Context: an optimization exercise on an open-source flow, tuned for small area. The choices shown serve that exercise and are no tape-out recipe. Function was checked by simulation only, so behaviour that the tests miss may differ from the original. Some runs may be left out. An edit can pass the tests and still lose a function that they never use. The clock cells of runs 6 to 16 come from the design's own scripts or RTL, not from TritonCTS. No driver is modelled on the clock port, so clock power and skew are understated where the tree is cut down; a real chip needs a root buffer or a tree. Power is estimated from default activity; no workload was simulated.

run_1/blocks.png
Scale bar: 20 um. Other sequential cells in the stronger grey, the rest of the logic in the fainter grey.
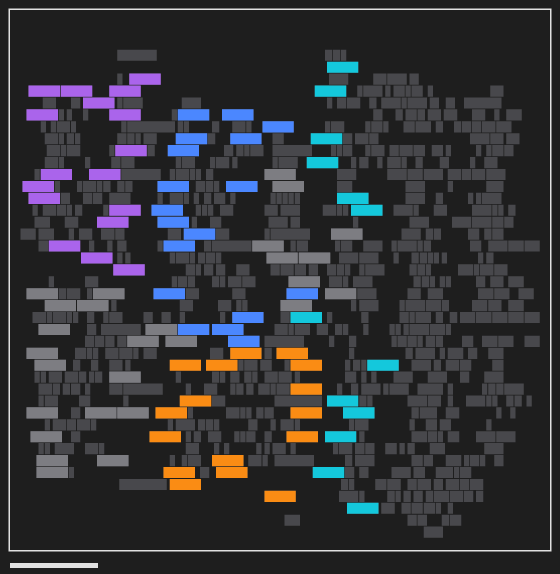
run_1/congestion_map.png
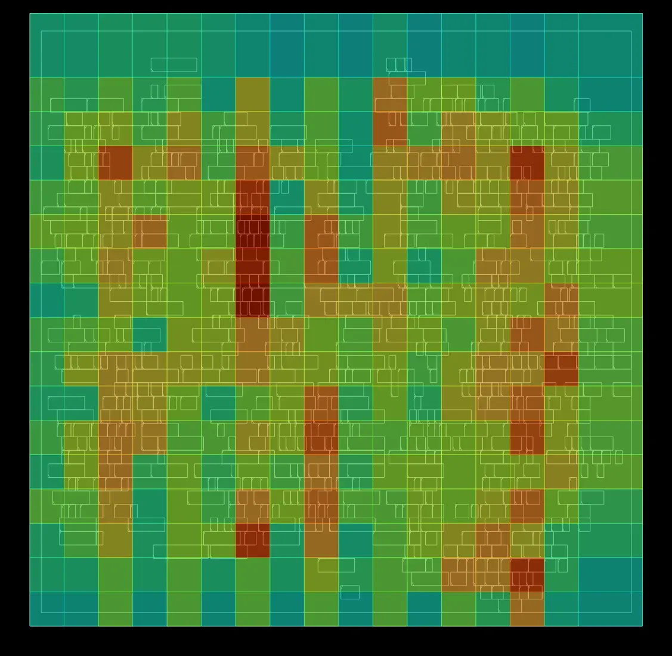
run_1/class_map.png
Fill, decap, tap and diode cells in grey.
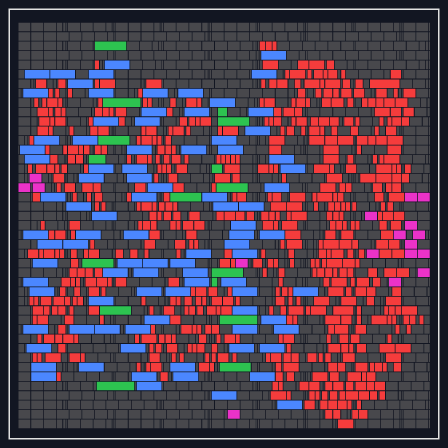
run_1/route_heat.png
25 x 25 tiles, from dark purple (low) to yellow (high), scaled to the fullest tile. Values are wire area over tile area, all layers added.
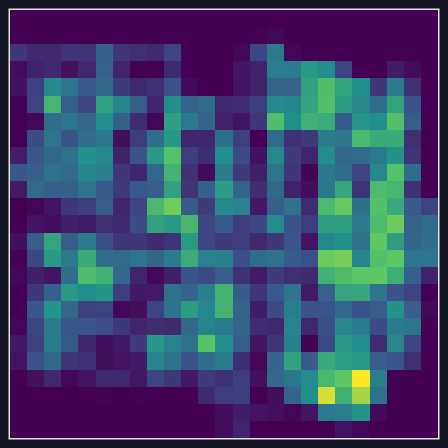
==> flow/design.v <==
module clk_div #(
    parameter DIVISOR = 100000000
) (
    input clk,
    input rst,
    output reg clk_out
);
  localparam W = $clog2(DIVISOR);
  reg [W-1:0] counter;
  always @(posedge clk) begin
    counter <= counter + 1'b1;
    if (rst) begin
      clk_out <= 0;
      counter <= {W{1'b0}};
    end else begin
      if (counter >= (DIVISOR - 1)) counter <= {W{1'b0}};
      clk_out <= (counter < DIVISOR / 2) ? 1'b1 : 1'b0;
    end
  end
endmodule
module input_filtering(
	input pb_1,
	input clk,
	input rst,
	output pb_out
    );
reg button_state_reg;
reg [15:0] counter;
always @ (posedge clk)
begin
  if(rst || pb_1 == 0)  
	begin
		counter <= 0;
		button_state_reg <= 0;
	end
	else
	begin
		counter <= counter + 1'b1;
		if(counter == 16'hffff)  
		begin
			button_state_reg <= 1;
			counter <= 0;
		end
	end
end
assign pb_out = button_state_reg;
endmodule
module tff (
    input clk,
    input rst,
    input t,
    output reg q
);
  reg t_q;
  always @(posedge clk) begin
    if (rst) begin
      q   <= 1'b0;
      t_q <= 1'b0;
    end else begin
      t_q <= t;
      if (t & ~t_q) q <= ~q;
    end
  end
endmodule
module next_number (
    input  [5:0] currentSeconds,
    input  [5:0] currentMinutes,
    input  [1:0] switches,
    output [5:0] nextSeconds,
    output [5:0] nextMinutes
);
  wire select;
  assign select = switches[1] & switches[0];
  wire [5:0] secondsMax;
  wire [5:0] minutesMax;
  assign secondsMax = (currentSeconds == 59);
  assign minutesMax = (currentMinutes == 59);
  wire [5:0] nextSecondsNormal;
  wire [5:0] nextMinutesNormal;
  wire [5:0] nextSecondsAlt;
  wire [5:0] nextMinutesAlt;
  assign nextSecondsNormal = secondsMax ? 0 : currentSeconds + 1;
  assign nextMinutesNormal = (minutesMax & secondsMax) ? 0 : secondsMax ? currentMinutes + 1 : currentMinutes;
  assign nextSecondsAlt = currentSeconds;
  assign nextMinutesAlt = (minutesMax & secondsMax) ? 0 : currentMinutes + 1;
  assign nextSeconds = select ? nextSecondsAlt : nextSecondsNormal;
  assign nextMinutes = select ? nextMinutesAlt : nextMinutesNormal;
endmodule   
module calculation (
    input clk,
    input rst,
    input pause,
    input sel_switch,
    input adj_switch,
    input clk1,   
    input clk2,   
    output [5:0] outputSeconds,
    output [5:0] outputMinutes
);
  reg  [5:0] currentSeconds;
  reg  [5:0] currentMinutes;
  reg        clk2_q;
  wire [5:0] nextSeconds;
  wire [5:0] nextMinutes;
  next_number nn (
      .currentSeconds(currentSeconds),
      .currentMinutes(currentMinutes),
      .switches({adj_switch, sel_switch}),
      .nextSeconds(nextSeconds),
      .nextMinutes(nextMinutes)
  );
  assign outputSeconds = currentSeconds;
  assign outputMinutes = currentMinutes;
  wire clk2_rise = clk2 & ~clk2_q;
  always @(posedge clk) begin
    clk2_q <= clk2;
    if (rst == 1) begin
      currentSeconds <= 6'b000000;
      currentMinutes <= 6'b000000;
    end
    else if (clk2_rise && (adj_switch || clk1)) begin
      if (pause == 0) begin
        currentSeconds <= nextSeconds;
        currentMinutes <= nextMinutes;
      end
    end
    if (rst == 1) begin
      currentSeconds <= 6'b000000;
      currentMinutes <= 6'b000000;
      clk2_q <= 1'b0;
    end
  end
endmodule
module get_digits (
    input  [5:0] inputNum,
    output [3:0] outputNum1sPlace,
    output [3:0] outputNum10sPlace
);
  assign outputNum1sPlace  = inputNum % 10;
  assign outputNum10sPlace = inputNum / 10;
endmodule
module ssd_mux (
    input  [3:0] inputNum,
    output [6:0] outputSegments
);
  reg [6:0] outputSegmentsTemp;
  assign outputSegments = outputSegmentsTemp;
  always @(inputNum) begin
    case (inputNum)
      0: outputSegmentsTemp = 7'b0000001;
      1: outputSegmentsTemp = 7'b1001111;
      2: outputSegmentsTemp = 7'b0010010;
      3: outputSegmentsTemp = 7'b0000110;
      4: outputSegmentsTemp = 7'b1001100;
      5: outputSegmentsTemp = 7'b0100100;
      6: outputSegmentsTemp = 7'b0100000;
      7: outputSegmentsTemp = 7'b0001111;
      8: outputSegmentsTemp = 7'b0000000;
      9: outputSegmentsTemp = 7'b0000100;
      default: outputSegmentsTemp = 7'b1111111;
    endcase
  end
endmodule
module blink (
    in,
    blink_clk,
    blink_sel,
    out
);
  input [6:0] in;
  input blink_clk;
  input blink_sel;
  output [6:0] out;
  wire is_on;   
  assign is_on = blink_sel == 0 || blink_clk == 0;
  assign out   = is_on ? in : 7'b1111111;
endmodule
module ssd_display_mux (
    input [6:0] segments1,
    input [6:0] segments2,
    input [6:0] segments3,
    input [6:0] segments4,
    input clk,
    input refresh_clk,
    input rst,
    output reg [3:0] Anode_Activate,   
    output reg [6:0] output_segments
);
  reg [1:0] LED_activating_counter;
  reg       refresh_clk_q;
  always @(posedge clk) begin
    if (rst) begin
      LED_activating_counter <= 2'b00;
      refresh_clk_q <= 1'b0;
    end else begin
      refresh_clk_q <= refresh_clk;
      if (refresh_clk & ~refresh_clk_q)
        LED_activating_counter <= LED_activating_counter + 1;
    end
  end
  always @(*) begin
    case (LED_activating_counter)
      2'b00: begin
        Anode_Activate  = 4'b0111;
        output_segments = segments1;
      end
      2'b01: begin
        Anode_Activate  = 4'b1011;
        output_segments = segments2;
      end
      2'b10: begin
        Anode_Activate  = 4'b1101;
        output_segments = segments3;
      end
      2'b11: begin
        Anode_Activate  = 4'b1110;
        output_segments = segments4;
      end
      default: begin
        Anode_Activate  = 4'b0111;
        output_segments = segments1;
      end
    endcase
  end
endmodule   
module stopwatch (
    input clk,
    input pb_rst,
    input pb_pause,
    input sw_select,
    input sw_mode,
    output [6:0] seven_seg,
    output [3:0] anode_count,
    output [1:0] Led
);
  wire clk1Hz;
  wire clk2Hz;
  wire clk10Hz;
  wire clk100Hz;
  wire slow_clk_en;
  wire [5:0] currentSeconds;
  wire [5:0] currentMinutes;
  wire [3:0] currentSeconds1sPlace;
  wire [3:0] currentSeconds10sPlace;
  wire [3:0] currentMinutes1sPlace;
  wire [3:0] currentMinutes10sPlace;
  wire [6:0] currentSeconds1sPlaceSegments;
  wire [6:0] currentSeconds10sPlaceSegments;
  wire [6:0] currentMinutes1sPlaceSegments;
  wire [6:0] currentMinutes10sPlaceSegments;
  wire [6:0] currentSeconds1sPlaceSegmentsBlinked;
  wire [6:0] currentSeconds10sPlaceSegmentsBlinked;
  wire [6:0] currentMinutes1sPlaceSegmentsBlinked;
  wire [6:0] currentMinutes10sPlaceSegmentsBlinked;
  wire pb_pause_filtered;
  wire sw_select_filtered;
  wire sw_mode_filtered;
  wire blink_sel_seconds;
  wire blink_sel_minutes;
  wire pause;
  wire rst;
assign Led[0] = rst;
assign Led[1] = pause;
  ssd_display_mux u_ssd_display_mux (
      .segments1      (currentMinutes10sPlaceSegmentsBlinked),
      .segments2      (currentMinutes1sPlaceSegmentsBlinked),
      .segments3      (currentSeconds10sPlaceSegmentsBlinked),
      .segments4      (currentSeconds1sPlaceSegmentsBlinked),
      .clk            (clk),
      .refresh_clk    (clk100Hz),
      .rst            (rst),
      .Anode_Activate (anode_count),
      .output_segments(seven_seg)
  );
  clk_div #(
      .DIVISOR(100000)
  ) u_clk_div_0 (
      .clk(clk),
      .rst(rst),
      .clk_out(clk1Hz)
  );
  clk_div #(
      .DIVISOR(50000)
  ) u_clk_div_1 (
      .clk(clk),
      .rst(rst),
      .clk_out(clk2Hz)
  );
  clk_div #(
      .DIVISOR(20000)
  ) u_clk_div_2 (
      .clk(clk),
      .rst(rst),
      .clk_out(clk10Hz)
  );
  clk_div #(
      .DIVISOR(10)
  ) u_clk_div_3 (
      .clk(clk),
      .rst(rst),
      .clk_out(clk100Hz)
  );
  assign rst = pb_rst;
  input_filtering u_input_filtering_button_2 (
      .pb_1       (pb_pause),
      .clk        (clk),
      .rst        (rst),
      .pb_out     (pb_pause_filtered)
  );
  input_filtering u_input_filtering_switch_1 (
      .pb_1       (sw_select),
      .clk        (clk),
      .rst        (rst),
      .pb_out     (sw_select_filtered)
  );
  input_filtering u_input_filtering_switch_2 (
      .pb_1       (sw_mode),
      .clk        (clk),
      .rst        (rst),
      .pb_out     (sw_mode_filtered)
  );
  get_digits u_get_digits_seconds (
      .inputNum         (currentSeconds),
      .outputNum1sPlace (currentSeconds1sPlace),
      .outputNum10sPlace(currentSeconds10sPlace)
  );
  get_digits u_get_digits_minutes (
      .inputNum         (currentMinutes),
      .outputNum1sPlace (currentMinutes1sPlace),
      .outputNum10sPlace(currentMinutes10sPlace)
  );
  ssd_mux u_ssd_mux_0 (
      .inputNum(currentSeconds1sPlace),
      .outputSegments(currentSeconds1sPlaceSegments)
  );
  ssd_mux u_ssd_mux_1 (
      .inputNum(currentSeconds10sPlace),
      .outputSegments(currentSeconds10sPlaceSegments)
  );
  ssd_mux u_ssd_mux_2 (
      .inputNum(currentMinutes1sPlace),
      .outputSegments(currentMinutes1sPlaceSegments)
  );
  ssd_mux u_ssd_mux_3 (
      .inputNum(currentMinutes10sPlace),
      .outputSegments(currentMinutes10sPlaceSegments)
  );
  blink u_blink_0 (
      .in       (currentSeconds1sPlaceSegments),
      .blink_clk(clk10Hz),
      .blink_sel(blink_sel_seconds),
      .out      (currentSeconds1sPlaceSegmentsBlinked)
  );
  blink u_blink_1 (
      .in       (currentSeconds10sPlaceSegments),
      .blink_clk(clk10Hz),
      .blink_sel(blink_sel_seconds),
      .out      (currentSeconds10sPlaceSegmentsBlinked)
  );
  blink u_blink_2 (
      .in       (currentMinutes1sPlaceSegments),
      .blink_clk(clk10Hz),
      .blink_sel(blink_sel_minutes),
      .out      (currentMinutes1sPlaceSegmentsBlinked)
  );
  blink u_blink_3 (
      .in       (currentMinutes10sPlaceSegments),
      .blink_clk(clk10Hz),
      .blink_sel(blink_sel_minutes),
      .out      (currentMinutes10sPlaceSegmentsBlinked)
  );
  tff u_tff (
      .clk(clk),
      .rst(rst),
      .t  (pb_pause_filtered),
      .q  (pause)
  );
  assign blink_sel_seconds = ~pause & ~sw_select & sw_mode;
  assign blink_sel_minutes = ~pause & sw_select & sw_mode;
  calculation u_calculation (
      .clk          (clk),
      .outputSeconds(currentSeconds),
      .outputMinutes(currentMinutes),
      .rst          (rst),
      .pause        (pause),
      .sel_switch   (sw_select),
      .adj_switch   (sw_mode),
      .clk1         (clk1Hz),
      .clk2         (clk2Hz)
  );
endmodule
==> flow/run.sh <==
#!/bin/bash
# synth_recipe.tcl (not shown) runs the flow's synth.tcl, then flattens the netlist and writes it again
# the make line also repeats each setting of config.mk as NAME=value (left out here)
make -C /OpenROAD-flow-scripts/flow DESIGN_CONFIG=/design/flow/config.mk WORK_HOME=/design/flow/orfs CLKGATE_MAP_FILE= SYNTH_SCRIPT=/design/flow/synth_recipe.tcl finish
==> flow/config.mk <==
export PLATFORM = sky130hd
export DESIGN_NAME = stopwatch
export DESIGN_NICKNAME = stopwatch
export VERILOG_FILES = /design/flow/design.v
export SDC_FILE = /design/flow/constraint.sdc
export NUM_CORES = 4
export LEC_CHECK = 0
export CAP_MARGIN = 20
export CORE_MARGIN = 2
export CORE_UTILIZATION = 40
export SLEW_MARGIN = 20
==> flow/constraint.sdc <==
create_clock -name core_clock -period 10.0 [get_ports {clk}]
set_input_delay 2.0000 -clock core_clock [delete_from_list [all_inputs] [get_ports {clk}]]
set_output_delay 2.0000 -clock core_clock [all_outputs]
set_load 0.01 [all_outputs]
==> impl_metrics.csv, run 1 <==
group,metric,value,unit
final_layout,syn_to_final_growth,11.4,%
run_status,status,"timing/DRC/antenna clean",
final_layout,antenna_cells,0,
final_layout,largest_reg_flops,17,
placement,post_dp_cell_area,5980,um2
synth,ys.flop_type,"dfxtp_1",
routing,drc,0,
final_layout,drive_gt1_share,4.25,%
power_and_ir_drop,power-top-group,"clock",
synth,synth_common_cells,"nor2_1 (118), dfxtp_1 (91), ha_1 (53)",
placement,gp_congestion,0.850,
synth,netlist.area_leader.share,32.0,%
timing,min_period,7.09,ns
cts,clk_pin_slew,0.06,ns
cts,cts_resized,0,
power_and_ir_drop,power.internal,0.000660,W
synth,synth-edff-count,0,
timing,finalMaxSlewViolations,0,
synth,yosysTopAreaCell,"dfxtp_1",
power_and_ir_drop,clockPowerShare,45.8,%
cts,cts_tree,"done",
floorplanning,start_util,41.0,%
placement,io_buffers,17,
power_and_ir_drop,p_per_area,133,nW/um2
synth,synth_compound_area_share,15.4,%
grt,antenna_found_initial,0,
final_layout,multi_input_area_share,56.8,%
cts,clockRootBuffer,"clkbuf_16",
setup_path,worst_setup_path_end_kind,"output pin",
floorplanning,tap_cells,180,
routing,vias_per_cell,5.30,
timing,finalHoldViolCount,0,
synth,synth_warnings,9,
final_layout,seq_cells,91,
timing,timing.hold.ws,0.441,ns
timing,rsz0062_at_grt,"no",
min_path,min_delay_path_depth,1,
routing,drt-pass1-iter-count,7,
final_layout,regArea,1820,um2
power_and_ir_drop,combinationalPower,0.0000799,W
cts,clkLatencyLatePin,0.34,ns
final_layout,most-common-layout-cells,"nor2_1 (118), dfxtp_1 (91), ha_1 (53)",
floorplanning,fp.dieW,123,um
synth,synth_top_family_by_area,"simple AND/OR/NAND/NOR gates",
synth,yosysSeqAreaShare,32.0,%
setup_path,path_cells,"inv_1 > ha_1 > or2_2 > ha_1 > o21bai_1 > o2bb2ai_1 > a222oi_1 > o211ai_1 > xnor2_2 > ha_1 > nand2b_1 > and3_1 > o31ai_1 > o32a_1 > clkdlybuf4s50_1",
setup_path,rrSetupSlack,7.56,ns
job,cap_violations,0,
timing,worst_slew_pin_slew,1.02,ns
routing,ant_nets,0,
setup_path,worst-setup-path-type,"flip-flop to output pin",
setup_path,critPathMaxFanout,14,
cts,postCtsHoldBufs,0,
synth,synthCells,695,
min_path,hp-start,"u_clk_div_1.counter[0]$_SDFF_PP0_",
final_layout,multi_input_gates,537,
synth,syn_nets,753,
cts,clock_sinks,91,
synth,synth_cell_type_count,70,
-- blocks.png (at the start) --
legend:
  blue:
    scope: u_clk_div_0
    flops: 18
  cyan:
    scope: u_calculation
    flops: 13
  purple:
    scope: u_input_filtering_button_2
    flops: 17
  orange:
    scope: u_clk_div_2
    flops: 16
    where: bottom centre
Final Util: 45.6%
Non-Filler Instances: 886

-- congestion_map.png (at the start) --
Total GRT Usage: 15.5%
met1 usage: 19.6%
busiest grt layer: met2
Global Route met2 Usage: 27.0%

-- class_map.png (at the start) --
legend:
  green:
    class: clock drivers and dummy loads
    cells: 16
    share_of_their_area: 5.7%
  magenta:
    class: remaining buffers and delay cells
    cells: 17
    share_of_their_area: 2.8%
  red:
    class: remaining logic cells
    cells: 582
    share_of_their_area: 62%
  blue:
    class: sequential cells
    cells: 91
    share_of_their_area: 30%
fin area: 6330 um2
# rows: 43
fraction of area in registers: 28.8%
core area: 13,900 um2

-- route_heat.png (at the start) --
nearly empty tiles: 25%
fullest tile: 0.48
densest ninth of the die: middle right
vias: 4,692
wire per inst: 12.5 um
final WL: 11,000 um

==> inputs of run 2 (changes only) <==
==> flow/design.v (replaced) <==
module stopwatch (
    input clk,
    input pb_rst,
    input pb_pause,
    input sw_select,
    input sw_mode,
    output [6:0] seven_seg,
    output [3:0] anode_count,
    output [1:0] Led
);
  wire rst = pb_rst;
  reg [4:0] q;
  reg [9:0] b;
  reg [3:0] d;
  wire slot_end = q[4] & q[3];
  wire [10:0] b_inc = {1'b0, b} + {10'd0, slot_end};
  wire tick = b_inc[10];
  wire [4:0] d_inc = {1'b0, d} + {4'd0, tick};
  wire d_wrap = d_inc[4];
  always @(posedge clk) begin
    if (rst) begin
      q <= 5'b10010;
      b <= 10'd1023;
      d <= 4'd6;
    end else begin
      q <= ~{q[3:0], q[4]};
      b <= b_inc[9:0] | {5'd0, tick, tick, 3'd0};
      d <= d_inc[3:0] | {1'b0, d_wrap, d_wrap, 1'b0};
    end
  end
  wire clk10 = d[0] ^ tick;
  wire d_first  = ~d[3] & ~d[0];
  wire d_second = ~d[2] & d[1] & d[0];
  reg [16:0] p;
  reg pause;
  wire p_x = (p == 17'h05555);
  always @(posedge clk) begin
    if (rst | ~pb_pause) p <= 17'h155d4;
    else p <= {~p[15:0], (p[16] ^ p[13]) | p_x};
    if (rst) pause <= 1'b0;
    else if (p_x) pause <= ~pause;
  end
  reg [3:0] s1;
  reg [2:0] s10;
  reg [3:0] m1;
  reg [2:0] m10;
  wire upd = tick & ~pause & (d_first | (sw_mode & d_second));
  wire selmin = sw_mode & sw_select;
  wire s1_9 = s1[3] & s1[0];
  wire s_max = s1_9 & s10[2] & s10[0];
  wire m1_9 = m1[3] & m1[0];
  wire m_max = m1_9 & m10[2] & m10[0];
  wire m_63 = m10[2] & m10[1] & m1[1] & m1[0];
  wire s_inc = upd & ~selmin;
  wire m_inc = upd & (selmin | s_max);
  always @(posedge clk) begin
    if (rst) begin
      s1 <= 4'd0;
      s10 <= 3'd0;
      m1 <= 4'd0;
      m10 <= 3'd0;
    end else begin
      if (s_inc) begin
        if (s1_9) begin
          s1 <= 4'd0;
          s10 <= (s10[2] & s10[0]) ? 3'd0 : s10 + 3'd1;
        end else s1 <= s1 + 4'd1;
      end
      if (m_inc) begin
        if ((m_max & s_max) | m_63) begin
          m1 <= 4'd0;
          m10 <= 3'd0;
        end else if (m1_9) begin
          m1 <= 4'd0;
          m10 <= m10 + 3'd1;
        end else m1 <= m1 + 4'd1;
      end
    end
  end
  reg [3:0] dig;
  always @(*) begin
    case (b[1:0])
      2'd3: dig = {1'b0, m10};
      2'd0: dig = m1;
      2'd1: dig = {1'b0, s10};
      default: dig = s1;
    endcase
  end
  reg [6:0] seg;
  always @(*) begin
    case (dig)
      4'd0: seg = 7'b0000001;
      4'd1: seg = 7'b1001111;
      4'd2: seg = 7'b0010010;
      4'd3: seg = 7'b0000110;
      4'd4: seg = 7'b1001100;
      4'd5: seg = 7'b0100100;
      4'd6: seg = 7'b0100000;
      4'd7: seg = 7'b0001111;
      4'd8: seg = 7'b0000000;
      4'd9: seg = 7'b0000100;
      default: seg = 7'b1111111;
    endcase
  end
  wire show_min = b[1] ~^ b[0];
  wire blank = clk10 & sw_mode & ~pause & ~(sw_select ^ show_min);
  assign seven_seg = seg | {7{blank}};
  assign anode_count = {b[1:0] != 2'd3, b[1:0] != 2'd0, b[1:0] != 2'd1, b[1:0] != 2'd2};
  assign Led = {pause, rst};
endmodule
==> flow/flow/run.sh (new file) <==
#!/bin/bash
# Own layout flow: the standard ORFS flow, with
#  - synthesis mapped by an area-oriented abc script (flow/abc.script) and no
#    half/full-adder extraction; everything else in synth_recipe.tcl unchanged
#  - small buffers on the ports
#  - a clock tree with no dummy loads
set -euo pipefail
W=$PWD
cat > $W/my_synth.tcl <<EOS
proc abc {args} {
  set i [lsearch -exact \$args -script]
  if {\$i >= 0} { set args [lreplace \$args [expr {\$i + 1}] [expr {\$i + 1}] $W/flow/abc.script] }
  yosys abc {*}\$args
}
source $W/synth_recipe.tcl
EOS
bash standard.sh SYNTH_SCRIPT=$W/my_synth.tcl ADDER_MAP_FILE= \
  "BUFFER_PORTS_ARGS=-buffer_cell sky130_fd_sc_hd__buf_1" \
  "CTS_ARGS=-repair_clock_nets -dont_use_dummy_load -buf_list sky130_fd_sc_hd__clkbuf_8 -root_buf sky130_fd_sc_hd__clkbuf_8" \
  finish > $W/standard.log 2>&1
==> flow/flow/abc.script (new file) <==
strash
dc2
&get -n
&dch -f
&nf -R 1000 -a
&put
==> flow/standard.sh (new file) <==
#!/bin/bash
# synth_recipe.tcl (not shown) runs the flow's synth.tcl, then flattens the netlist and writes it again
# the make line also repeats each setting of config.mk as NAME=value (left out here)
make -C /OpenROAD-flow-scripts/flow DESIGN_CONFIG=/design/flow/config.mk WORK_HOME=/design/flow/orfs CLKGATE_MAP_FILE= SYNTH_SCRIPT=/design/flow/synth_recipe.tcl "${@:-finish}"
removed: flow/run.sh
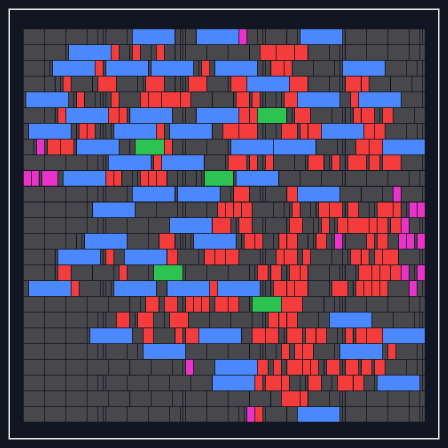
run_2/class_map.png
Fill, decap, tap and diode cells in grey.
legend:
  red:
    class: remaining logic cells
    cells: 174
    share_of_their_area: 44%
  blue:
    class: sequential cells
    cells: 51
    share_of_their_area: 49%
  green:
    class: clock-net drivers
    cells: 5
    share_of_their_area: 3.3%
  magenta:
    class: remaining buffers and delay cells
    cells: 18
    share_of_their_area: 3.4%
# rows: 25
fraction of area in registers: 47.1%
core area: 4720 um2

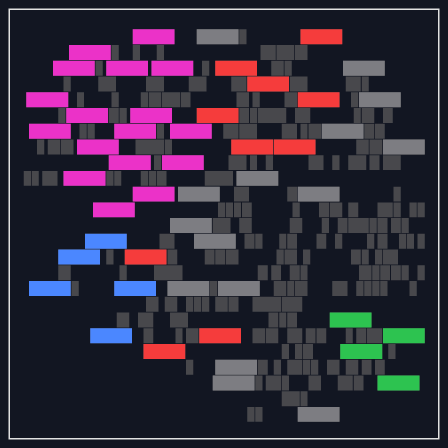
run_2/ff_map.png
Other sequential cells in the stronger grey, the rest of the logic in the fainter grey.
legend:
  blue:
    netlist_name: q
    flops: 5
  green:
    netlist_name: m1
    flops: 4
    where: lower right
  red:
    netlist_name: b
    flops: 10
  magenta:
    netlist_name: p
    flops: 17
Reg area: 1020 um2
Final Util: 45.9%

==> run 2 against run 1 <==
Against the previous run:
- still clean
- sequential power decreased by 42%
- die area decreased by 64%
- maximum frequency increased by 38%
- setup slack improved by 1.9 ns
- clock power decreased by 73%
- routed wire length decreased by 68%
- first-iteration DRC count decreased by 67%
- clock-buffer cell count decreased by 5
- total power decreased by 56%
- cell count decreased by 64%
- sequential cell count decreased by 40
- critical path type unchanged
==> impl_metrics.csv, run 2 <==
group,metric,value,unit
job,cap_violations,0,
min_path,min_delay_path_depth,1,
placement,hpwlAfterDp,2490,um
power_and_ir_drop,vdd_drop_max,0.0797,mV
grt,grt_max_degree,30,
final_layout,largest_reg_flops,17,
synth,yosysSeqAreaShare,52.1,%
final_layout,drive_gt1_share,2.42,%
synth,synthCells,227,
run_status,status,"timing/DRC/antenna clean",
final_layout,nNetsFinal,255,
timing,timing.hold.ws,0.379,ns
routing,wire_per_inst,11.1,um
routing,ant_nets,0,
synth,netlist.area_leader.share,52.1,%
cts,cts_resized,0,
power_and_ir_drop,power.internal,0.000276,W
cts,clockRootBuffer,"clkbuf_8",
routing,wl_met3,178,um
synth,synth_top_family_by_area,"simple AND/OR/NAND/NOR gates",
grt,grt_util_met2,19.8,%
floorplanning,tap_cells,67,
final_layout,multi_input_gates,168,
final_layout,layout_commonest_cell,"dfxtp_1",
routing,top_layer,"met4",
power_and_ir_drop,p_per_area,171,nW/um2
synth,synthSimpleGateAreaFrac,26.6,%
min_path,hp-class,"flip-flop to flip-flop",
grt,busiest_layer,"met2",
synth,syn_nets,232,
setup_path,worstSetupPathDepth,10,
placement,io_buffers,17,
timing,tns,0,ns
floorplanning,start_util,41.5,%
floorplanning,fp.dieW,74.0,um
setup_path,cp-endpoint,"seven_seg[3]",
power_and_ir_drop,clockPowerShare,28.5,%
routing,wirelength,3500,um
setup_path,rrSetupSlack,6.50,ns
power_and_ir_drop,combinationalPowerShare,12.0,%
synth,ys.flop_type,"dfxtp_1",
min_path,hp-start,"q[0]$_SDFF_PP0_",
final_layout,buf_share,3.29,%
timing,finalHoldViolCount,0,
synth,synth_cell_type_count,35,
final_layout,design_area,2170,um2
final_layout,final_cells,315,
grt,grt_usage,13.7,%
routing,num_vias,1551,
setup_path,path_buf_inv,1,
routing,vias_per_cell,4.92,
synth,synth_compound_area_share,15.8,%
timing,min_period,5.15,ns
setup_path,crit_slowest_cell,"dfxtp_1",
timing,fmax,194,MHz
setup_path,worst_setup_path_end_kind,"output pin",
cts,cts_tree,"done",
setup_path,r2r_cells,13,
final_layout,syn_to_final_growth,10.7,%
timing,finalMaxSlewViolations,0,
grt,use_met3,2.98,%
setup_path,crit_top_cell,"and3_1",
timing,worst_slew_pin_slew,0.628,ns
floorplanning,ioPinCount,18,
placement,place_ws,4.93,ns
synth,avgSynthCellArea,8.63,um2
final_layout,most-common-layout-cells,"dfxtp_1 (51), nor2_1 (35), nand2_1 (30)",
cts,clk_pin_slew,0.08,ns
cts,postCtsHoldBufs,0,
placement,gp_congestion,0.745,
routing,drt-pass1-iter-count,4,
placement,post_dp_cell_area,2100,um2
timing,finalCritPeriodShare,51.5,%
final_layout,multi_input_area_share,41.5,%
power_and_ir_drop,power-top-group,"sequential cells",
grt,antenna_found_initial,0,
setup_path,cp-startpoint,"b[0]$_SDFF_PP1_",
timing,slew_headroom,58.0,%
synth,ys_ff_latch,51,
setup_path,worst-setup-path-type,"flip-flop to output pin",
min_path,worstHoldEndpoint,"q[1]$_SDFF_PP1_",
final_layout,antenna_cells,0,
final_layout,top_regs,"p (17), b (10), q (5)",
routing,wl_met1,1830,um
grt,use_met1,19.4,%
setup_path,path_cells,"and3_1 > and3_1 > nand3_1 > nor2_1 > and4_1 > and2_0 > xnor2_1 > o32a_1 > o211ai_1 > buf_1",
setup_path,critPathMaxFanout,9,
timing,rsz0062_at_grt,"no",
final_layout,top_register,"p",
final_layout,seq_cells,51,
power_and_ir_drop,power_leakage,0.829,nW
synth,synth_warnings,1,
cts,clkLatencyLatePin,0.30,ns
synth,yosysTopAreaCell,"dfxtp_1",
synth,synth-edff-count,0,
routing,drc,0,
setup_path,crit_family,"simple AND/OR/NAND/NOR gates",
synth,synth_common_cells,"dfxtp_1 (51), nor2_1 (35), nand2_1 (30)",
setup_path,start_kind,"flip-flop",
synth,postSynth.asyncResetShare,0,%
cts,clock_sinks,51,
final_layout,clock_area_share,3.17,%
power_and_ir_drop,combinationalPower,0.0000443,W
==> inputs of run 3 (changes only) <==
--- a/flow/flow/run.sh
+++ b/flow/flow/run.sh
@@ -18,3 +18,3 @@
   "BUFFER_PORTS_ARGS=-buffer_cell sky130_fd_sc_hd__buf_1" \
-  "CTS_ARGS=-repair_clock_nets -dont_use_dummy_load -buf_list sky130_fd_sc_hd__clkbuf_8 -root_buf sky130_fd_sc_hd__clkbuf_8" \
+  "CTS_ARGS=-repair_clock_nets -dont_use_dummy_load -buf_list sky130_fd_sc_hd__clkbuf_16 -root_buf sky130_fd_sc_hd__clkbuf_16" \
   finish > $W/standard.log 2>&1
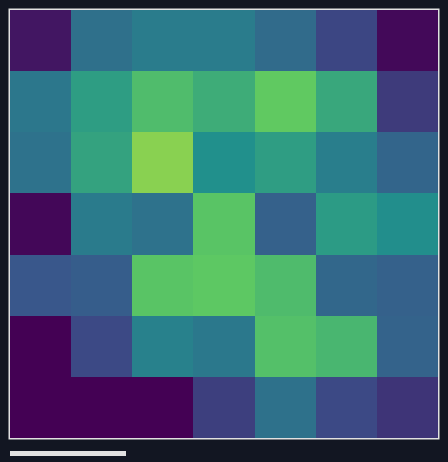
run_3/util_map.png
Scale bar: 20 um. 7 x 7 tiles, from dark purple (low) to yellow (high), 0 to 100% covered.
fullest tile: 82%
emptiest ninth of the die: lower left
mean over tiles: 39%
densest ninth of the die: centre
nearly empty tiles: 10%
tiles over 75% full: 4.1%
Initial Util: 41.5%
Final Util: 47.1%

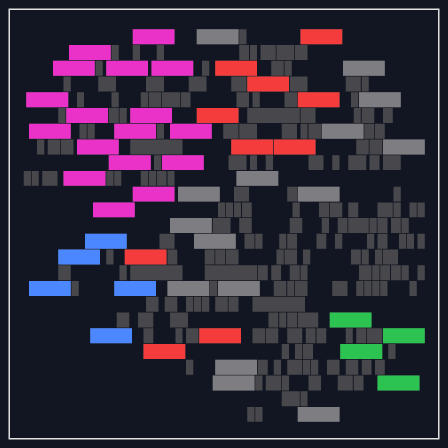
run_3/ff_map.png
Other sequential cells in the stronger grey, the rest of the logic in the fainter grey.
fraction of area in registers: 45.9%
seq pwr: 0.000221 W

==> run 3 against run 2 <==
Against the previous run:
- still clean on timing, DRC and antenna
- sequential power hardly changed
- sequential cell count stayed put
- clock power is 43% higher
- core utilization is 1.2 points higher
- critical endpoint unchanged
- largest cell class unchanged
==> impl_metrics.csv, run 3 <==
group,metric,value,unit
floorplanning,ioPinCount,18,
synth,synth_warnings,1,
cts,clkLatencyLatePin,0.28,ns
final_layout,antenna_cells,0,
final_layout,regArea,1020,um2
cts,clock_sinks,51,
grt,use_met1,19.1,%
setup_path,crit_slowest_cell,"dfxtp_1",
timing,finalHoldViolCount,0,
synth,avgSynthCellArea,8.63,um2
setup_path,worst_setup_path_end_kind,"output pin",
routing,wirelength,3530,um
cts,postCtsHoldBufs,0,
final_layout,design_area,2220,um2
synth,synth_common_cells,"dfxtp_1 (51), nor2_1 (35), nand2_1 (30)",
timing,worst_slew_pin_slew,0.610,ns
placement,post_dp_cell_area,2100,um2
setup_path,rrSetupSlack,6.47,ns
placement,gp_congestion,0.745,
synth,synth_compound_area_share,15.8,%
cts,clockRootBuffer,"clkbuf_16",
synth,yosysTopAreaCell,"dfxtp_1",
final_layout,drive_gt1_share,2.42,%
placement,hpwlAfterDp,2490,um
final_layout,top_regs,"p (17), b (10), q (5)",
setup_path,path_cells,"and3_1 > and3_1 > nand3_1 > nor2_1 > and4_1 > and2_0 > xnor2_1 > o32a_1 > o211ai_1 > buf_1",
final_layout,top_register,"p",
setup_path,start_kind,"flip-flop",
routing,wl_met1,1840,um
floorplanning,coreArea,4720,um2
final_layout,multi_input_gates,168,
min_path,min_delay_path_depth,1,
timing,timing.hold.ws,0.375,ns
final_layout,layout_commonest_cell,"dfxtp_1",
setup_path,cp-endpoint,"seven_seg[3]",
min_path,hp-start,"q[0]$_SDFF_PP0_",
run_status,status,"timing/DRC/antenna clean",
grt,antenna_found_initial,0,
setup_path,worstSetupPathDepth,10,
synth,postSynth.asyncResetShare,0,%
final_layout,buf_share,3.21,%
cts,cts_resized,0,
routing,drc,0,
grt,busiest_layer,"met2",
power_and_ir_drop,power-top-group,"sequential cells",
synth,ys_ff_latch,51,
routing,drt-pass1-iter-count,4,
cts,clk_pin_slew,0.06,ns
grt,grt_max_degree,30,
grt,grt_usage,13.8,%
synth,synthCells,227,
power_and_ir_drop,power.internal,0.000319,W
timing,tns,0,ns
final_layout,largest_reg_flops,17,
setup_path,crit_top_cell,"and3_1",
routing,wl_met3,151,um
floorplanning,tap_cells,67,
synth,yosysSeqAreaShare,52.1,%
final_layout,syn_to_final_growth,13.5,%
setup_path,cp-startpoint,"b[0]$_SDFF_PP1_",
power_and_ir_drop,p_per_area,188,nW/um2
power_and_ir_drop,power_leakage,0.855,nW
timing,slew_headroom,59.3,%
timing,finalMaxSlewViolations,0,
final_layout,final_cells,315,
final_layout,multi_input_area_share,40.5,%
power_and_ir_drop,combinationalPowerShare,10.7,%
==> inputs of run 4 (changes only) <==
--- a/flow/flow/run.sh
+++ b/flow/flow/run.sh
@@ -18,3 +18,3 @@
   "BUFFER_PORTS_ARGS=-buffer_cell sky130_fd_sc_hd__buf_1" \
-  "CTS_ARGS=-repair_clock_nets -dont_use_dummy_load -buf_list sky130_fd_sc_hd__clkbuf_16 -root_buf sky130_fd_sc_hd__clkbuf_16" \
+  "CTS_ARGS=-sink_clustering_enable -repair_clock_nets -dont_use_dummy_load" \
   finish > $W/standard.log 2>&1
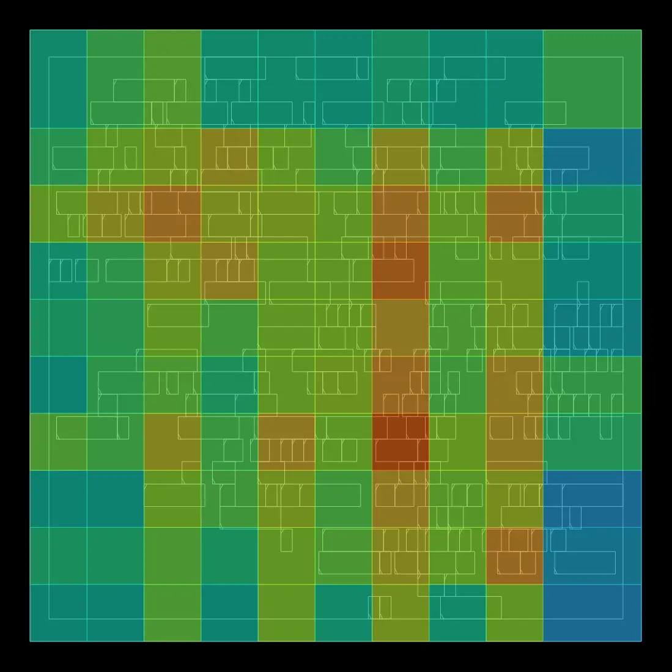
run_4/congestion_map.png
wire per inst: 11.1 um
met1 usage: 19.4%
Total GRT Usage: 13.7%

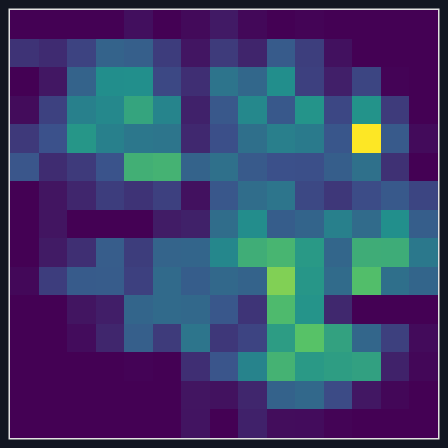
run_4/route_heat.png
15 x 15 tiles, from dark purple (low) to yellow (high), scaled to the fullest tile. Values are wire area over tile area, all layers added.
mean over tiles: 0.10
nearly empty tiles: 26%
emptiest ninth of the die: lower left
tiles over half the peak: 11%
fullest tile: 0.47
vias: 1,551
final WL: 3500 um

==> run 4 against run 3 <==
Against the previous run:
- cell count unchanged
- critical endpoint unchanged
- non-clock buffer count did not move
- synthesized cell count unchanged
- clock power is about 30% lower
- die area stayed put
- sequential cell count unchanged
- design area shrank 2.5%
- largest power group unchanged
- critical path type unchanged
- sequential power is essentially flat
==> impl_metrics.csv, run 4 <==
group,metric,value,unit
run_status,status,"timing/DRC/antenna clean",
power_and_ir_drop,power-top-group,"sequential cells",
synth,synth_warnings,1,
final_layout,design_area,2170,um2
final_layout,antenna_cells,0,
timing,slew_headroom,58.0,%
timing,finalHoldViolCount,0,
grt,antenna_found_initial,0,
grt,grt_max_degree,30,
floorplanning,ioPinCount,18,
synth,avgSynthCellArea,8.63,um2
setup_path,crit_slowest_cell,"dfxtp_1",
routing,wl_met1,1830,um
setup_path,worstSetupPathDepth,10,
cts,clock_sinks,51,
final_layout,multi_input_area_share,41.5,%
synth,synthCells,227,
routing,wl_met3,178,um
setup_path,worstReg2RegEnd,"m10[2]$_SDFFE_PP0P_",
setup_path,start_kind,"flip-flop",
setup_path,cp-endpoint,"seven_seg[3]",
timing,tns,0,ns
synth,yosysTopAreaCell,"dfxtp_1",
final_layout,syn_to_final_growth,10.7,%
power_and_ir_drop,power_leakage,0.829,nW
floorplanning,tap_cells,67,
timing,finalMaxSlewViolations,0,
setup_path,path_cells,"and3_1 > and3_1 > nand3_1 > nor2_1 > and4_1 > and2_0 > xnor2_1 > o32a_1 > o211ai_1 > buf_1",
power_and_ir_drop,powerSeq,0.000220,W
power_and_ir_drop,combinationalPowerShare,12.0,%
floorplanning,start_util,41.5,%
final_layout,layout_commonest_cell,"dfxtp_1",
final_layout,buf_share,3.29,%
setup_path,r2r_cells,13,
floorplanning,coreArea,4720,um2
final_layout,largest_reg_flops,17,
placement,hpwlAfterDp,2490,um
min_path,hp-start,"q[0]$_SDFF_PP0_",
setup_path,worst_setup_path_end_kind,"output pin",
timing,timing.hold.ws,0.379,ns
power_and_ir_drop,p_per_area,171,nW/um2
cts,cts_buffers,5,
routing,drt-pass1-iter-count,4,
routing,drc,0,
cts,clockRootBuffer,"clkbuf_8",
synth,synth_common_cells,"dfxtp_1 (51), nor2_1 (35), nand2_1 (30)",
placement,gp_congestion,0.745,
final_layout,regArea,1020,um2
final_layout,top_regs,"p (17), b (10), q (5)",
power_and_ir_drop,power.internal,0.000276,W
synth,ys_ff_latch,51,
setup_path,cp-startpoint,"b[0]$_SDFF_PP1_",
job,cap_violations,0,
timing,worst_slew_pin_slew,0.628,ns
cts,postCtsHoldBufs,0,
final_layout,multi_input_gates,168,
min_path,min_delay_path_depth,1,
final_layout,drive_gt1_share,2.42,%
synth,synth_compound_area_share,15.8,%
==> inputs of run 5 (changes only) <==
--- a/flow/flow/run.sh
+++ b/flow/flow/run.sh
@@ -18,3 +18,3 @@
   "BUFFER_PORTS_ARGS=-buffer_cell sky130_fd_sc_hd__buf_1" \
-  "CTS_ARGS=-sink_clustering_enable -repair_clock_nets -dont_use_dummy_load" \
+  "CTS_ARGS=-repair_clock_nets -dont_use_dummy_load -sink_clustering_enable -sink_clustering_size 60 -sink_clustering_max_diameter 400 -buf_list sky130_fd_sc_hd__clkbuf_8 -root_buf sky130_fd_sc_hd__clkbuf_8" \
   finish > $W/standard.log 2>&1
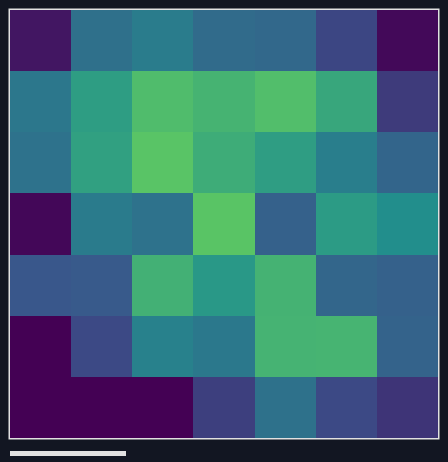
run_5/util_map.png
Scale bar: 20 um. 7 x 7 tiles, from dark purple (low) to yellow (high), 0 to 100% covered.
nearly empty tiles: 10%
fullest tile: 73%
emptiest ninth of the die: lower left
mean over tiles: 38%
Final Util: 45.9%

==> run 5 against run 4 <==
Against the previous run:
- clock-buffer cell count stayed put
- synthesized cell count stayed put
- via count did not move
- design area unchanged
- global-route usage unchanged
- sequential cell count did not move
- hold slack unchanged
- cell count unchanged
- register-to-register slack about the same
- die area unchanged
- largest power group unchanged
- clock skew unchanged
- setup slack is the same
==> impl_metrics.csv, run 5 <==
group,metric,value,unit
final_layout,design_area,2170,um2
placement,hpwlAfterDp,2490,um
setup_path,crit_family,"simple AND/OR/NAND/NOR gates",
final_layout,multi_input_gates,168,
final_layout,signal_buffers,18,
power_and_ir_drop,power.internal,0.000276,W
final_layout,drive_gt1_share,2.42,%
synth,ys_ff_latch,51,
cts,clock_sinks,51,
placement,gp_congestion,0.745,
grt,grt_max_degree,30,
timing,slew_headroom,58.0,%
power_and_ir_drop,power-top-group,"sequential cells",
final_layout,buf_share,3.29,%
setup_path,start_kind,"flip-flop",
final_layout,largest_reg_flops,17,
routing,drt-pass1-iter-count,4,
synth,synth_compound_area_share,15.8,%
grt,grt_usage,13.7,%
min_path,min_delay_path_depth,1,
job,cap_violations,0,
timing,finalMaxSlewViolations,0,
floorplanning,ioPinCount,18,
final_layout,layout_commonest_cell,"dfxtp_1",
timing,timing.hold.ws,0.379,ns
cts,cts_buffers,5,
synth,synthCells,227,
cts,postCtsHoldBufs,0,
power_and_ir_drop,combinationalPowerShare,12.0,%
timing,tns,0,ns
routing,wire_per_inst,11.1,um
final_layout,multi_input_area_share,41.5,%
power_and_ir_drop,power_leakage,0.829,nW
timing,finalHoldViolCount,0,
setup_path,path_cells,"and3_1 > and3_1 > nand3_1 > nor2_1 > and4_1 > and2_0 > xnor2_1 > o32a_1 > o211ai_1 > buf_1",
setup_path,worst_setup_path_end_kind,"output pin",
min_path,hp-class,"flip-flop to flip-flop",
setup_path,worstSetupPathDepth,10,
power_and_ir_drop,p_per_area,171,nW/um2
final_layout,syn_to_final_growth,10.7,%
setup_path,cp-startpoint,"b[0]$_SDFF_PP1_",
routing,dr_wl_met2,1460,um
setup_path,crit_slowest_cell,"dfxtp_1",
final_layout,top_regs,"p (17), b (10), q (5)",
run_status,status,"timing/DRC/antenna clean",
synth,synth_warnings,1,
final_layout,antenna_cells,0,
min_path,hp-start,"q[0]$_SDFF_PP0_",
setup_path,r2r_cells,13,
routing,wl_met3,178,um
power_and_ir_drop,powerSeq,0.000220,W
grt,use_met1,19.4,%
grt,busiest_layer,"met2",
cts,post_cts_buffers,0,
synth,avgSynthCellArea,8.63,um2
routing,num_vias,1551,
final_layout,regArea,1020,um2
setup_path,worstReg2RegEnd,"m10[2]$_SDFFE_PP0P_",
routing,drc,0,
floorplanning,tap_cells,67,
timing,worst_slew_pin_slew,0.628,ns
synth,yosysTopAreaCell,"dfxtp_1",
floorplanning,start_util,41.5,%
==> inputs of run 6 (changes only) <==
--- a/flow/flow/run.sh
+++ b/flow/flow/run.sh
@@ -5,3 +5,3 @@
 #  - small buffers on the ports
-#  - a clock tree with no dummy loads
+#  - a clock tree of one buffer (flow/pre_cts.tcl)
 set -euo pipefail
@@ -16,5 +16,7 @@
 EOS
+export FLOW_CLK_BUF=sky130_fd_sc_hd__clkbuf_8
+export FLOW_CLK_K=3
 bash standard.sh SYNTH_SCRIPT=$W/my_synth.tcl ADDER_MAP_FILE= \
   "BUFFER_PORTS_ARGS=-buffer_cell sky130_fd_sc_hd__buf_1" \
-  "CTS_ARGS=-repair_clock_nets -dont_use_dummy_load -sink_clustering_enable -sink_clustering_size 60 -sink_clustering_max_diameter 400 -buf_list sky130_fd_sc_hd__clkbuf_8 -root_buf sky130_fd_sc_hd__clkbuf_8" \
+  PRE_CTS_TCL=$W/flow/pre_cts.tcl \
   finish > $W/standard.log 2>&1
==> flow/flow/pre_cts.tcl (new file) <==
# Clock tree: the flip-flops are split into CLK_K groups by position (k-means);
# each group gets one clock buffer at its centroid, and the clock port drives
# only those buffers.
set block [ord::get_db_block]
set dbu [$block getDbUnitsPerMicron]
set k $::env(FLOW_CLK_K)
set pins {}
foreach it [[$block findNet clk] getITerms] {
  set loc [[$it getInst] getLocation]
  lappend pins [list [$it getName] [expr {double([lindex $loc 0]) / $dbu}] [expr {double([lindex $loc 1]) / $dbu}]]
}
set pins [lsort -real -index 1 $pins]
set n [llength $pins]
# initial centres: spread along x
set cents {}
for {set c 0} {$c < $k} {incr c} {
  set p [lindex $pins [expr {int(($c + 0.5) * $n / $k)}]]
  lappend cents [list [lindex $p 1] [lindex $p 2]]
}
for {set iter 0} {$iter < 20} {incr iter} {
  set groups {}
  for {set c 0} {$c < $k} {incr c} { lappend groups {} }
  foreach p $pins {
    set best 0
    set bd 1e30
    for {set c 0} {$c < $k} {incr c} {
      set cc [lindex $cents $c]
      set d [expr {abs([lindex $p 1] - [lindex $cc 0]) + abs([lindex $p 2] - [lindex $cc 1])}]
      if {$d < $bd} { set bd $d; set best $c }
    }
    lset groups $best [concat [lindex $groups $best] [list $p]]
  }
  set cents {}
  foreach g $groups {
    set sx 0.0
    set sy 0.0
    foreach p $g { set sx [expr {$sx + [lindex $p 1]}]; set sy [expr {$sy + [lindex $p 2]}] }
    set m [llength $g]
    if {$m == 0} { set m 1 }
    lappend cents [list [expr {$sx / $m}] [expr {$sy / $m}]]
  }
}
set c 0
foreach g $groups cc $cents {
  if {[llength $g] == 0} { continue }
  set loads {}
  foreach p $g { lappend loads [get_pins [lindex $p 0]] }
  puts "clock buffer $c: [llength $g] sinks at $cc"
  insert_buffer -buffer_cell $::env(FLOW_CLK_BUF) -net clk -load_pins $loads -location $cc -buffer_name clkbuf_$c -net_name clk_leaf_$c
  incr c
}
rename clock_tree_synthesis orig_clock_tree_synthesis
proc clock_tree_synthesis {args} {
  puts "clock_tree_synthesis skipped: the clock buffers were inserted by pre_cts.tcl"
}
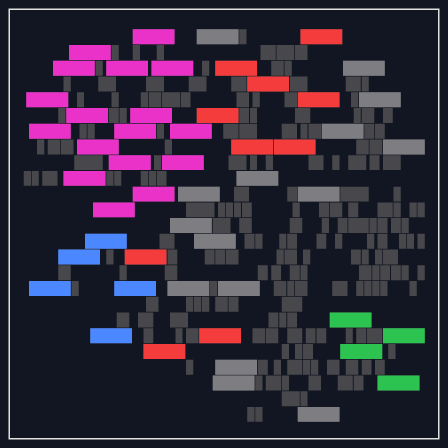
run_6/ff_map.png
Other sequential cells in the stronger grey, the rest of the logic in the fainter grey.
fraction of area in registers: 47.7%
Final Util: 45.3%
seq pwr: 0.000220 W

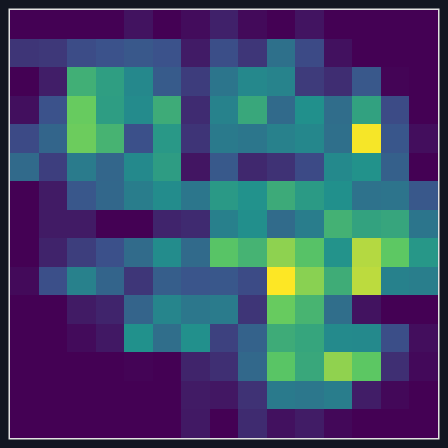
run_6/route_heat.png
15 x 15 tiles, from dark purple (low) to yellow (high), scaled to the fullest tile. Values are wire area over tile area, all layers added.
emptiest ninth of the die: lower left
densest ninth of the die: middle right
tiles over half the peak: 18%
mean over tiles: 0.097
wire per inst: 10.9 um
vias: 1,532

==> run 6 against run 5 <==
Against the previous run:
- core utilization decreased by 0.58 points
- sequential share of layout area rose by 0.61 points
- register-to-register slack worse by 0.02 ns
- routed wire length down 2.5%
- sequential power about the same
- sequential cell count is the same
- largest power group unchanged
==> impl_metrics.csv, run 6 <==
group,metric,value,unit
setup_path,worst_setup_path_end_kind,"output pin",
setup_path,path_cells,"buf_1 > or3_1 > nand3_1 > o32a_1 > o211ai_1 > buf_1",
timing,slew_headroom,59.5,%
power_and_ir_drop,power.internal,0.000258,W
power_and_ir_drop,p_per_area,160,nW/um2
synth,synth_warnings,1,
final_layout,syn_to_final_growth,9.26,%
setup_path,start_kind,"primary input",
power_and_ir_drop,power_leakage,0.815,nW
power_and_ir_drop,power-top-group,"sequential cells",
run_status,status,"timing/DRC/antenna clean",
synth,ys_ff_latch,51,
placement,gp_congestion,0.745,
timing,finalHoldViolCount,0,
final_layout,top_regs,"p (17), b (10), q (5)",
cts,postCtsHoldBufs,0,
setup_path,worstSetupPathDepth,6,
power_and_ir_drop,combinationalPowerShare,12.9,%
setup_path,crit_slowest_cell,"or3_1",
timing,timing.hold.ws,0.381,ns
grt,use_met1,18.5,%
setup_path,crit_family,"simple AND/OR/NAND/NOR gates",
routing,dr_wl_met2,1470,um
routing,wl_met3,133,um
synth,synth_compound_area_share,15.8,%
cts,post_cts_buffers,0,
synth,synthCells,227,
setup_path,cp-startpoint,"sw_select",
routing,drt-pass1-iter-count,4,
grt,grt_max_degree,30,
timing,worst_slew_pin_slew,0.607,ns
final_layout,multi_input_gates,168,
grt,busiest_layer,"met2",
final_layout,multi_input_area_share,42.1,%
setup_path,worstReg2RegEnd,"m10[2]$_SDFFE_PP0P_",
floorplanning,tap_cells,67,
final_layout,drive_gt1_share,1.63,%
synth,avgSynthCellArea,8.63,um2
min_path,min_delay_path_depth,1,
grt,grt_usage,12.5,%
final_layout,regArea,1020,um2
final_layout,design_area,2140,um2
==> inputs of run 7 (changes only) <==
==> flow/flow/abc.script (replaced) <==
strash
&get -n
&deepsyn -T 30 -S 2
&dch -f
&nf -R 1000 -a
&put
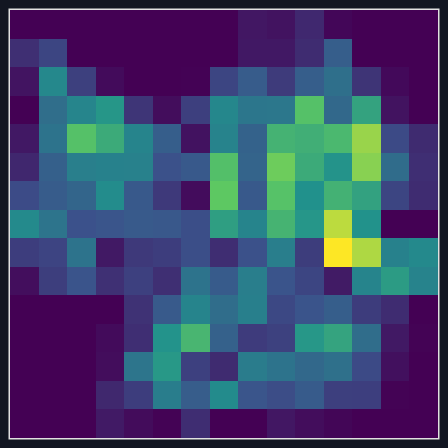
run_7/route_heat.png
15 x 15 tiles, from dark purple (low) to yellow (high), scaled to the fullest tile. Values are wire area over tile area, all layers added.
wire per inst: 11.4 um
final WL: 3370 um
vias: 1,529
Total GRT Usage: 13.4%

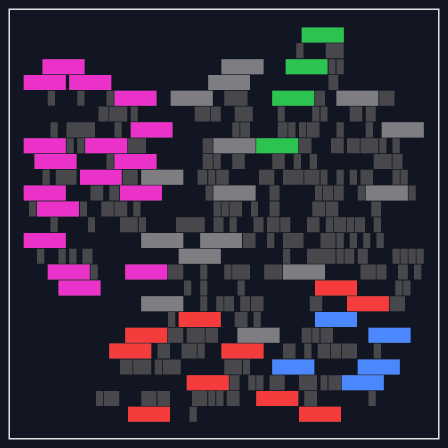
run_7/ff_map.png
Other sequential cells in the stronger grey, the rest of the logic in the fainter grey.
legend:
  blue:
    netlist_name: q
    flops: 5
    where: lower right
  green:
    netlist_name: m1
    flops: 4
  magenta:
    netlist_name: p
    flops: 17
  red:
    netlist_name: b
    flops: 10
    where: bottom centre
not coloured: 15
Final Util: 44.9%
fraction of area in registers: 48.5%

==> run 7 against run 6 <==
Against the previous run:
- sequential power about the same
- cell count decreased by 5.8%
- first-iteration DRC count decreased by 12%
- design area decreased by 1.6%
- setup slack got worse by 0.63 ns
- via count decreased by 0.20%
==> impl_metrics.csv, run 7 <==
group,metric,value,unit
run_status,status,"timing/DRC/antenna clean",
min_path,hp-class,"flip-flop to flip-flop",
synth,avgSynthCellArea,8.75,um2
grt,use_met1,18.4,%
synth,syn_nets,227,
power_and_ir_drop,power.internal,0.000258,W
power_and_ir_drop,power_leakage,0.805,nW
synth,yosysSeqAreaShare,52.6,%
grt,busiest_layer,"met2",
setup_path,worstReg2RegEnd,"m10[2]$_SDFFE_PP0P_",
final_layout,top_register,"p",
synth,synth_compound_area_share,15.3,%
final_layout,multi_input_gates,160,
timing,timing.hold.ws,0.382,ns
final_layout,top_regs,"p (17), b (10), q (5)",
synth,synth_area_leaders,"dfxtp_1 (53%), nor2_1 (6.4%), nand2_1 (6.0%)",
setup_path,worst_setup_path_end_kind,"output pin",
final_layout,regArea,1020,um2
setup_path,path_cells,"buf_1 > or3_1 > nand3_1 > o32a_1 > a21boi_0 > a21boi_0 > o21bai_1 > o21ai_0 > buf_1",
placement,gp_congestion,0.842,
setup_path,slowest_delay,0.36,ns
routing,vias_per_cell,5.18,
floorplanning,start_util,41.4,%
setup_path,cp-startpoint,"sw_select",
setup_path,start_kind,"primary input",
final_layout,multiInputGateArea,872,um2
setup_path,r2r_cells,16,
timing,worst_slew_pin_slew,0.617,ns
setup_path,crit_slowest_cell,"or3_1",
setup_path,rrSetupSlack,6.21,ns
routing,wl_met3,110,um
floorplanning,coreArea,4690,um2
setup_path,crit_family,"compound AO/OA/AOI/OAI gates",
final_layout,design_area,2110,um2
synth,yosysMostFrequentCell,"dfxtp_1",
floorplanning,tap_cells,54,
synth,synthCells,222,
power_and_ir_drop,powerSeq,0.000220,W
synth,ys_ff_latch,51,
setup_path,worstSetupPathDepth,9,
final_layout,multi_input_area_share,41.4,%
timing,tns,0,ns
synth,synth-edff-count,0,
grt,antenna_found_initial,0,
synth,netlist.area_leader.share,52.6,%
power_and_ir_drop,p_per_area,162,nW/um2
final_layout,drive_gt1_share,1.66,%
synth,synth_warnings,1,
timing,rsz0062_at_grt,"no",
timing,finalHoldViolCount,0,
final_layout,syn_to_final_growth,8.51,%
floorplanning,fp.dieW,73.7,um
timing,slew_headroom,58.8,%
power_and_ir_drop,combinationalPower,0.0000436,W
routing,drt_iter0_markers,79,
grt,grt_pass1_vias,1454,
power_and_ir_drop,power-top-group,"sequential cells",
min_path,min_delay_path_depth,1,
final_layout,most-common-layout-cells,"dfxtp_1 (51), nor2_1 (33), nand2_1 (31)",
grt,grt_max_degree,32,
routing,drc,0,
routing,top_layer,"met4",
synth,synth_xor_area_share,4.06,%
final_layout,largest_reg_flops,17,
power_and_ir_drop,combinationalPowerShare,12.8,%
setup_path,critPathMaxFanout,5,
cts,post_cts_buffers,0,
routing,drt-pass1-iter-count,4,
cts,postCtsHoldBufs,0,
setup_path,reg2reg_from,"b[0]$_SDFF_PP1_",
routing,dr_wl_met2,1540,um
==> inputs of run 8 (changes only) <==
==> flow/flow/abc.script (replaced) <==
strash
dc2
&get -n
&dch -f
&nf -R 1000 -a
&put
--- a/flow/config.mk
+++ b/flow/config.mk
@@ -9,3 +9,3 @@
 export CORE_MARGIN = 2
-export CORE_UTILIZATION = 40
+export CORE_UTILIZATION = 70
 export SLEW_MARGIN = 20
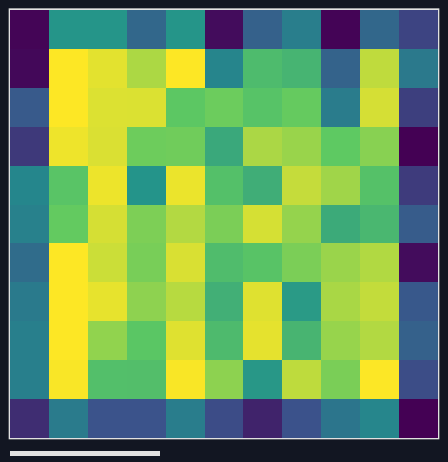
run_8/util_map.png
Scale bar: 20 um. 11 x 11 tiles, from dark purple (low) to yellow (high), 0 to 100% covered.
nearly empty tiles: 3.3%
tiles over 75% full: 46%
densest ninth of the die: centre
emptiest ninth of the die: upper right
fullest tile: 100%
Final Util: 77.3%
core area: 2710 um2
Initial Util: 72.3%

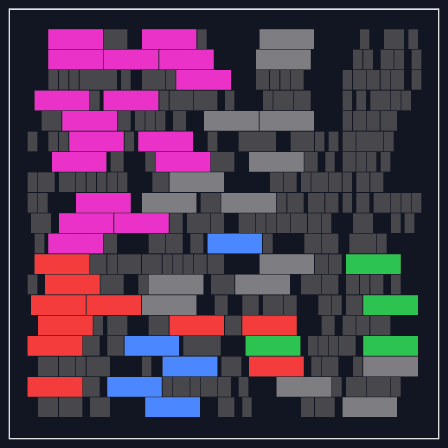
run_8/ff_map.png
Other sequential cells in the stronger grey, the rest of the logic in the fainter grey.
fraction of area in registers: 48.7%
seq pwr: 0.000221 W

==> run 8 against run 7 <==
Against the previous run:
- cell count decreased by 6.1%
- total power decreased by 0.14%
- sequential share of layout area increased by 0.26 points
- still clean
- critical path type is now flip-flop to output pin
- setup slack improved by 0.55 ns
- combinational power increased by 4%
==> impl_metrics.csv, run 8 <==
group,metric,value,unit
synth,synth_xor_area_share,3.58,%
routing,top_layer,"met4",
synth,muxShareOfSynthArea,0,%
final_layout,multiInputGateArea,901,um2
cts,clk_pin_slew,0.11,ns
run_status,status,"timing/DRC/antenna clean",
setup_path,r2r_cells,13,
setup_path,reg2reg_from,"b[0]$_SDFF_PP1_",
synth,synth-edff-count,0,
timing,slew_headroom,63.0,%
setup_path,crit_family,"simple AND/OR/NAND/NOR gates",
placement,gp_congestion,0.993,
power_and_ir_drop,swShare,24.1,%
grt,antenna_found_initial,0,
final_layout,layout_commonest_cell,"dfxtp_1",
routing,num_vias,1599,
final_layout,largest_class,"sequential cells",
power_and_ir_drop,switching_power,0.0000818,W
placement,hpwlAfterDp,2600,um
synth,synth_warnings,1,
synth,synth_compound_area_share,15.8,%
final_layout,antenna_cells,0,
timing,timing.hold.ws,0.386,ns
floorplanning,dieHeight,56.9,um
power_and_ir_drop,combinationalPowerShare,13.4,%
setup_path,start_kind,"flip-flop",
power_and_ir_drop,vdd_drop_max,0.177,mV
power_and_ir_drop,combinationalPower,0.0000454,W
synth,netlist.area_leader.share,52.1,%
setup_path,rrSetupSlack,6.40,ns
power_and_ir_drop,p_per_area,162,nW/um2
timing,tns,0,ns
grt,overflow,0,
synth,synth_fa_ha_area_share,0,%
power_and_ir_drop,power.internal,0.000258,W
synth,syn_nets,232,
setup_path,worst-setup-path-type,"flip-flop to output pin",
routing,drt_iter0_markers,119,
routing,drt-pass1-iter-count,4,
floorplanning,tap_cells,31,
synth,ys_ff_latch,51,
synth,synth_area_leaders,"dfxtp_1 (52%), nor2_1 (6.7%), nand2_1 (5.7%)",
final_layout,syn_to_final_growth,6.96,%
routing,wire_per_inst,12.3,um
final_layout,drive_gt1_share,1.63,%
routing,wl_met3,136,um
final_layout,most-common-layout-cells,"dfxtp_1 (51), nor2_1 (35), nand2_1 (30)",
final_layout,multi_input_area_share,43.0,%
routing,wirelength,3410,um
min_path,min_delay_path_depth,1,
final_layout,multi_input_gates,168,
routing,drc,0,
synth,avgSynthCellArea,8.63,um2
synth,synthCells,227,
timing,finalHoldViolCount,0,
routing,dr_wl_met2,1710,um
power_and_ir_drop,total_power,0.000340,W
final_layout,largest_reg_flops,17,
timing,worst_slew_pin_slew,0.555,ns
setup_path,required,8.00,ns
min_path,hp-class,"flip-flop to flip-flop",
floorplanning,fp.dieW,56.9,um
setup_path,worst_setup_path_end_kind,"output pin",
final_layout,nNonClkInverters,6,
routing,vias_per_cell,5.77,
grt,grt_pass1_vias,1465,
setup_path,worstSetupPathDepth,10,
setup_path,cp-startpoint,"b[0]$_SDFF_PP1_",
setup_path,path_cells,"and3_1 > and3_1 > nand3_1 > nor2_1 > and4_1 > and2_0 > xnor2_1 > o32a_1 > o21ai_0 > buf_1",
final_layout,top_regs,"p (17), b (10), q (5)",
synth,syn_area,1960,um2
floorplanning,rows,19,
synth,ys.flop_type,"dfxtp_1",
grt,use_met1,30.0,%
final_layout,top_register,"p",
grt,grt_usage,22.0,%
timing,rsz0062_at_grt,"no",
cts,postCtsHoldBufs,0,
grt,grt_max_degree,30,
setup_path,slowest_delay,0.47,ns
power_and_ir_drop,clockPowerShare,21.7,%
cts,post_cts_buffers,0,
grt,busiest_layer,"met2",
setup_path,crit_slowest_cell,"dfxtp_1",
final_layout,regArea,1020,um2
setup_path,worstReg2RegEnd,"m10[2]$_SDFFE_PP0P_",
synth,yosysMostFrequentCell,"dfxtp_1",
power_and_ir_drop,power_leakage,0.815,nW
power_and_ir_drop,power-top-group,"sequential cells",
final_layout,design_area,2100,um2
synth,yosysSeqAreaShare,52.1,%
setup_path,critPathMaxFanout,9,
==> inputs of run 9 (changes only) <==
--- a/flow/design.v
+++ b/flow/design.v
@@ -11,6 +11,6 @@
   wire rst = pb_rst;
-  reg [4:0] q;
+  reg [3:0] q;
   reg [9:0] b;
   reg [3:0] d;
-  wire slot_end = q[4] & q[3];
+  wire slot_end = ~q[2] & ~q[1] & ~q[0];
   wire [10:0] b_inc = {1'b0, b} + {10'd0, slot_end};
@@ -21,3 +21,3 @@
     if (rst) begin
-      q <= 5'b10010;
+      q <= 4'b0111;
       b <= 10'd1023;
@@ -25,3 +25,3 @@
     end else begin
-      q <= ~{q[3:0], q[4]};
+      q <= {~q[2:0], q[3] ^ (q[2] & ~q[0])};
       b <= b_inc[9:0] | {5'd0, tick, tick, 3'd0};
==> flow/flow/abc.script (replaced) <==
strash
&get -n
&deepsyn -T 30 -S 2
&dch -f
&nf -R 1000 -a
&put
--- a/flow/config.mk
+++ b/flow/config.mk
@@ -9,3 +9,3 @@
 export CORE_MARGIN = 2
-export CORE_UTILIZATION = 70
+export CORE_UTILIZATION = 40
 export SLEW_MARGIN = 20
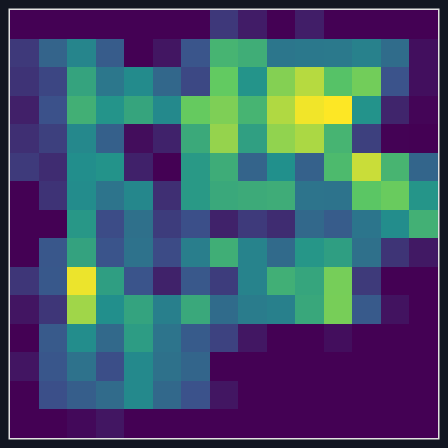
run_9/route_heat.png
15 x 15 tiles, from dark purple (low) to yellow (high), scaled to the fullest tile. Values are wire area over tile area, all layers added.
vias: 1,490
wire per inst: 11.9 um

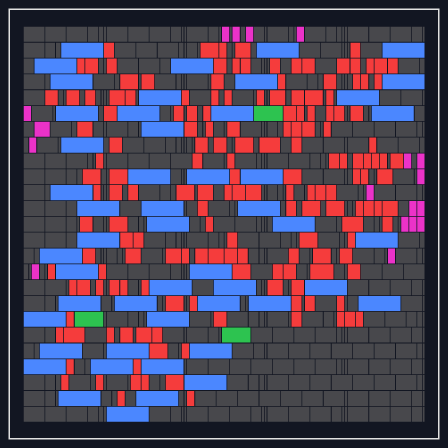
run_9/class_map.png
Fill, decap, tap and diode cells in grey.
legend:
  magenta:
    class: remaining buffers and delay cells
    cells: 18
    share_of_their_area: 3.5%
  green:
    class: clock-net drivers
    cells: 3
    share_of_their_area: 2.0%
  red:
    class: remaining logic cells
    cells: 166
    share_of_their_area: 45%
  blue:
    class: sequential cells
    cells: 50
    share_of_their_area: 49%
fin area: 2100 um2
Final Util: 44.7%
fraction of area in registers: 47.7%

==> run 9 against run 8 <==
Against the previous run:
- hold slack got worse by 0.011 ns
- synthesized cell count decreased by 4.0%
- cell count increased by 5.1%
- highest routed layer unchanged
==> impl_metrics.csv, run 9 <==
group,metric,value,unit
final_layout,nNonClkInverters,3,
synth,ys_ff_latch,50,
floorplanning,tap_cells,54,
final_layout,syn_to_final_growth,8.54,%
routing,wirelength,3470,um
setup_path,critPathMaxFanout,6,
final_layout,regArea,1000,um2
timing,worst_slew_pin_slew,0.616,ns
setup_path,start_kind,"flip-flop",
power_and_ir_drop,vdd_drop_max,0.143,mV
power_and_ir_drop,swShare,21.9,%
grt,grt_max_degree,28,
cts,post_cts_buffers,0,
timing,tns,0,ns
setup_path,slowest_delay,0.36,ns
grt,antenna_found_initial,0,
setup_path,worstReg2RegEnd,"s10[1]$_SDFFE_PP0P_",
grt,use_met1,19.6,%
grt,grt_pass1_vias,1283,
timing,rsz0062_at_grt,"no",
power_and_ir_drop,power.internal,0.000242,W
timing,timing.hold.ws,0.375,ns
routing,top_layer,"met4",
timing,finalHoldViolCount,0,
synth,synthCells,218,
synth,syn_area,1930,um2
final_layout,multiInputGateArea,907,um2
routing,drt-pass1-iter-count,4,
routing,drt_iter0_markers,70,
setup_path,worst_setup_path_end_kind,"output pin",
final_layout,multi_input_area_share,43.2,%
routing,wl_met3,117,um
final_layout,layout_commonest_cell,"dfxtp_1",
grt,overflow,0,
synth,synth_area_leaders,"dfxtp_1 (52%), nor2_1 (6.4%), a21oi_1 (4.7%)",
final_layout,top_regs,"p (17), b (10)",
final_layout,most-common-layout-cells,"dfxtp_1 (50), nor2_1 (33), nand2_1 (23)",
setup_path,path_cells,"nor3_1 > nor2b_1 > and4_1 > and3_1 > and2_0 > and3_1 > xnor2_1 > o32a_1 > o211ai_1 > o21a_1 > nand2b_1 > o21ai_0 > buf_1",
floorplanning,rows,25,
synth,synth_xor_area_share,4.53,%
synth,synth_warnings,1,
routing,dr_wl_met2,1390,um
synth,syn_nets,223,
timing,slew_headroom,58.8,%
power_and_ir_drop,combinationalPower,0.0000268,W
power_and_ir_drop,power-top-group,"sequential cells",
synth,yosysSeqAreaShare,51.7,%
floorplanning,dieHeight,73.5,um
power_and_ir_drop,total_power,0.000309,W
placement,hpwlAfterDp,2540,um
synth,synth_fa_ha_area_share,0,%
grt,grt_usage,12.6,%
grt,busiest_layer,"met1",
cts,postCtsHoldBufs,0,
cts,clk_pin_slew,0.12,ns
final_layout,antenna_cells,0,
power_and_ir_drop,clockPowerShare,24.7,%
run_status,status,"timing/DRC/antenna clean",
power_and_ir_drop,powerSeq,0.000206,W
synth,avgSynthCellArea,8.87,um2
min_path,hp-class,"flip-flop to flip-flop",
final_layout,top_register,"p",
final_layout,largest_reg_flops,17,
setup_path,worst-setup-path-type,"flip-flop to output pin",
power_and_ir_drop,power_leakage,0.822,nW
synth,ys.flop_type,"dfxtp_1",
setup_path,crit_slowest_cell,"nor3_1",
final_layout,largest_class,"sequential cells",
synth,synth-edff-count,0,
floorplanning,start_util,41.2,%
==> inputs of run 10 (changes only) <==
--- a/flow/design.v
+++ b/flow/design.v
@@ -13,3 +13,4 @@
   reg [9:0] b;
-  reg [3:0] d;
+  reg par;
+  reg [2:0] k;
   wire slot_end = ~q[2] & ~q[1] & ~q[0];
@@ -17,4 +18,4 @@
   wire tick = b_inc[10];
-  wire [4:0] d_inc = {1'b0, d} + {4'd0, tick};
-  wire d_wrap = d_inc[4];
+  wire [3:0] k_inc = {1'b0, k} + {3'd0, tick};
+  wire k_wrap = k_inc[3];
   always @(posedge clk) begin
@@ -23,3 +24,4 @@
       b <= 10'd1023;
-      d <= 4'd6;
+      par <= 1'b0;
+      k <= 3'd3;
     end else begin
@@ -27,8 +29,7 @@
       b <= b_inc[9:0] | {5'd0, tick, tick, 3'd0};
-      d <= d_inc[3:0] | {1'b0, d_wrap, d_wrap, 1'b0};
+      par <= par ^ tick;
+      k <= k_inc[2:0] | {1'b0, k_wrap, k_wrap};
     end
   end
-  wire clk10 = d[0] ^ tick;
-  wire d_first  = ~d[3] & ~d[0];
-  wire d_second = ~d[2] & d[1] & d[0];
+  wire clk10 = par ^ tick;
   reg [16:0] p;
@@ -46,3 +47,3 @@
   reg [2:0] m10;
-  wire upd = tick & ~pause & (d_first | (sw_mode & d_second));
+  wire upd = tick & ~pause & ~k[2] & (~par | sw_mode);
   wire selmin = sw_mode & sw_select;
--- a/flow/flow/run.sh
+++ b/flow/flow/run.sh
@@ -16,3 +16,3 @@
 EOS
-export FLOW_CLK_BUF=sky130_fd_sc_hd__clkbuf_8
+export FLOW_CLK_BUF=sky130_fd_sc_hd__buf_6
 export FLOW_CLK_K=3
==> flow/flow/abc.script (replaced) <==
strash
&get -n
&deepsyn -J 300 -S 2
&dch -f
&nf -R 1000 -a
&put
mfs3 -ae
topo
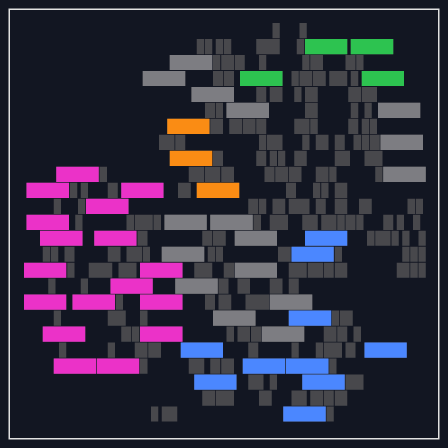
run_10/ff_map.png
Other sequential cells in the stronger grey, the rest of the logic in the fainter grey.
legend:
  magenta:
    netlist_name: p
    flops: 17
  blue:
    netlist_name: b
    flops: 10
  green:
    netlist_name: m1
    flops: 4
    where: upper right
  orange:
    netlist_name: s10
    flops: 3
Final Util: 44.1%
seq pwr: 0.000207 W
fraction of area in registers: 48.7%
Reg area: 1000 um2

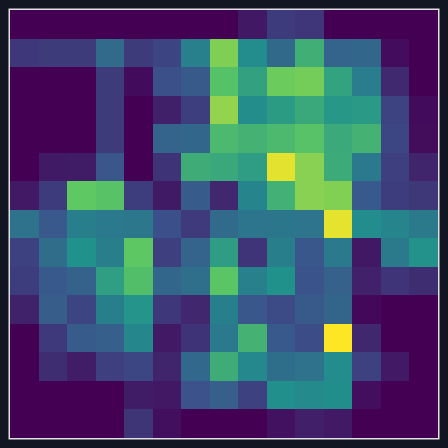
run_10/route_heat.png
15 x 15 tiles, from dark purple (low) to yellow (high), scaled to the fullest tile. Values are wire area over tile area, all layers added.
mean over tiles: 0.094
emptiest ninth of the die: upper left
tiles over half the peak: 19%
fullest tile: 0.35
nearly empty tiles: 22%
Total GRT Usage: 12.6%
wire per inst: 11.2 um

==> run 10 against run 9 <==
Against the previous run:
- clock power is 8.1% lower
- die area is 1.8% lower
- highest routed layer unchanged
- still clean on timing, DRC and antenna
- core utilization down 0.67 points
==> impl_metrics.csv, run 10 <==
group,metric,value,unit
run_status,status,"timing/DRC/antenna clean",
power_and_ir_drop,vdd_drop_max,0.119,mV
final_layout,layout_commonest_cell,"dfxtp_1",
timing,slew_headroom,60.5,%
power_and_ir_drop,clockPowerShare,23.4,%
power_and_ir_drop,swShare,21.0,%
synth,ys_ff_latch,50,
cts,postCtsHoldBufs,0,
routing,wirelength,3240,um
final_layout,design_area,2050,um2
setup_path,start_kind,"flip-flop",
final_layout,multi_input_area_share,42.0,%
grt,overflow,0,
routing,wl_met3,89,um
synth,synth_warnings,1,
power_and_ir_drop,total_power,0.000300,W
setup_path,slowest_delay,0.38,ns
grt,grt_pass1_vias,1262,
final_layout,largest_class,"sequential cells",
floorplanning,dieHeight,72.9,um
floorplanning,tap_cells,54,
final_layout,largest_reg_flops,17,
grt,antenna_found_initial,0,
cts,post_cts_buffers,0,
setup_path,critPathMaxFanout,6,
final_layout,syn_to_final_growth,8.31,%
floorplanning,start_util,40.7,%
setup_path,crit_slowest_cell,"o32a_1",
synth,syn_nets,222,
power_and_ir_drop,power.internal,0.000237,W
routing,num_vias,1427,
grt,grt_max_degree,32,
synth,synth-edff-count,0,
setup_path,worst-setup-path-type,"flip-flop to output pin",
timing,rsz0062_at_grt,"no",
timing,worst_slew_pin_slew,0.592,ns
synth,synthCells,217,
timing,timing.hold.ws,0.394,ns
synth,synth_fa_ha_area_share,0,%
grt,busiest_layer,"met1",
routing,drt_iter0_markers,75,
routing,top_layer,"met4",
setup_path,path_cells,"nor3_1 > nor2b_1 > nand2_1 > nor2_1 > and3_1 > and2_0 > and3_1 > xnor2_1 > o32a_1 > a21boi_0 > a21boi_0 > nand2b_1 > buf_1",
cts,clk_pin_slew,0.12,ns
synth,yosysSeqAreaShare,52.8,%
placement,hpwlAfterDp,2430,um
routing,dr_wl_met2,1290,um
final_layout,multiInputGateArea,862,um2
floorplanning,rows,25,
synth,avgSynthCellArea,8.74,um2
timing,finalHoldViolCount,0,
power_and_ir_drop,power_leakage,0.781,nW
final_layout,nNonClkInverters,5,
==> inputs of run 11 (changes only) <==
--- a/flow/flow/run.sh
+++ b/flow/flow/run.sh
@@ -16,3 +16,3 @@
 EOS
-export FLOW_CLK_BUF=sky130_fd_sc_hd__buf_6
+export FLOW_CLK_BUF=sky130_fd_sc_hd__clkbuf_8
 export FLOW_CLK_K=3
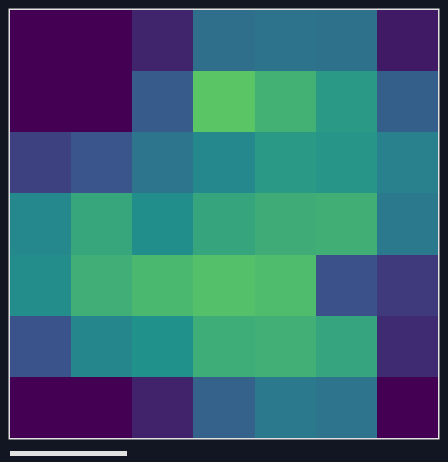
run_11/util_map.png
Scale bar: 20 um. 7 x 7 tiles, from dark purple (low) to yellow (high), 0 to 100% covered.
Final Util: 44.2%
core area: 4660 um2

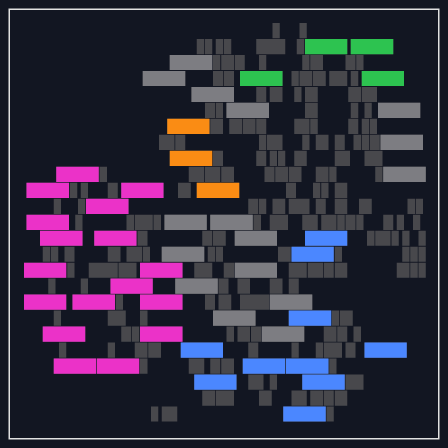
run_11/ff_map.png
Other sequential cells in the stronger grey, the rest of the logic in the fainter grey.
legend:
  orange:
    netlist_name: s10
    flops: 3
  green:
    netlist_name: m1
    flops: 4
    where: upper right
  blue:
    netlist_name: b
    flops: 10
  magenta:
    netlist_name: p
    flops: 17
not coloured: 16
fraction of area in registers: 48.5%

==> run 11 against run 10 <==
Against the previous run:
- largest power group unchanged
- routed wire length did not move
- critical endpoint unchanged
- via count increased by 0.14%
- highest routed layer unchanged
- setup slack got worse by 0.020 ns
- still clean
- area after synthesis is the same
==> impl_metrics.csv, run 11 <==
group,metric,value,unit
power_and_ir_drop,total_power,0.000304,W
floorplanning,die_area,5310,um2
setup_path,worst_setup_path_end_kind,"output pin",
grt,antenna_found_initial,0,
power_and_ir_drop,swShare,20.7,%
final_layout,largest_class,"sequential cells",
floorplanning,start_util,40.7,%
final_layout,layout_commonest_cell,"dfxtp_1",
power_and_ir_drop,power_leakage,0.785,nW
placement,hpwlAfterDp,2430,um
synth,synth_compound_area_share,13.9,%
timing,worst_slew_pin_slew,0.592,ns
final_layout,design_area,2060,um2
power_and_ir_drop,vdd_drop_max,0.122,mV
setup_path,start_kind,"flip-flop",
cts,postCtsHoldBufs,0,
routing,top_layer,"met4",
setup_path,slowest_delay,0.38,ns
routing,wirelength,3240,um
setup_path,path_buf_inv,1,
synth,synth_fa_ha_area_share,0,%
final_layout,nNonClkInverters,5,
grt,grt_usage,12.6,%
routing,wl_met3,87,um
routing,dr_wl_met2,1290,um
floorplanning,tap_cells,54,
cts,clk_pin_slew,0.10,ns
synth,synth-edff-count,0,
final_layout,syn_to_final_growth,8.71,%
synth,ys_ff_latch,50,
floorplanning,dieHeight,72.9,um
setup_path,cp-startpoint,"q[2]$_SDFF_PP1_",
synth,synth_xor_area_share,4.16,%
routing,drc,0,
timing,finalHoldViolCount,0,
synth,synthCells,217,
routing,wire_per_inst,11.2,um
routing,ant_nets,0,
final_layout,regArea,1000,um2
final_layout,multi_input_gates,160,
power_and_ir_drop,powerSeq,0.000207,W
run_status,status,"timing/DRC/antenna clean",
timing,slew_headroom,60.5,%
setup_path,crit_family,"simple AND/OR/NAND/NOR gates",
final_layout,most-common-layout-cells,"dfxtp_1 (50), nand2_1 (30), nor2_1 (28)",
timing,rsz0062_at_grt,"no",
grt,busiest_layer,"met1",
timing,final.setup.worst_slack,4.47,ns
timing,setup_violations,0,
setup_path,path_cells,"nor3_1 > nor2b_1 > nand2_1 > nor2_1 > and3_1 > and2_0 > and3_1 > xnor2_1 > o32a_1 > a21boi_0 > a21boi_0 > nand2b_1 > buf_1",
setup_path,crit_slowest_cell,"o32a_1",
final_layout,antenna_cells,0,
timing,min_period,5.53,ns
final_layout,nNetsFinal,243,
cts,post_cts_buffers,0,
floorplanning,rows,25,
grt,grt_pass1_vias,1262,
setup_path,worst-setup-path-type,"flip-flop to output pin",
final_layout,largest_reg_flops,17,
timing,fmax,181,MHz
routing,drt_iter0_markers,75,
setup_path,critPathMaxFanout,6,
final_layout,multiInputGateArea,862,um2
final_layout,seq_cells,50,
setup_path,cp-endpoint,"seven_seg[3]",
synth,avgSynthCellArea,8.74,um2
final_layout,multi_input_area_share,41.8,%
grt,overflow,0,
power_and_ir_drop,power.internal,0.000241,W
timing,timing.hold.ws,0.392,ns
routing,num_vias,1429,
grt,grt_max_degree,32,
synth,synth_warnings,1,
power_and_ir_drop,clockPowerShare,24.3,%
timing,clock_skew,0.0143,ns
floorplanning,fp.dieW,72.9,um
floorplanning,ioPinCount,18,
synth,netlist.area_leader.share,52.8,%
synth,syn_nets,222,
synth,yosysSeqAreaShare,52.8,%
final_layout,fillers,472,
==> inputs of run 12 (changes only) <==
==> flow/flow/abc.script (replaced) <==
strash
&get -n
&deepsyn -T 30 -S 2
&dch -f
&nf -R 1000 -a
&put
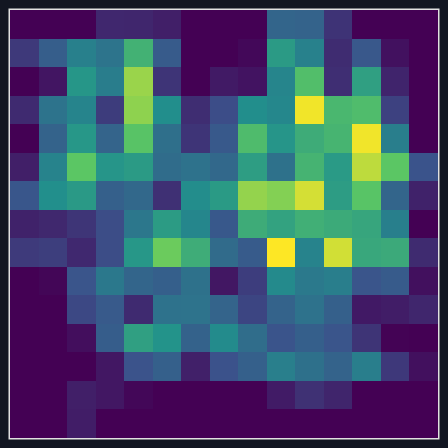
run_12/route_heat.png
15 x 15 tiles, from dark purple (low) to yellow (high), scaled to the fullest tile. Values are wire area over tile area, all layers added.
final WL: 3240 um
wire per inst: 11.2 um
vias: 1,444

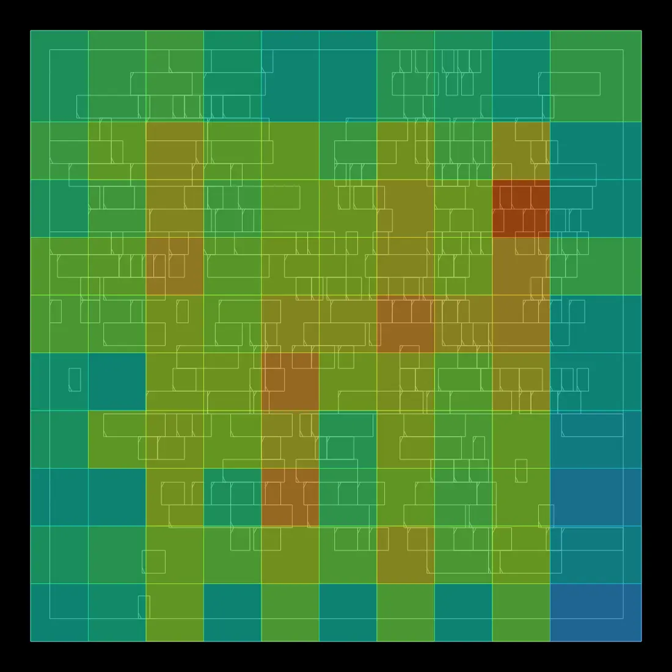
run_12/congestion_map.png
Final Util: 44.4%
met1 usage: 19.0%
met3 usage: 1.24%

==> run 12 against run 11 <==
Against the previous run:
- global-route usage up 0.40 points
- clock power is 2% higher
- highest routed layer unchanged
- die area grew 0.44%
- routed wire length shrank 0.19%
- largest power group unchanged
- cell count fell by 0.69%
- largest cell class unchanged
- synthesized cell count decreased by 0.92%
- critical path type unchanged
- critical path depth is 1 lower
- hold slack lost 0.021 ns
- via count rose by 1.0%
- combinational power is essentially flat
==> impl_metrics.csv, run 12 <==
group,metric,value,unit
run_status,status,"timing/DRC/antenna clean",
floorplanning,start_util,40.9,%
synth,avgSynthCellArea,8.86,um2
setup_path,start_kind,"flip-flop",
setup_path,critPathMaxFanout,6,
grt,busiest_layer,"met2",
grt,overflow,0,
final_layout,syn_to_final_growth,8.67,%
routing,dr_wl_met2,1430,um
final_layout,design_area,2070,um2
synth,yosysSeqAreaShare,52.5,%
final_layout,nNonClkInverters,3,
final_layout,seq_share,48.3,%
setup_path,path_cells,"nor3_1 > nor2b_1 > and4_1 > and3_1 > and2_0 > and3_1 > xnor2_1 > o32a_1 > a21boi_0 > a21boi_0 > nand2b_1 > buf_1",
floorplanning,rows,25,
routing,ant_nets,0,
final_layout,seq_cells,50,
setup_path,crit_slowest_cell,"o32a_1",
power_and_ir_drop,power.internal,0.000241,W
setup_path,required,8.00,ns
timing,final.setup.worst_slack,4.58,ns
timing,timing.hold.ws,0.371,ns
timing,setup_violations,0,
floorplanning,die_area,5330,um2
grt,grt_usage,13.0,%
final_layout,multi_input_gates,160,
final_layout,antenna_cells,0,
grt,antenna_found_initial,0,
grt,grt_util_met2,21.6,%
floorplanning,tap_cells,54,
final_layout,regArea,1000,um2
synth,netlist.area_leader.share,52.5,%
grt,grt_max_degree,32,
power_and_ir_drop,powerSeq,0.000207,W
setup_path,slowest_delay,0.38,ns
final_layout,fillers,458,
final_layout,nNetsFinal,241,
synth,synth-edff-count,0,
synth,syn_nets,220,
routing,drt_iter0_markers,77,
routing,top_layer,"met4",
final_layout,multi_input_area_share,42.4,%
routing,drc,0,
synth,ys_ff_latch,50,
routing,wl_met3,84,um
floorplanning,ioPinCount,18,
setup_path,crit_family,"simple AND/OR/NAND/NOR gates",
synth,syn_area,1910,um2
synth,synth_compound_area_share,13.9,%
floorplanning,coreArea,4660,um2
power_and_ir_drop,total_power,0.000305,W
cts,clk_pin_slew,0.11,ns
setup_path,worst_setup_path_end_kind,"output pin",
final_layout,multiInputGateArea,878,um2
power_and_ir_drop,clockPowerShare,24.7,%
floorplanning,fp.dieW,73.0,um
cts,post_cts_buffers,0,
power_and_ir_drop,power_leakage,0.778,nW
power_and_ir_drop,swShare,21.1,%
timing,fmax,185,MHz
timing,slew_headroom,63.0,%
setup_path,cp-startpoint,"q[2]$_SDFF_PP1_",
timing,finalHoldViolCount,0,
synth,synth_warnings,1,
synth,synthCells,215,
synth,synth_common_cells,"dfxtp_1 (50), nand2_1 (28), nor2_1 (27)",
final_layout,largest_class,"sequential cells",
synth,synth_xor_area_share,4.14,%
floorplanning,dieHeight,73.0,um
timing,rsz0062_at_grt,"no",
final_layout,largest_reg_flops,17,
grt,grt_pass1_vias,1345,
setup_path,cp-endpoint,"seven_seg[3]",
setup_path,worst-setup-path-type,"flip-flop to output pin",
power_and_ir_drop,vdd_drop_max,0.0759,mV
setup_path,path_buf_inv,1,
synth,synth_fa_ha_area_share,0,%
placement,hpwlAfterDp,2420,um
setup_path,worstSetupPathDepth,12,
==> inputs of run 13 (changes only) <==
--- a/flow/design.v
+++ b/flow/design.v
@@ -102,3 +102,8 @@
       4'd9: seg = 7'b0000100;
-      default: seg = 7'b1111111;
+      4'd10: seg = 7'b0010010;
+      4'd11: seg = 7'b0000110;
+      4'd12: seg = 7'b1001100;
+      4'd13: seg = 7'b0100100;
+      4'd14: seg = 7'b0100000;
+      default: seg = 7'b0001111;
     endcase
--- a/flow/flow/run.sh
+++ b/flow/flow/run.sh
@@ -5,3 +5,4 @@
 #  - small buffers on the ports
-#  - a clock tree of one buffer (flow/pre_cts.tcl)
+#  - a clock tree of FLOW_CLK_K buffers driven by the clock port (flow/pre_cts.tcl),
+#    made stronger if its slew comes near the limit (flow/post_cts.tcl)
 set -euo pipefail
@@ -17,2 +18,4 @@
 export FLOW_CLK_BUF=sky130_fd_sc_hd__clkbuf_8
+export FLOW_CLK_BUF_BIG=sky130_fd_sc_hd__clkbuf_16
+export FLOW_CLK_SLEW_PS=105
 export FLOW_CLK_K=3
@@ -20,3 +23,3 @@
   "BUFFER_PORTS_ARGS=-buffer_cell sky130_fd_sc_hd__buf_1" \
-  PRE_CTS_TCL=$W/flow/pre_cts.tcl \
+  PRE_CTS_TCL=$W/flow/pre_cts.tcl POST_CTS_TCL=$W/flow/post_cts.tcl \
   finish > $W/standard.log 2>&1
==> flow/flow/abc.script (replaced) <==
strash
&get -n
&deepsyn -J 300 -S 2
&dch -f
&nf -R 1000 -a
&put
mfs3 -ae
topo
==> flow/flow/post_cts.tcl (new file) <==
proc clk_pin_slew_max {} {
  set_propagated_clock [all_clocks]
  estimate_parasitics -placement
  set worst 0.0
  foreach pin [all_registers -clock_pins] {
    foreach prop {slew_max_rise slew_max_fall} {
      set s [get_property $pin $prop]
      if {$s > $worst} { set worst $s }
    }
  }
  unset_propagated_clock [all_clocks]
  return [expr {$worst * 1000.0}]
}
set w [clk_pin_slew_max]
puts "clock pin slew (placement estimate): $w ps"
if {$w > $::env(FLOW_CLK_SLEW_PS)} {
  foreach inst [get_cells clkbuf_*] {
    replace_cell $inst $::env(FLOW_CLK_BUF_BIG)
  }
  detailed_placement
  set w [clk_pin_slew_max]
  puts "clock buffers swapped for $::env(FLOW_CLK_BUF_BIG); clock pin slew (placement estimate): $w ps"
}
--- a/flow/flow/pre_cts.tcl
+++ b/flow/flow/pre_cts.tcl
@@ -1,4 +1,4 @@
-# Clock tree: the flip-flops are split into CLK_K groups by position (k-means);
-# each group gets one clock buffer at its centroid, and the clock port drives
-# only those buffers.
+# Clock tree: the flip-flops are split into FLOW_CLK_K groups of nearly equal
+# size by position (k-means with a capacity per group); each group gets one
+# clock buffer at its centroid, and the clock port drives only those buffers.
 set block [ord::get_db_block]
@@ -13,3 +13,3 @@
 set n [llength $pins]
-# initial centres: spread along x
+set cap [expr {($n + $k - 1) / $k}]
 set cents {}
@@ -19,14 +19,25 @@
 }
-for {set iter 0} {$iter < 20} {incr iter} {
-  set groups {}
-  for {set c 0} {$c < $k} {incr c} { lappend groups {} }
-  foreach p $pins {
-    set best 0
-    set bd 1e30
+for {set iter 0} {$iter < 30} {incr iter} {
+  # all sink-centre pairs, nearest first; assign while the centre has room
+  set pairs {}
+  for {set i 0} {$i < $n} {incr i} {
+    set p [lindex $pins $i]
     for {set c 0} {$c < $k} {incr c} {
       set cc [lindex $cents $c]
-      set d [expr {abs([lindex $p 1] - [lindex $cc 0]) + abs([lindex $p 2] - [lindex $cc 1])}]
-      if {$d < $bd} { set bd $d; set best $c }
+      lappend pairs [list [expr {abs([lindex $p 1] - [lindex $cc 0]) + abs([lindex $p 2] - [lindex $cc 1])}] $i $c]
     }
-    lset groups $best [concat [lindex $groups $best] [list $p]]
+  }
+  set pairs [lsort -real -index 0 $pairs]
+  set owner [lrepeat $n -1]
+  set count [lrepeat $k 0]
+  foreach pr $pairs {
+    lassign $pr d i c
+    if {[lindex $owner $i] >= 0 || [lindex $count $c] >= $cap} { continue }
+    lset owner $i $c
+    lset count $c [expr {[lindex $count $c] + 1}]
+  }
+  set groups [lrepeat $k {}]
+  for {set i 0} {$i < $n} {incr i} {
+    set c [lindex $owner $i]
+    lset groups $c [concat [lindex $groups $c] [list [lindex $pins $i]]]
   }
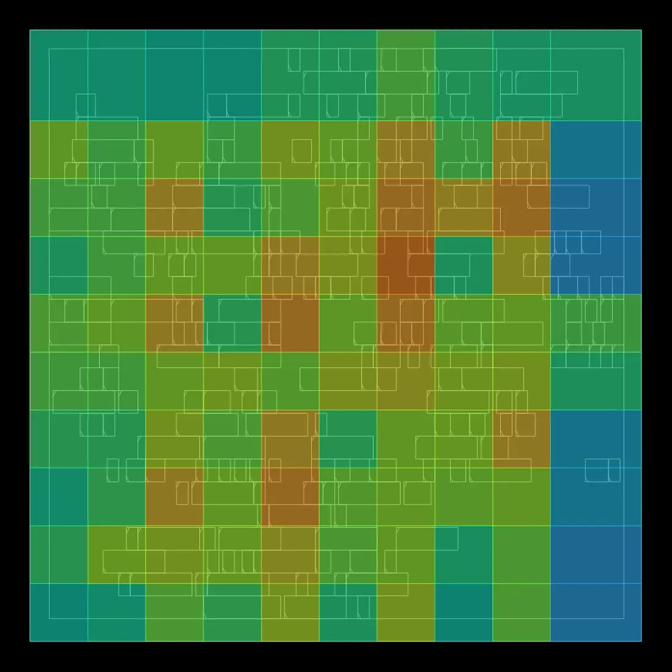
run_13/congestion_map.png
met1 usage: 20.1%
wire per inst: 11.8 um
met3 usage: 1.38%

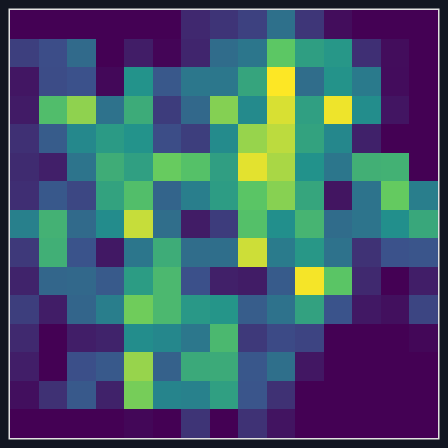
run_13/route_heat.png
15 x 15 tiles, from dark purple (low) to yellow (high), scaled to the fullest tile. Values are wire area over tile area, all layers added.
nearly empty tiles: 20%
tiles over half the peak: 27%
mean over tiles: 0.10
emptiest ninth of the die: lower right
fullest tile: 0.32
Total GRT Usage: 13.5%
vias: 1,476
final WL: 3420 um

==> run 13 against run 12 <==
Against the previous run:
- still clean
- register-to-register slack got worse by 0.39 ns
- die area decreased by 0.25%
- area after synthesis decreased by 0.26%
- setup slack improved by 0.29 ns
- maximum frequency increased by 5.7%
- core utilization increased by 0.62 points
- critical path depth decreased by 1
- clock skew decreased by 0.025 ns
==> impl_metrics.csv, run 13 <==
group,metric,value,unit
synth,synth_common_cells,"dfxtp_1 (50), nand2_1 (29), nor2_1 (26)",
final_layout,syn_to_final_growth,10.5,%
run_status,status,"timing/DRC/antenna clean",
synth,synth_warnings,1,
routing,top_layer,"met4",
setup_path,cp-startpoint,"q[2]$_SDFF_PP1_",
grt,grt_pass1_vias,1357,
placement,hpwlAfterDp,2520,um
power_and_ir_drop,total_power,0.000384,W
setup_path,crit_family,"simple AND/OR/NAND/NOR gates",
synth,muxShareOfSynthArea,0,%
final_layout,multiInputGateArea,862,um2
final_layout,largest_reg_flops,17,
synth,ys_ff_latch,50,
grt,busiest_layer,"met2",
final_layout,multi_input_gates,160,
setup_path,worst-setup-path-type,"flip-flop to output pin",
floorplanning,dieHeight,72.9,um
final_layout,seq_cells,50,
synth,syn_area,1900,um2
setup_path,critPathMaxFanout,7,
setup_path,start_kind,"flip-flop",
floorplanning,tap_cells,54,
timing,slew_headroom,59.8,%
final_layout,multi_input_area_share,41.1,%
setup_path,path_buf_inv,1,
routing,ant_nets,0,
synth,synth-edff-count,0,
power_and_ir_drop,clockPowerShare,27.0,%
setup_path,worstSetupPathDepth,11,
routing,drc,0,
power_and_ir_drop,swShare,25.1,%
final_layout,regArea,1000,um2
final_layout,largest_class,"sequential cells",
synth,synth_xor_area_share,4.15,%
synth,synth_top_family_by_area,"simple AND/OR/NAND/NOR gates",
timing,finalCritPeriodShare,51.3,%
floorplanning,start_util,40.8,%
synth,synth_fa_ha_area_share,0,%
setup_path,slowest_delay,0.45,ns
grt,grt_util_met2,21.8,%
timing,timing.hold.ws,0.381,ns
setup_path,cp-endpoint,"seven_seg[4]",
cts,clk_pin_slew,0.07,ns
final_layout,antenna_cells,0,
min_path,min_delay_path_depth,1,
routing,drt_iter0_markers,55,
timing,rsz0062_at_grt,"no",
setup_path,worst_setup_path_end_kind,"output pin",
grt,antenna_found_initial,0,
placement,gp_congestion,0.798,
floorplanning,die_area,5320,um2
floorplanning,rows,25,
synth,ys.flop_type,"dfxtp_1",
synth,avgSynthCellArea,8.72,um2
routing,dr_wl_met2,1390,um
final_layout,nNonClkInverters,6,
power_and_ir_drop,power_leakage,0.800,nW
synth,syn_nets,223,
final_layout,fillers,478,
setup_path,required,8.00,ns
power_and_ir_drop,vdd_drop_max,0.145,mV
final_layout,fin_util,45.0,%
floorplanning,fp.dieW,72.9,um
power_and_ir_drop,powerSeq,0.000214,W
floorplanning,ioPinCount,18,
final_layout,nNetsFinal,244,
synth,netlist.area_leader.share,52.7,%
routing,wl_met3,105,um
final_layout,seq_share,47.7,%
setup_path,crit_slowest_cell,"or3_1",
timing,final.setup.worst_slack,4.87,ns
final_layout,layout_commonest_cell,"dfxtp_1",
grt,grt_max_degree,34,
setup_path,path_cells,"nor3_1 > nor2b_1 > nand2_1 > nor2_1 > and3_1 > and2_0 > and3_1 > xnor2_1 > or3_1 > o21ai_0 > buf_1",
power_and_ir_drop,power.internal,0.000287,W
timing,setup_violations,0,
synth,synthCells,218,
power_and_ir_drop,combinationalPowerShare,17.2,%
grt,overflow,0,
final_layout,design_area,2100,um2
power_and_ir_drop,switching_power,0.0000962,W
floorplanning,coreArea,4660,um2
timing,fmax,195,MHz
synth,synth_compound_area_share,13.5,%
==> inputs of run 14 (changes only) <==
--- a/flow/flow/run.sh
+++ b/flow/flow/run.sh
@@ -19,3 +19,3 @@
 export FLOW_CLK_BUF_BIG=sky130_fd_sc_hd__clkbuf_16
-export FLOW_CLK_SLEW_PS=105
+export FLOW_CLK_SLEW_PS=118
 export FLOW_CLK_K=3
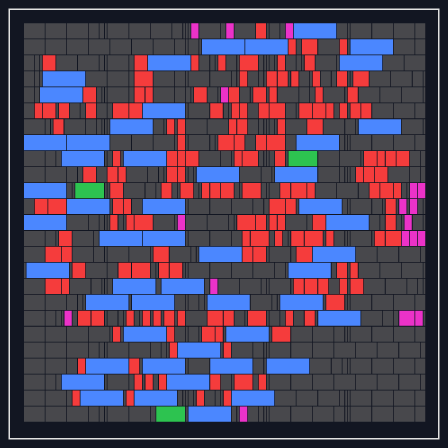
run_14/class_map.png
Fill, decap, tap and diode cells in grey.
fin area: 2070 um2
fraction of area in registers: 48.5%
Final Util: 44.3%

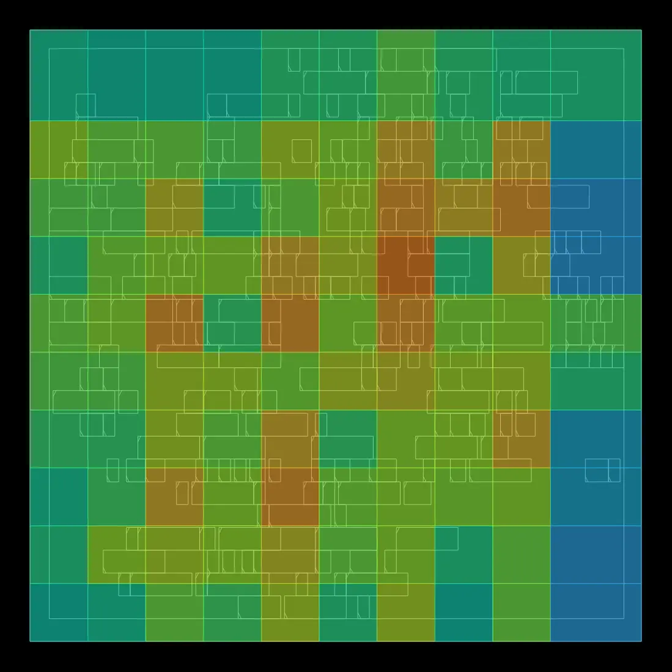
run_14/congestion_map.png
wire per inst: 11.7 um
met1 usage: 20.2%

==> run 14 against run 13 <==
Against the previous run:
- setup slack got worse by 0.035 ns
- clock power shrank 26%
- core utilization fell by 0.72 points
- total power fell by 6.9%
- maximum frequency fell by 0.69%
- die area unchanged
- sequential power about the same
- sequential cell count did not move
- clock skew is 0.00055 ns higher
- area after synthesis is the same
- critical endpoint unchanged
- largest power group unchanged
==> impl_metrics.csv, run 14 <==
group,metric,value,unit
power_and_ir_drop,combinationalPowerShare,18.5,%
routing,ant_nets,0,
placement,place_ws,4.97,ns
synth,muxShareOfSynthArea,0,%
timing,rsz0062_at_grt,"no",
final_layout,nNonClkInverters,6,
setup_path,path_cells,"nor3_1 > nor2b_1 > nand2_1 > nor2_1 > and3_1 > and2_0 > and3_1 > xnor2_1 > or3_1 > o21ai_0 > buf_1",
setup_path,worst-setup-path-type,"flip-flop to output pin",
final_layout,seq_cells,50,
floorplanning,coreArea,4660,um2
floorplanning,dieHeight,72.9,um
routing,drt_iter0_markers,66,
synth,synth_warnings,1,
cts,clk_pin_slew,0.10,ns
setup_path,cp-endpoint,"seven_seg[4]",
final_layout,syn_to_final_growth,8.69,%
job,cap_violations,0,
synth,ys_ff_latch,50,
power_and_ir_drop,clockPowerShare,21.6,%
placement,dp.cells,288,
grt,overflow,0,
final_layout,antenna_cells,0,
setup_path,start_kind,"flip-flop",
grt,busiest_layer,"met2",
final_layout,regArea,1000,um2
power_and_ir_drop,powerSeq,0.000214,W
timing,fmax,194,MHz
timing,finalMaxSlewViolations,0,
final_layout,multi_input_area_share,41.7,%
grt,antenna_found_initial,0,
floorplanning,ioPinCount,18,
final_layout,nNetsFinal,244,
setup_path,critPathMaxFanout,7,
timing,finalCritPeriodShare,51.6,%
synth,synth_xor_area_share,4.15,%
run_status,status,"timing/DRC/antenna clean",
setup_path,path_buf_inv,1,
routing,wl_met1,1830,um
power_and_ir_drop,power_leakage,0.785,nW
timing,final.setup.worst_slack,4.84,ns
final_layout,fillers,482,
grt,grt_util_met2,21.7,%
min_path,min_delay_path_depth,1,
timing,setup_violations,0,
routing,num_vias,1482,
final_layout,multiInputGateArea,862,um2
power_and_ir_drop,total_power,0.000357,W
timing,slew_headroom,59.5,%
floorplanning,start_util,40.8,%
grt,use_met3,1.38,%
routing,top_layer,"met4",
routing,wl_met3,103,um
cts,clkLatencyLatePin,0.16,ns
setup_path,cp-startpoint,"q[2]$_SDFF_PP1_",
power_and_ir_drop,power.internal,0.000261,W
final_layout,final_cells,291,
synth,avgSynthCellArea,8.72,um2
synth,synth_fa_ha_area_share,0,%
setup_path,slowest_delay,0.45,ns
synth,syn_area,1900,um2
final_layout,largest_class,"sequential cells",
placement,post_dp_cell_area,2020,um2
setup_path,crit_slowest_cell,"or3_1",
synth,synth_top_family_by_area,"simple AND/OR/NAND/NOR gates",
power_and_ir_drop,p_seq_share,59.9,%
grt,grt_usage,13.5,%
timing,timing.hold.ws,0.389,ns
synth,synth-edff-count,0,
floorplanning,tap_cells,54,
synth,netlist.area_leader.share,52.7,%
timing,tns,0,ns
grt,grt_pass1_vias,1352,
synth,synthCells,218,
routing,drc,0,
min_path,worstHoldEndpoint,"p[12]$_SDFF_PP1_",
setup_path,crit_top_cell,"and3_1",
synth,ys.flop_type,"dfxtp_1",
synth,synth_compound_area_share,13.5,%
synth,yosysTopAreaCell,"dfxtp_1",
routing,dr_wl_met2,1420,um
synth,synth_common_cells,"dfxtp_1 (50), nand2_1 (29), nor2_1 (26)",
final_layout,multi_input_gates,160,
power_and_ir_drop,swShare,26.8,%
setup_path,rrSetupSlack,6.11,ns
floorplanning,rows,25,
synth,synthSimpleGateAreaFrac,27.7,%
placement,gp_congestion,0.798,
setup_path,worst_setup_path_end_kind,"output pin",
floorplanning,fp.dieW,72.9,um
placement,hpwlAfterDp,2520,um
final_layout,layout_commonest_cell,"dfxtp_1",
setup_path,worstSetupPathDepth,11,
power_and_ir_drop,vdd_drop_max,0.121,mV
final_layout,largest_reg_flops,17,
routing,wirelength,3410,um
setup_path,required,8.00,ns
grt,grt_max_degree,34,
power_and_ir_drop,switching_power,0.0000958,W
setup_path,crit_family,"simple AND/OR/NAND/NOR gates",
setup_path,r2r_cells,16,
synth,syn_nets,223,
floorplanning,die_area,5320,um2
==> inputs of run 15 (changes only) <==
--- a/flow/flow/run.sh
+++ b/flow/flow/run.sh
@@ -17,4 +17,4 @@
 EOS
-export FLOW_CLK_BUF=sky130_fd_sc_hd__clkbuf_8
-export FLOW_CLK_BUF_BIG=sky130_fd_sc_hd__clkbuf_16
+export FLOW_CLK_BUF=sky130_fd_sc_hd__buf_6
+export FLOW_CLK_BUF_UP="sky130_fd_sc_hd__clkbuf_8 sky130_fd_sc_hd__clkbuf_16"
 export FLOW_CLK_SLEW_PS=118
--- a/flow/flow/post_cts.tcl
+++ b/flow/flow/post_cts.tcl
@@ -15,5 +15,6 @@
 puts "clock pin slew (placement estimate): $w ps"
-if {$w > $::env(FLOW_CLK_SLEW_PS)} {
+foreach cell $::env(FLOW_CLK_BUF_UP) {
+  if {$w <= $::env(FLOW_CLK_SLEW_PS)} { break }
   foreach inst [get_cells clkbuf_*] {
-    replace_cell $inst $::env(FLOW_CLK_BUF_BIG)
+    replace_cell $inst $cell
   }
@@ -21,3 +22,3 @@
   set w [clk_pin_slew_max]
-  puts "clock buffers swapped for $::env(FLOW_CLK_BUF_BIG); clock pin slew (placement estimate): $w ps"
+  puts "clock buffers swapped for $cell; clock pin slew (placement estimate): $w ps"
 }
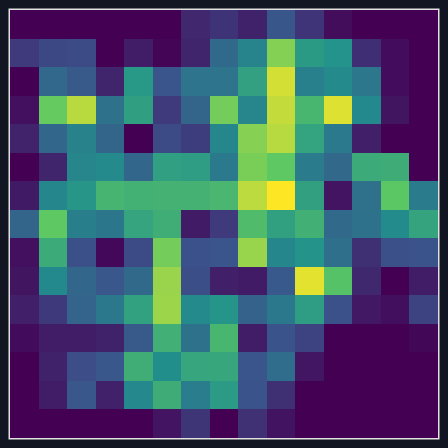
run_15/route_heat.png
15 x 15 tiles, from dark purple (low) to yellow (high), scaled to the fullest tile. Values are wire area over tile area, all layers added.
emptiest ninth of the die: lower right
fullest tile: 0.33
tiles over half the peak: 25%
vias: 1,470
final WL: 3420 um
wire per inst: 11.7 um

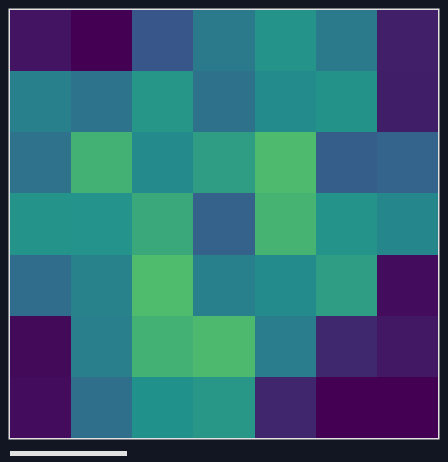
run_15/util_map.png
Scale bar: 20 um. 7 x 7 tiles, from dark purple (low) to yellow (high), 0 to 100% covered.
fullest tile: 69%
mean over tiles: 37%
nearly empty tiles: 6.1%
Final Util: 44.2%
Initial Util: 40.8%

==> run 15 against run 14 <==
Against the previous run:
- critical path type unchanged
- core utilization decreased by 0.16 points
- register-to-register slack about the same
- first-iteration DRC count decreased by 14%
==> impl_metrics.csv, run 15 <==
group,metric,value,unit
grt,use_met3,1.38,%
grt,busiest_layer,"met2",
setup_path,start_kind,"flip-flop",
synth,avgSynthCellArea,8.72,um2
setup_path,cp-startpoint,"q[2]$_SDFF_PP1_",
final_layout,layout_commonest_cell,"dfxtp_1",
synth,synthCells,218,
final_layout,nNetsFinal,244,
synth,synth_warnings,1,
final_layout,multiInputGateArea,862,um2
routing,wl_met3,103,um
job,cap_violations,0,
setup_path,crit_family,"simple AND/OR/NAND/NOR gates",
placement,dp.cells,288,
routing,ant_nets,0,
routing,drc,0,
final_layout,multi_input_area_share,41.9,%
synth,synth_xor_area_share,4.15,%
synth,synth_common_cells,"dfxtp_1 (50), nand2_1 (29), nor2_1 (26)",
floorplanning,rows,25,
setup_path,worst_setup_path_end_kind,"output pin",
timing,rsz0062_at_grt,"no",
power_and_ir_drop,switching_power,0.0000957,W
routing,top_layer,"met4",
floorplanning,tap_cells,54,
run_status,status,"timing/DRC/antenna clean",
grt,overflow,0,
grt,grt_util_met2,21.7,%
timing,finalCritPeriodShare,51.5,%
timing,fmax,194,MHz
final_layout,regArea,1000,um2
grt,antenna_found_initial,0,
grt,use_met1,20.2,%
routing,wl_met1,1840,um
setup_path,path_cells,"nor3_1 > nor2b_1 > nand2_1 > nor2_1 > and3_1 > and2_0 > and3_1 > xnor2_1 > or3_1 > o21ai_0 > buf_1",
floorplanning,dieHeight,72.9,um
final_layout,largest_class,"sequential cells",
placement,gp_congestion,0.798,
setup_path,crit_top_cell,"and3_1",
final_layout,final_cells,291,
power_and_ir_drop,power.internal,0.000258,W
final_layout,fillers,486,
setup_path,worst-setup-path-type,"flip-flop to output pin",
final_layout,largest_reg_flops,17,
synth,yosysTopAreaCell,"dfxtp_1",
power_and_ir_drop,p_seq_share,60.5,%
timing,slew_headroom,59.5,%
power_and_ir_drop,combinationalPowerShare,18.7,%
cts,clk_pin_slew,0.11,ns
synth,ys_ff_latch,50,
setup_path,r2r_cells,16,
synth,ys.flop_type,"dfxtp_1",
setup_path,critPathMaxFanout,7,
setup_path,path_buf_inv,1,
power_and_ir_drop,swShare,27.1,%
floorplanning,fp.dieW,72.9,um
floorplanning,ioPinCount,18,
floorplanning,coreArea,4660,um2
routing,drt_iter0_markers,57,
floorplanning,die_area,5320,um2
final_layout,seq_share,48.6,%
timing,timing.hold.ws,0.390,ns
setup_path,slowest_delay,0.45,ns
==> inputs of run 16 (changes only) <==
--- a/flow/flow/run.sh
+++ b/flow/flow/run.sh
@@ -17,6 +17,6 @@
 EOS
-export FLOW_CLK_BUF=sky130_fd_sc_hd__buf_6
-export FLOW_CLK_BUF_UP="sky130_fd_sc_hd__clkbuf_8 sky130_fd_sc_hd__clkbuf_16"
+export FLOW_CLK_BUF=sky130_fd_sc_hd__buf_4
+export FLOW_CLK_BUF_UP="sky130_fd_sc_hd__buf_6 sky130_fd_sc_hd__clkbuf_8 sky130_fd_sc_hd__clkbuf_16"
 export FLOW_CLK_SLEW_PS=118
-export FLOW_CLK_K=3
+export FLOW_CLK_K=4
 bash standard.sh SYNTH_SCRIPT=$W/my_synth.tcl ADDER_MAP_FILE= \
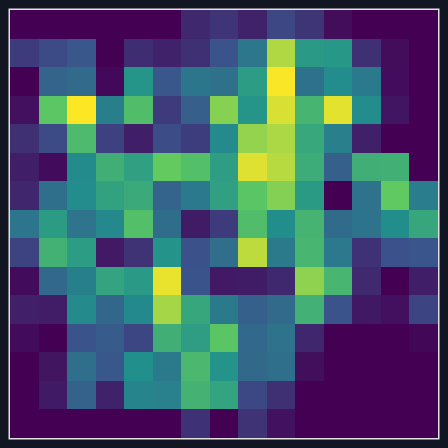
run_16/route_heat.png
15 x 15 tiles, from dark purple (low) to yellow (high), scaled to the fullest tile. Values are wire area over tile area, all layers added.
Total GRT Usage: 13.4%
final WL: 3420 um
vias: 1,483

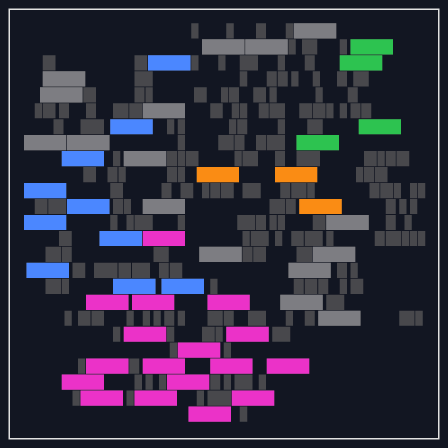
run_16/ff_map.png
Other sequential cells in the stronger grey, the rest of the logic in the fainter grey.
legend:
  orange:
    netlist_name: s10
    flops: 3
  blue:
    netlist_name: b
    flops: 10
    where: middle left
  green:
    netlist_name: m1
    flops: 4
    where: upper right
  magenta:
    netlist_name: p
    flops: 17
seq pwr: 0.000214 W
fraction of area in registers: 48.4%

==> run 16 against run 15 <==
Against the previous run:
- still clean on timing, DRC and antenna
- area after synthesis did not move
- register-to-register slack better by 0.02 ns
- synthesized cell count did not move
- hold slack worse by 0.014 ns
- cell count increased by 0.34%
- global-route usage shrank 0.12 points
- total power increased by 2.0%
- critical endpoint unchanged
- largest power group unchanged
==> impl_metrics.csv, run 16 <==
group,metric,value,unit
synth,synth_common_cells,"dfxtp_1 (50), nand2_1 (29), nor2_1 (26)",
setup_path,slowest_delay,0.45,ns
placement,dp.cells,288,
synth,yosysTopAreaCell,"dfxtp_1",
grt,overflow,0,
floorplanning,dieHeight,72.9,um
power_and_ir_drop,p_seq_share,59.4,%
timing,slew_headroom,59.6,%
grt,busiest_layer,"met2",
power_and_ir_drop,power.internal,0.000266,W
timing,finalCritPeriodShare,51.2,%
final_layout,largest_reg_flops,17,
job,cap_violations,0,
setup_path,cp-startpoint,"q[2]$_SDFF_PP1_",
setup_path,r2r_cells,16,
grt,use_met1,20.1,%
power_and_ir_drop,swShare,26.3,%
final_layout,fin_util,44.4,%
grt,antenna_found_initial,0,
run_status,status,"timing/DRC/antenna clean",
grt,grt_util_met2,21.2,%
timing,rsz0062_at_grt,"no",
final_layout,largest_class,"sequential cells",
routing,ant_nets,0,
timing,timing.hold.ws,0.375,ns
routing,drt_iter0_markers,61,
routing,wire_per_inst,11.7,um
cts,clk_pin_slew,0.09,ns
setup_path,worst-setup-path-type,"flip-flop to output pin",
power_and_ir_drop,switching_power,0.0000949,W
floorplanning,fp.dieW,72.9,um
final_layout,multi_input_area_share,41.7,%
routing,wl_met3,118,um
routing,drc,0,
floorplanning,ioPinCount,18,
synth,ys.flop_type,"dfxtp_1",
power_and_ir_drop,combinationalPowerShare,18.3,%
floorplanning,die_area,5320,um2
setup_path,path_cells,"nor3_1 > nor2b_1 > nand2_1 > nor2_1 > and3_1 > and2_0 > and3_1 > xnor2_1 > or3_1 > o21ai_0 > buf_1",
floorplanning,rows,25,
synth,synth_xor_area_share,4.15,%
final_layout,multiInputGateArea,862,um2
routing,wl_met1,1860,um
grt,use_met3,1.80,%
setup_path,crit_family,"simple AND/OR/NAND/NOR gates",
setup_path,critPathMaxFanout,7,
final_layout,regArea,1000,um2
synth,avgSynthCellArea,8.72,um2
synth,synthCells,218,
timing,fmax,195,MHz
==> inputs of run 17 (changes only) <==
==> flow/flow/run.sh (replaced) <==
#!/bin/bash
# Own layout flow: the standard ORFS flow (standard.sh), with
#  - synthesis as in synth_recipe.tcl, except that its abc call is run with each
#    area-oriented abc script flow/abc_*.script and the smallest result is kept
#    (flow/synth_abc.tcl), and no half/full-adder extraction
#  - small buffers on the ports
#  - a clock tree of FLOW_CLK_K buffers driven by the clock port (flow/pre_cts.tcl),
#    where a buffer's sinks see a slew near the limit, that buffer is made
#    stronger (flow/post_cts.tcl)
# The make output goes to standard.log; each step's log is under orfs/logs/.
set -euo pipefail
W=$PWD
printf 'source %s\nsource %s\n' "$W/flow/synth_abc.tcl" "$W/synth_recipe.tcl" > "$W/my_synth.tcl"
export FLOW_FLOW_DIR=$W/flow
export FLOW_CLK_BUF=sky130_fd_sc_hd__buf_4
export FLOW_CLK_BUF_UP="sky130_fd_sc_hd__buf_6 sky130_fd_sc_hd__clkbuf_8 sky130_fd_sc_hd__clkbuf_16"
export FLOW_CLK_SLEW_PS=116
export FLOW_CLK_K=4
bash standard.sh SYNTH_SCRIPT=$W/my_synth.tcl ADDER_MAP_FILE= \
  "BUFFER_PORTS_ARGS=-buffer_cell sky130_fd_sc_hd__buf_1" \
  PRE_CTS_TCL=$W/flow/pre_cts.tcl POST_CTS_TCL=$W/flow/post_cts.tcl \
  finish > $W/standard.log 2>&1
==> flow/flow/abc_1r.script (new file) <==
strash
&get -n
&deepsyn -J 300 -S 1
&dch -f
&nf -R 1000 -a
&put
mfs3 -ae
topo
strash
&get -n
&dch -f
&nf -R 1000 -a
&put
mfs3 -ae
topo
==> flow/flow/abc_2r.script (new file) <==
strash
&get -n
&deepsyn -J 300 -S 2
&dch -f
&nf -R 1000 -a
&put
mfs3 -ae
topo
strash
&get -n
&dch -f
&nf -R 1000 -a
&put
mfs3 -ae
topo
==> flow/flow/abc_3r.script (new file) <==
strash
&get -n
&deepsyn -J 300 -S 3
&dch -f
&nf -R 1000 -a
&put
mfs3 -ae
topo
strash
&get -n
&dch -f
&nf -R 1000 -a
&put
mfs3 -ae
topo
==> flow/flow/abc_4r.script (new file) <==
strash
&get -n
&deepsyn -J 300 -S 4
&dch -f
&nf -R 1000 -a
&put
mfs3 -ae
topo
strash
&get -n
&dch -f
&nf -R 1000 -a
&put
mfs3 -ae
topo
==> flow/flow/post_cts.tcl (replaced) <==
proc clk_buf_slews {} {
  set_propagated_clock [all_clocks]
  estimate_parasitics -placement
  set res {}
  foreach inst [get_cells clkbuf_*] {
    set worst 0.0
    set net [get_nets -of_objects [get_pins [get_full_name $inst]/X]]
    foreach pin [get_pins -of_objects $net -filter "direction == input"] {
      foreach prop {slew_max_rise slew_max_fall} {
        set s [get_property $pin $prop]
        if {$s > $worst} { set worst $s }
      }
    }
    lappend res [list [get_full_name $inst] [expr {$worst * 1000.0}]]
  }
  unset_propagated_clock [all_clocks]
  return $res
}
set up $::env(FLOW_CLK_BUF_UP)
for {set round 0} {$round < 4} {incr round} {
  set changed 0
  foreach r [clk_buf_slews] {
    lassign $r name w
    set cell [get_property [get_cells $name] ref_name]
    puts "clock buffer $name ($cell): sink slew (placement estimate) $w ps"
    if {$w > $::env(FLOW_CLK_SLEW_PS)} {
      set chain [concat [list $::env(FLOW_CLK_BUF)] $up]
      set i [lsearch -exact $chain $cell]
      if {$i >= 0 && $i + 1 < [llength $chain]} {
        replace_cell [get_cells $name] [lindex $chain [expr {$i + 1}]]
        puts "clock buffer $name swapped for [lindex $chain [expr {$i + 1}]]"
        set changed 1
      }
    }
  }
  if {!$changed} { break }
  detailed_placement
}
==> flow/flow/synth_abc.tcl (new file) <==
# Sourced before synth_recipe.tcl: its abc call is run once per script
# flow/abc_*.script (an area-oriented abc script with different random seeds),
# and the smallest mapped design is kept.
proc abc {args} {
  set i [lsearch -exact $args -script]
  design -save my_pre_abc
  set best_area 1e30
  set best_script ""
  foreach script [lsort [glob $::env(FLOW_FLOW_DIR)/abc_*.script]] {
    design -load my_pre_abc
    set a $args
    if {$i >= 0} { set a [lreplace $a [expr {$i + 1}] [expr {$i + 1}] $script] }
    yosys abc {*}$a
    set st [tee -q -s result.string stat {*}$::lib_args]
    if {![regexp {Chip area for module '[^']*': ([0-9.]+)} $st -> area]} { set area 1e29 }
    puts "FLOW_ABC [file tail $script]: area $area"
    if {$area < $best_area} {
      set best_area $area
      set best_script $script
      design -save my_best_abc
    }
  }
  design -load my_best_abc
  puts "FLOW_ABC kept [file tail $best_script]: area $best_area"
}
--- a/flow/config.mk
+++ b/flow/config.mk
@@ -9,3 +9,3 @@
 export CORE_MARGIN = 2
-export CORE_UTILIZATION = 40
+export CORE_UTILIZATION = 85
 export SLEW_MARGIN = 20
removed: flow/flow/abc.script
==> run 17 against run 16 <==
Against the previous run:
- area after synthesis is 1.8% lower
- the run now fails in global placement without I/O (3_1_place_gp_skip_io)
- synthesized cell count is 0.46% lower
==> impl_metrics.csv, run 17 <==
group,metric,value,unit
synth,synthCells,217,
synth,avgSynthCellArea,8.60,um2
synth,syn_area,1870,um2
synth,ys_ff_latch,50,
run_status,status,"did not finish",
synth,yosysMostFrequentCell,"dfxtp_1",
synth,synth_xor_area_share,4.69,%
synth,syn_nets,222,
synth,synth_top_family_by_area,"simple AND/OR/NAND/NOR gates",
synth,synth_area_leaders,"dfxtp_1 (54%), nand2_1 (6.6%), a21oi_1 (5.9%)",
synth,yosysSeqAreaShare,53.6,%
floorplanning,fp.dieW,50.9,um
synth,synth_compound_area_share,13.7,%
synth,postSynth.asyncResetShare,0,%
run_status,stop_stage,"global placement without I/O (3_1_place_gp_skip_io)",
floorplanning,rows,16,
synth,synth_common_cells,"dfxtp_1 (50), nand2_1 (33), nor2_1 (25)",
synth,synth-edff-count,0,
run_status,tool.error,"[ERROR GPL-0301] Utilization 103.859 % exceeds 100%.",
synth,yosysTopAreaCell,"dfxtp_1",
synth,ys.flop_type,"dfxtp_1",
synth,synth_warnings,1,
synth,muxShareOfSynthArea,0,%
floorplanning,dieHeight,50.9,um
synth,synth_cell_type_count,26,
synth,netlist.area_leader.share,53.6,%
synth,synthSimpleGateAreaFrac,25.8,%
floorplanning,start_util,92.3,%
synth,synth_fa_ha_area_share,0,%

==> screenshots <==
Cell classes on the final placement.
Fill, decap, tap and diode cells in grey.
Plate I
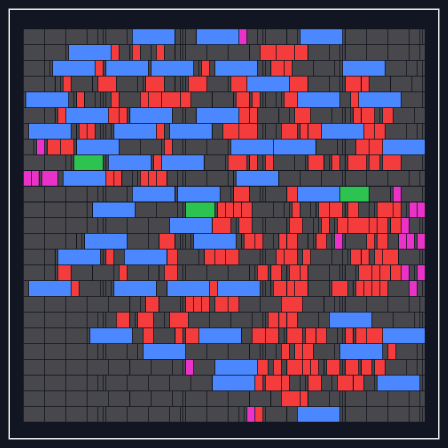
Plate II
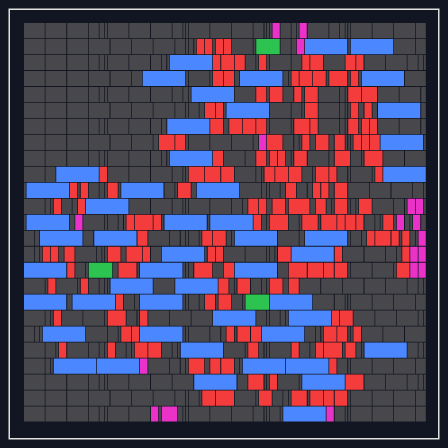
Plate III
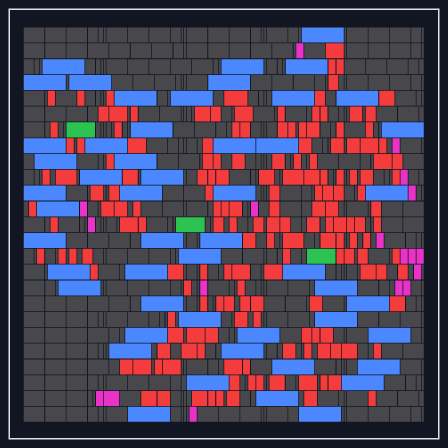
Plate IV
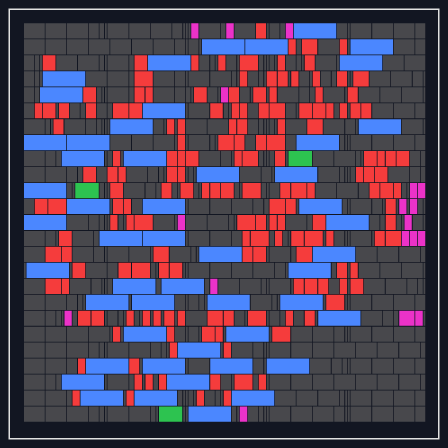
Plate V
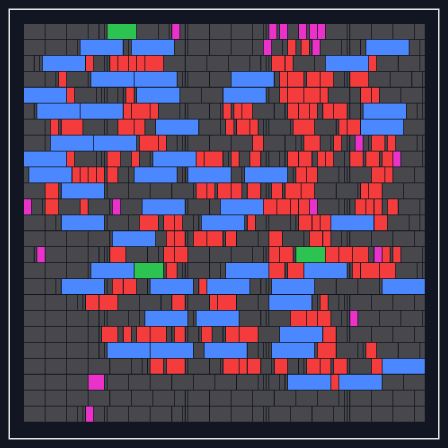
Plate VI
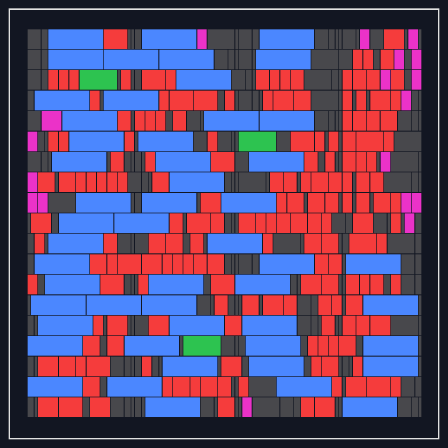
run 8 -> Plate VI
run 10 -> Plate II
run 6 -> Plate I
run 15 -> Plate IV
run 12 -> Plate V
run 7 -> Plate III
The one with the highest utilization is Plate VI.


==> layout pictures side by side <==
Track usage over the die.
panel A
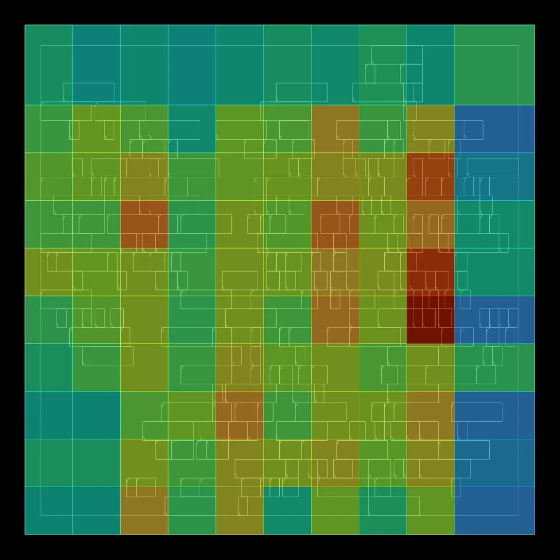
panel B
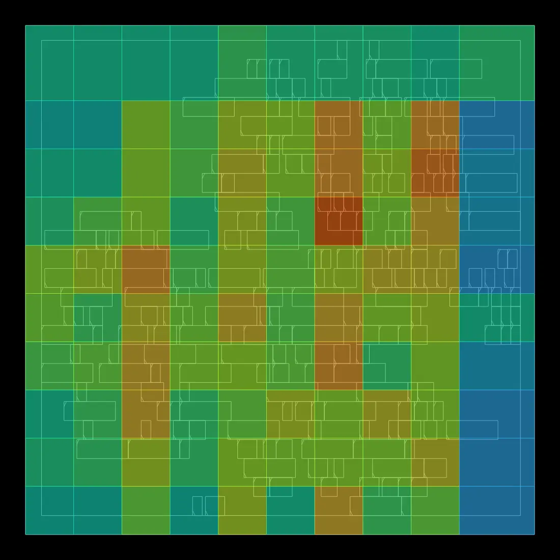
panel C
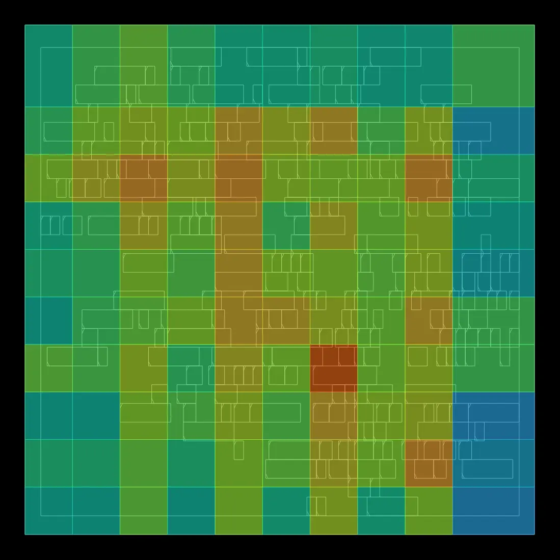
panel D
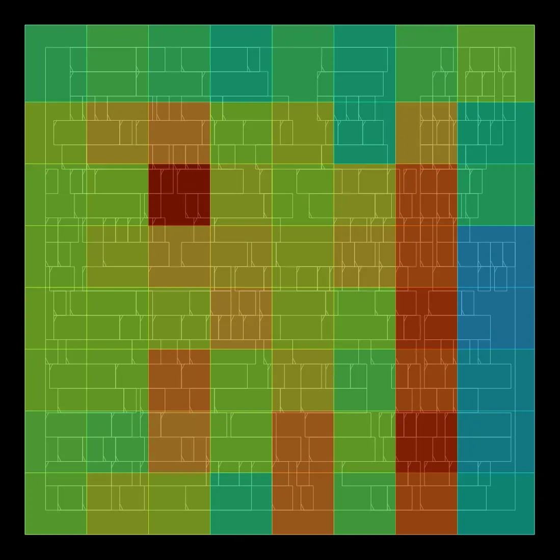
panel E
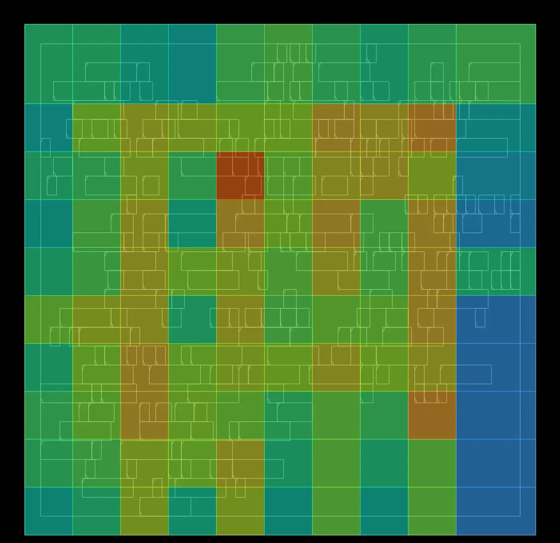
| from | picture |
|---|---|
| run 7 | panel A |
| run 10 | panel B |
| run 9 | panel E |
| run 3 | panel C |
| run 8 | panel D |
Of these, highest utilization: panel D
Of these, highest track usage: panel D

[separate check: timing with driven ports]
How much do the figures lean on ideal ports? The routed layouts below were timed once more, with nothing changed but the port constraints.
Step 1 (the two cells are an assumption about what drives the block):
set clk [get_ports {clk}]
set_driving_cell -lib_cell sky130_fd_sc_hd__clkbuf_16 $clk
set_driving_cell -lib_cell sky130_fd_sc_hd__buf_2 [delete_from_list [all_inputs] $clk]
Step 2, shift: input delay + t, output delay - t, t = (earliest + latest rising clock arrival at the registers) / 2. This alone moves slack from input paths to output paths.
Three values: no drivers, after step 1, after step 2; two values: the first two.
run	t (ns)	slack for setup (ns)	worst data-port slew with drivers (ns)
run 1	0.372	2.910 / 2.873 / 3.245	0.05
run 2	0.315	4.854 / 4.829 / 4.910	0.03
run 3	0.309	4.837 / 4.805 / 4.910	0.03
run 4	0.315	4.854 / 4.829 / 4.910	0.03
run 5	0.315	4.854 / 4.829 / 4.910	0.03
run 6	0.197	4.932 / 4.909 / 4.909	0.03
run 7	0.198	4.306 / 4.269 / 4.269	0.05
run 8	0.190	4.856 / 4.816 / 4.875	0.03
run 9	0.205	4.468 / 4.420 / 4.625	0.03
run 10	0.178	4.493 / 4.445 / 4.512	0.04
run 11	0.197	4.473 / 4.428 / 4.512	0.04
run 12	0.192	4.580 / 4.538 / 4.552	0.04
run 13	0.194	4.872 / 4.814 / 4.933	0.04
run 14	0.201	4.837 / 4.790 / 4.935	0.04
run 15	0.180	4.854 / 4.805 / 4.934	0.04
run 16	0.172	4.878 / 4.820 / 4.936	0.04
After both steps every run listed still meets setup and hold. For run 7, which loses most, drivers alone change the setup slack by -0.037 ns; drivers and shift together by -0.037 ns.
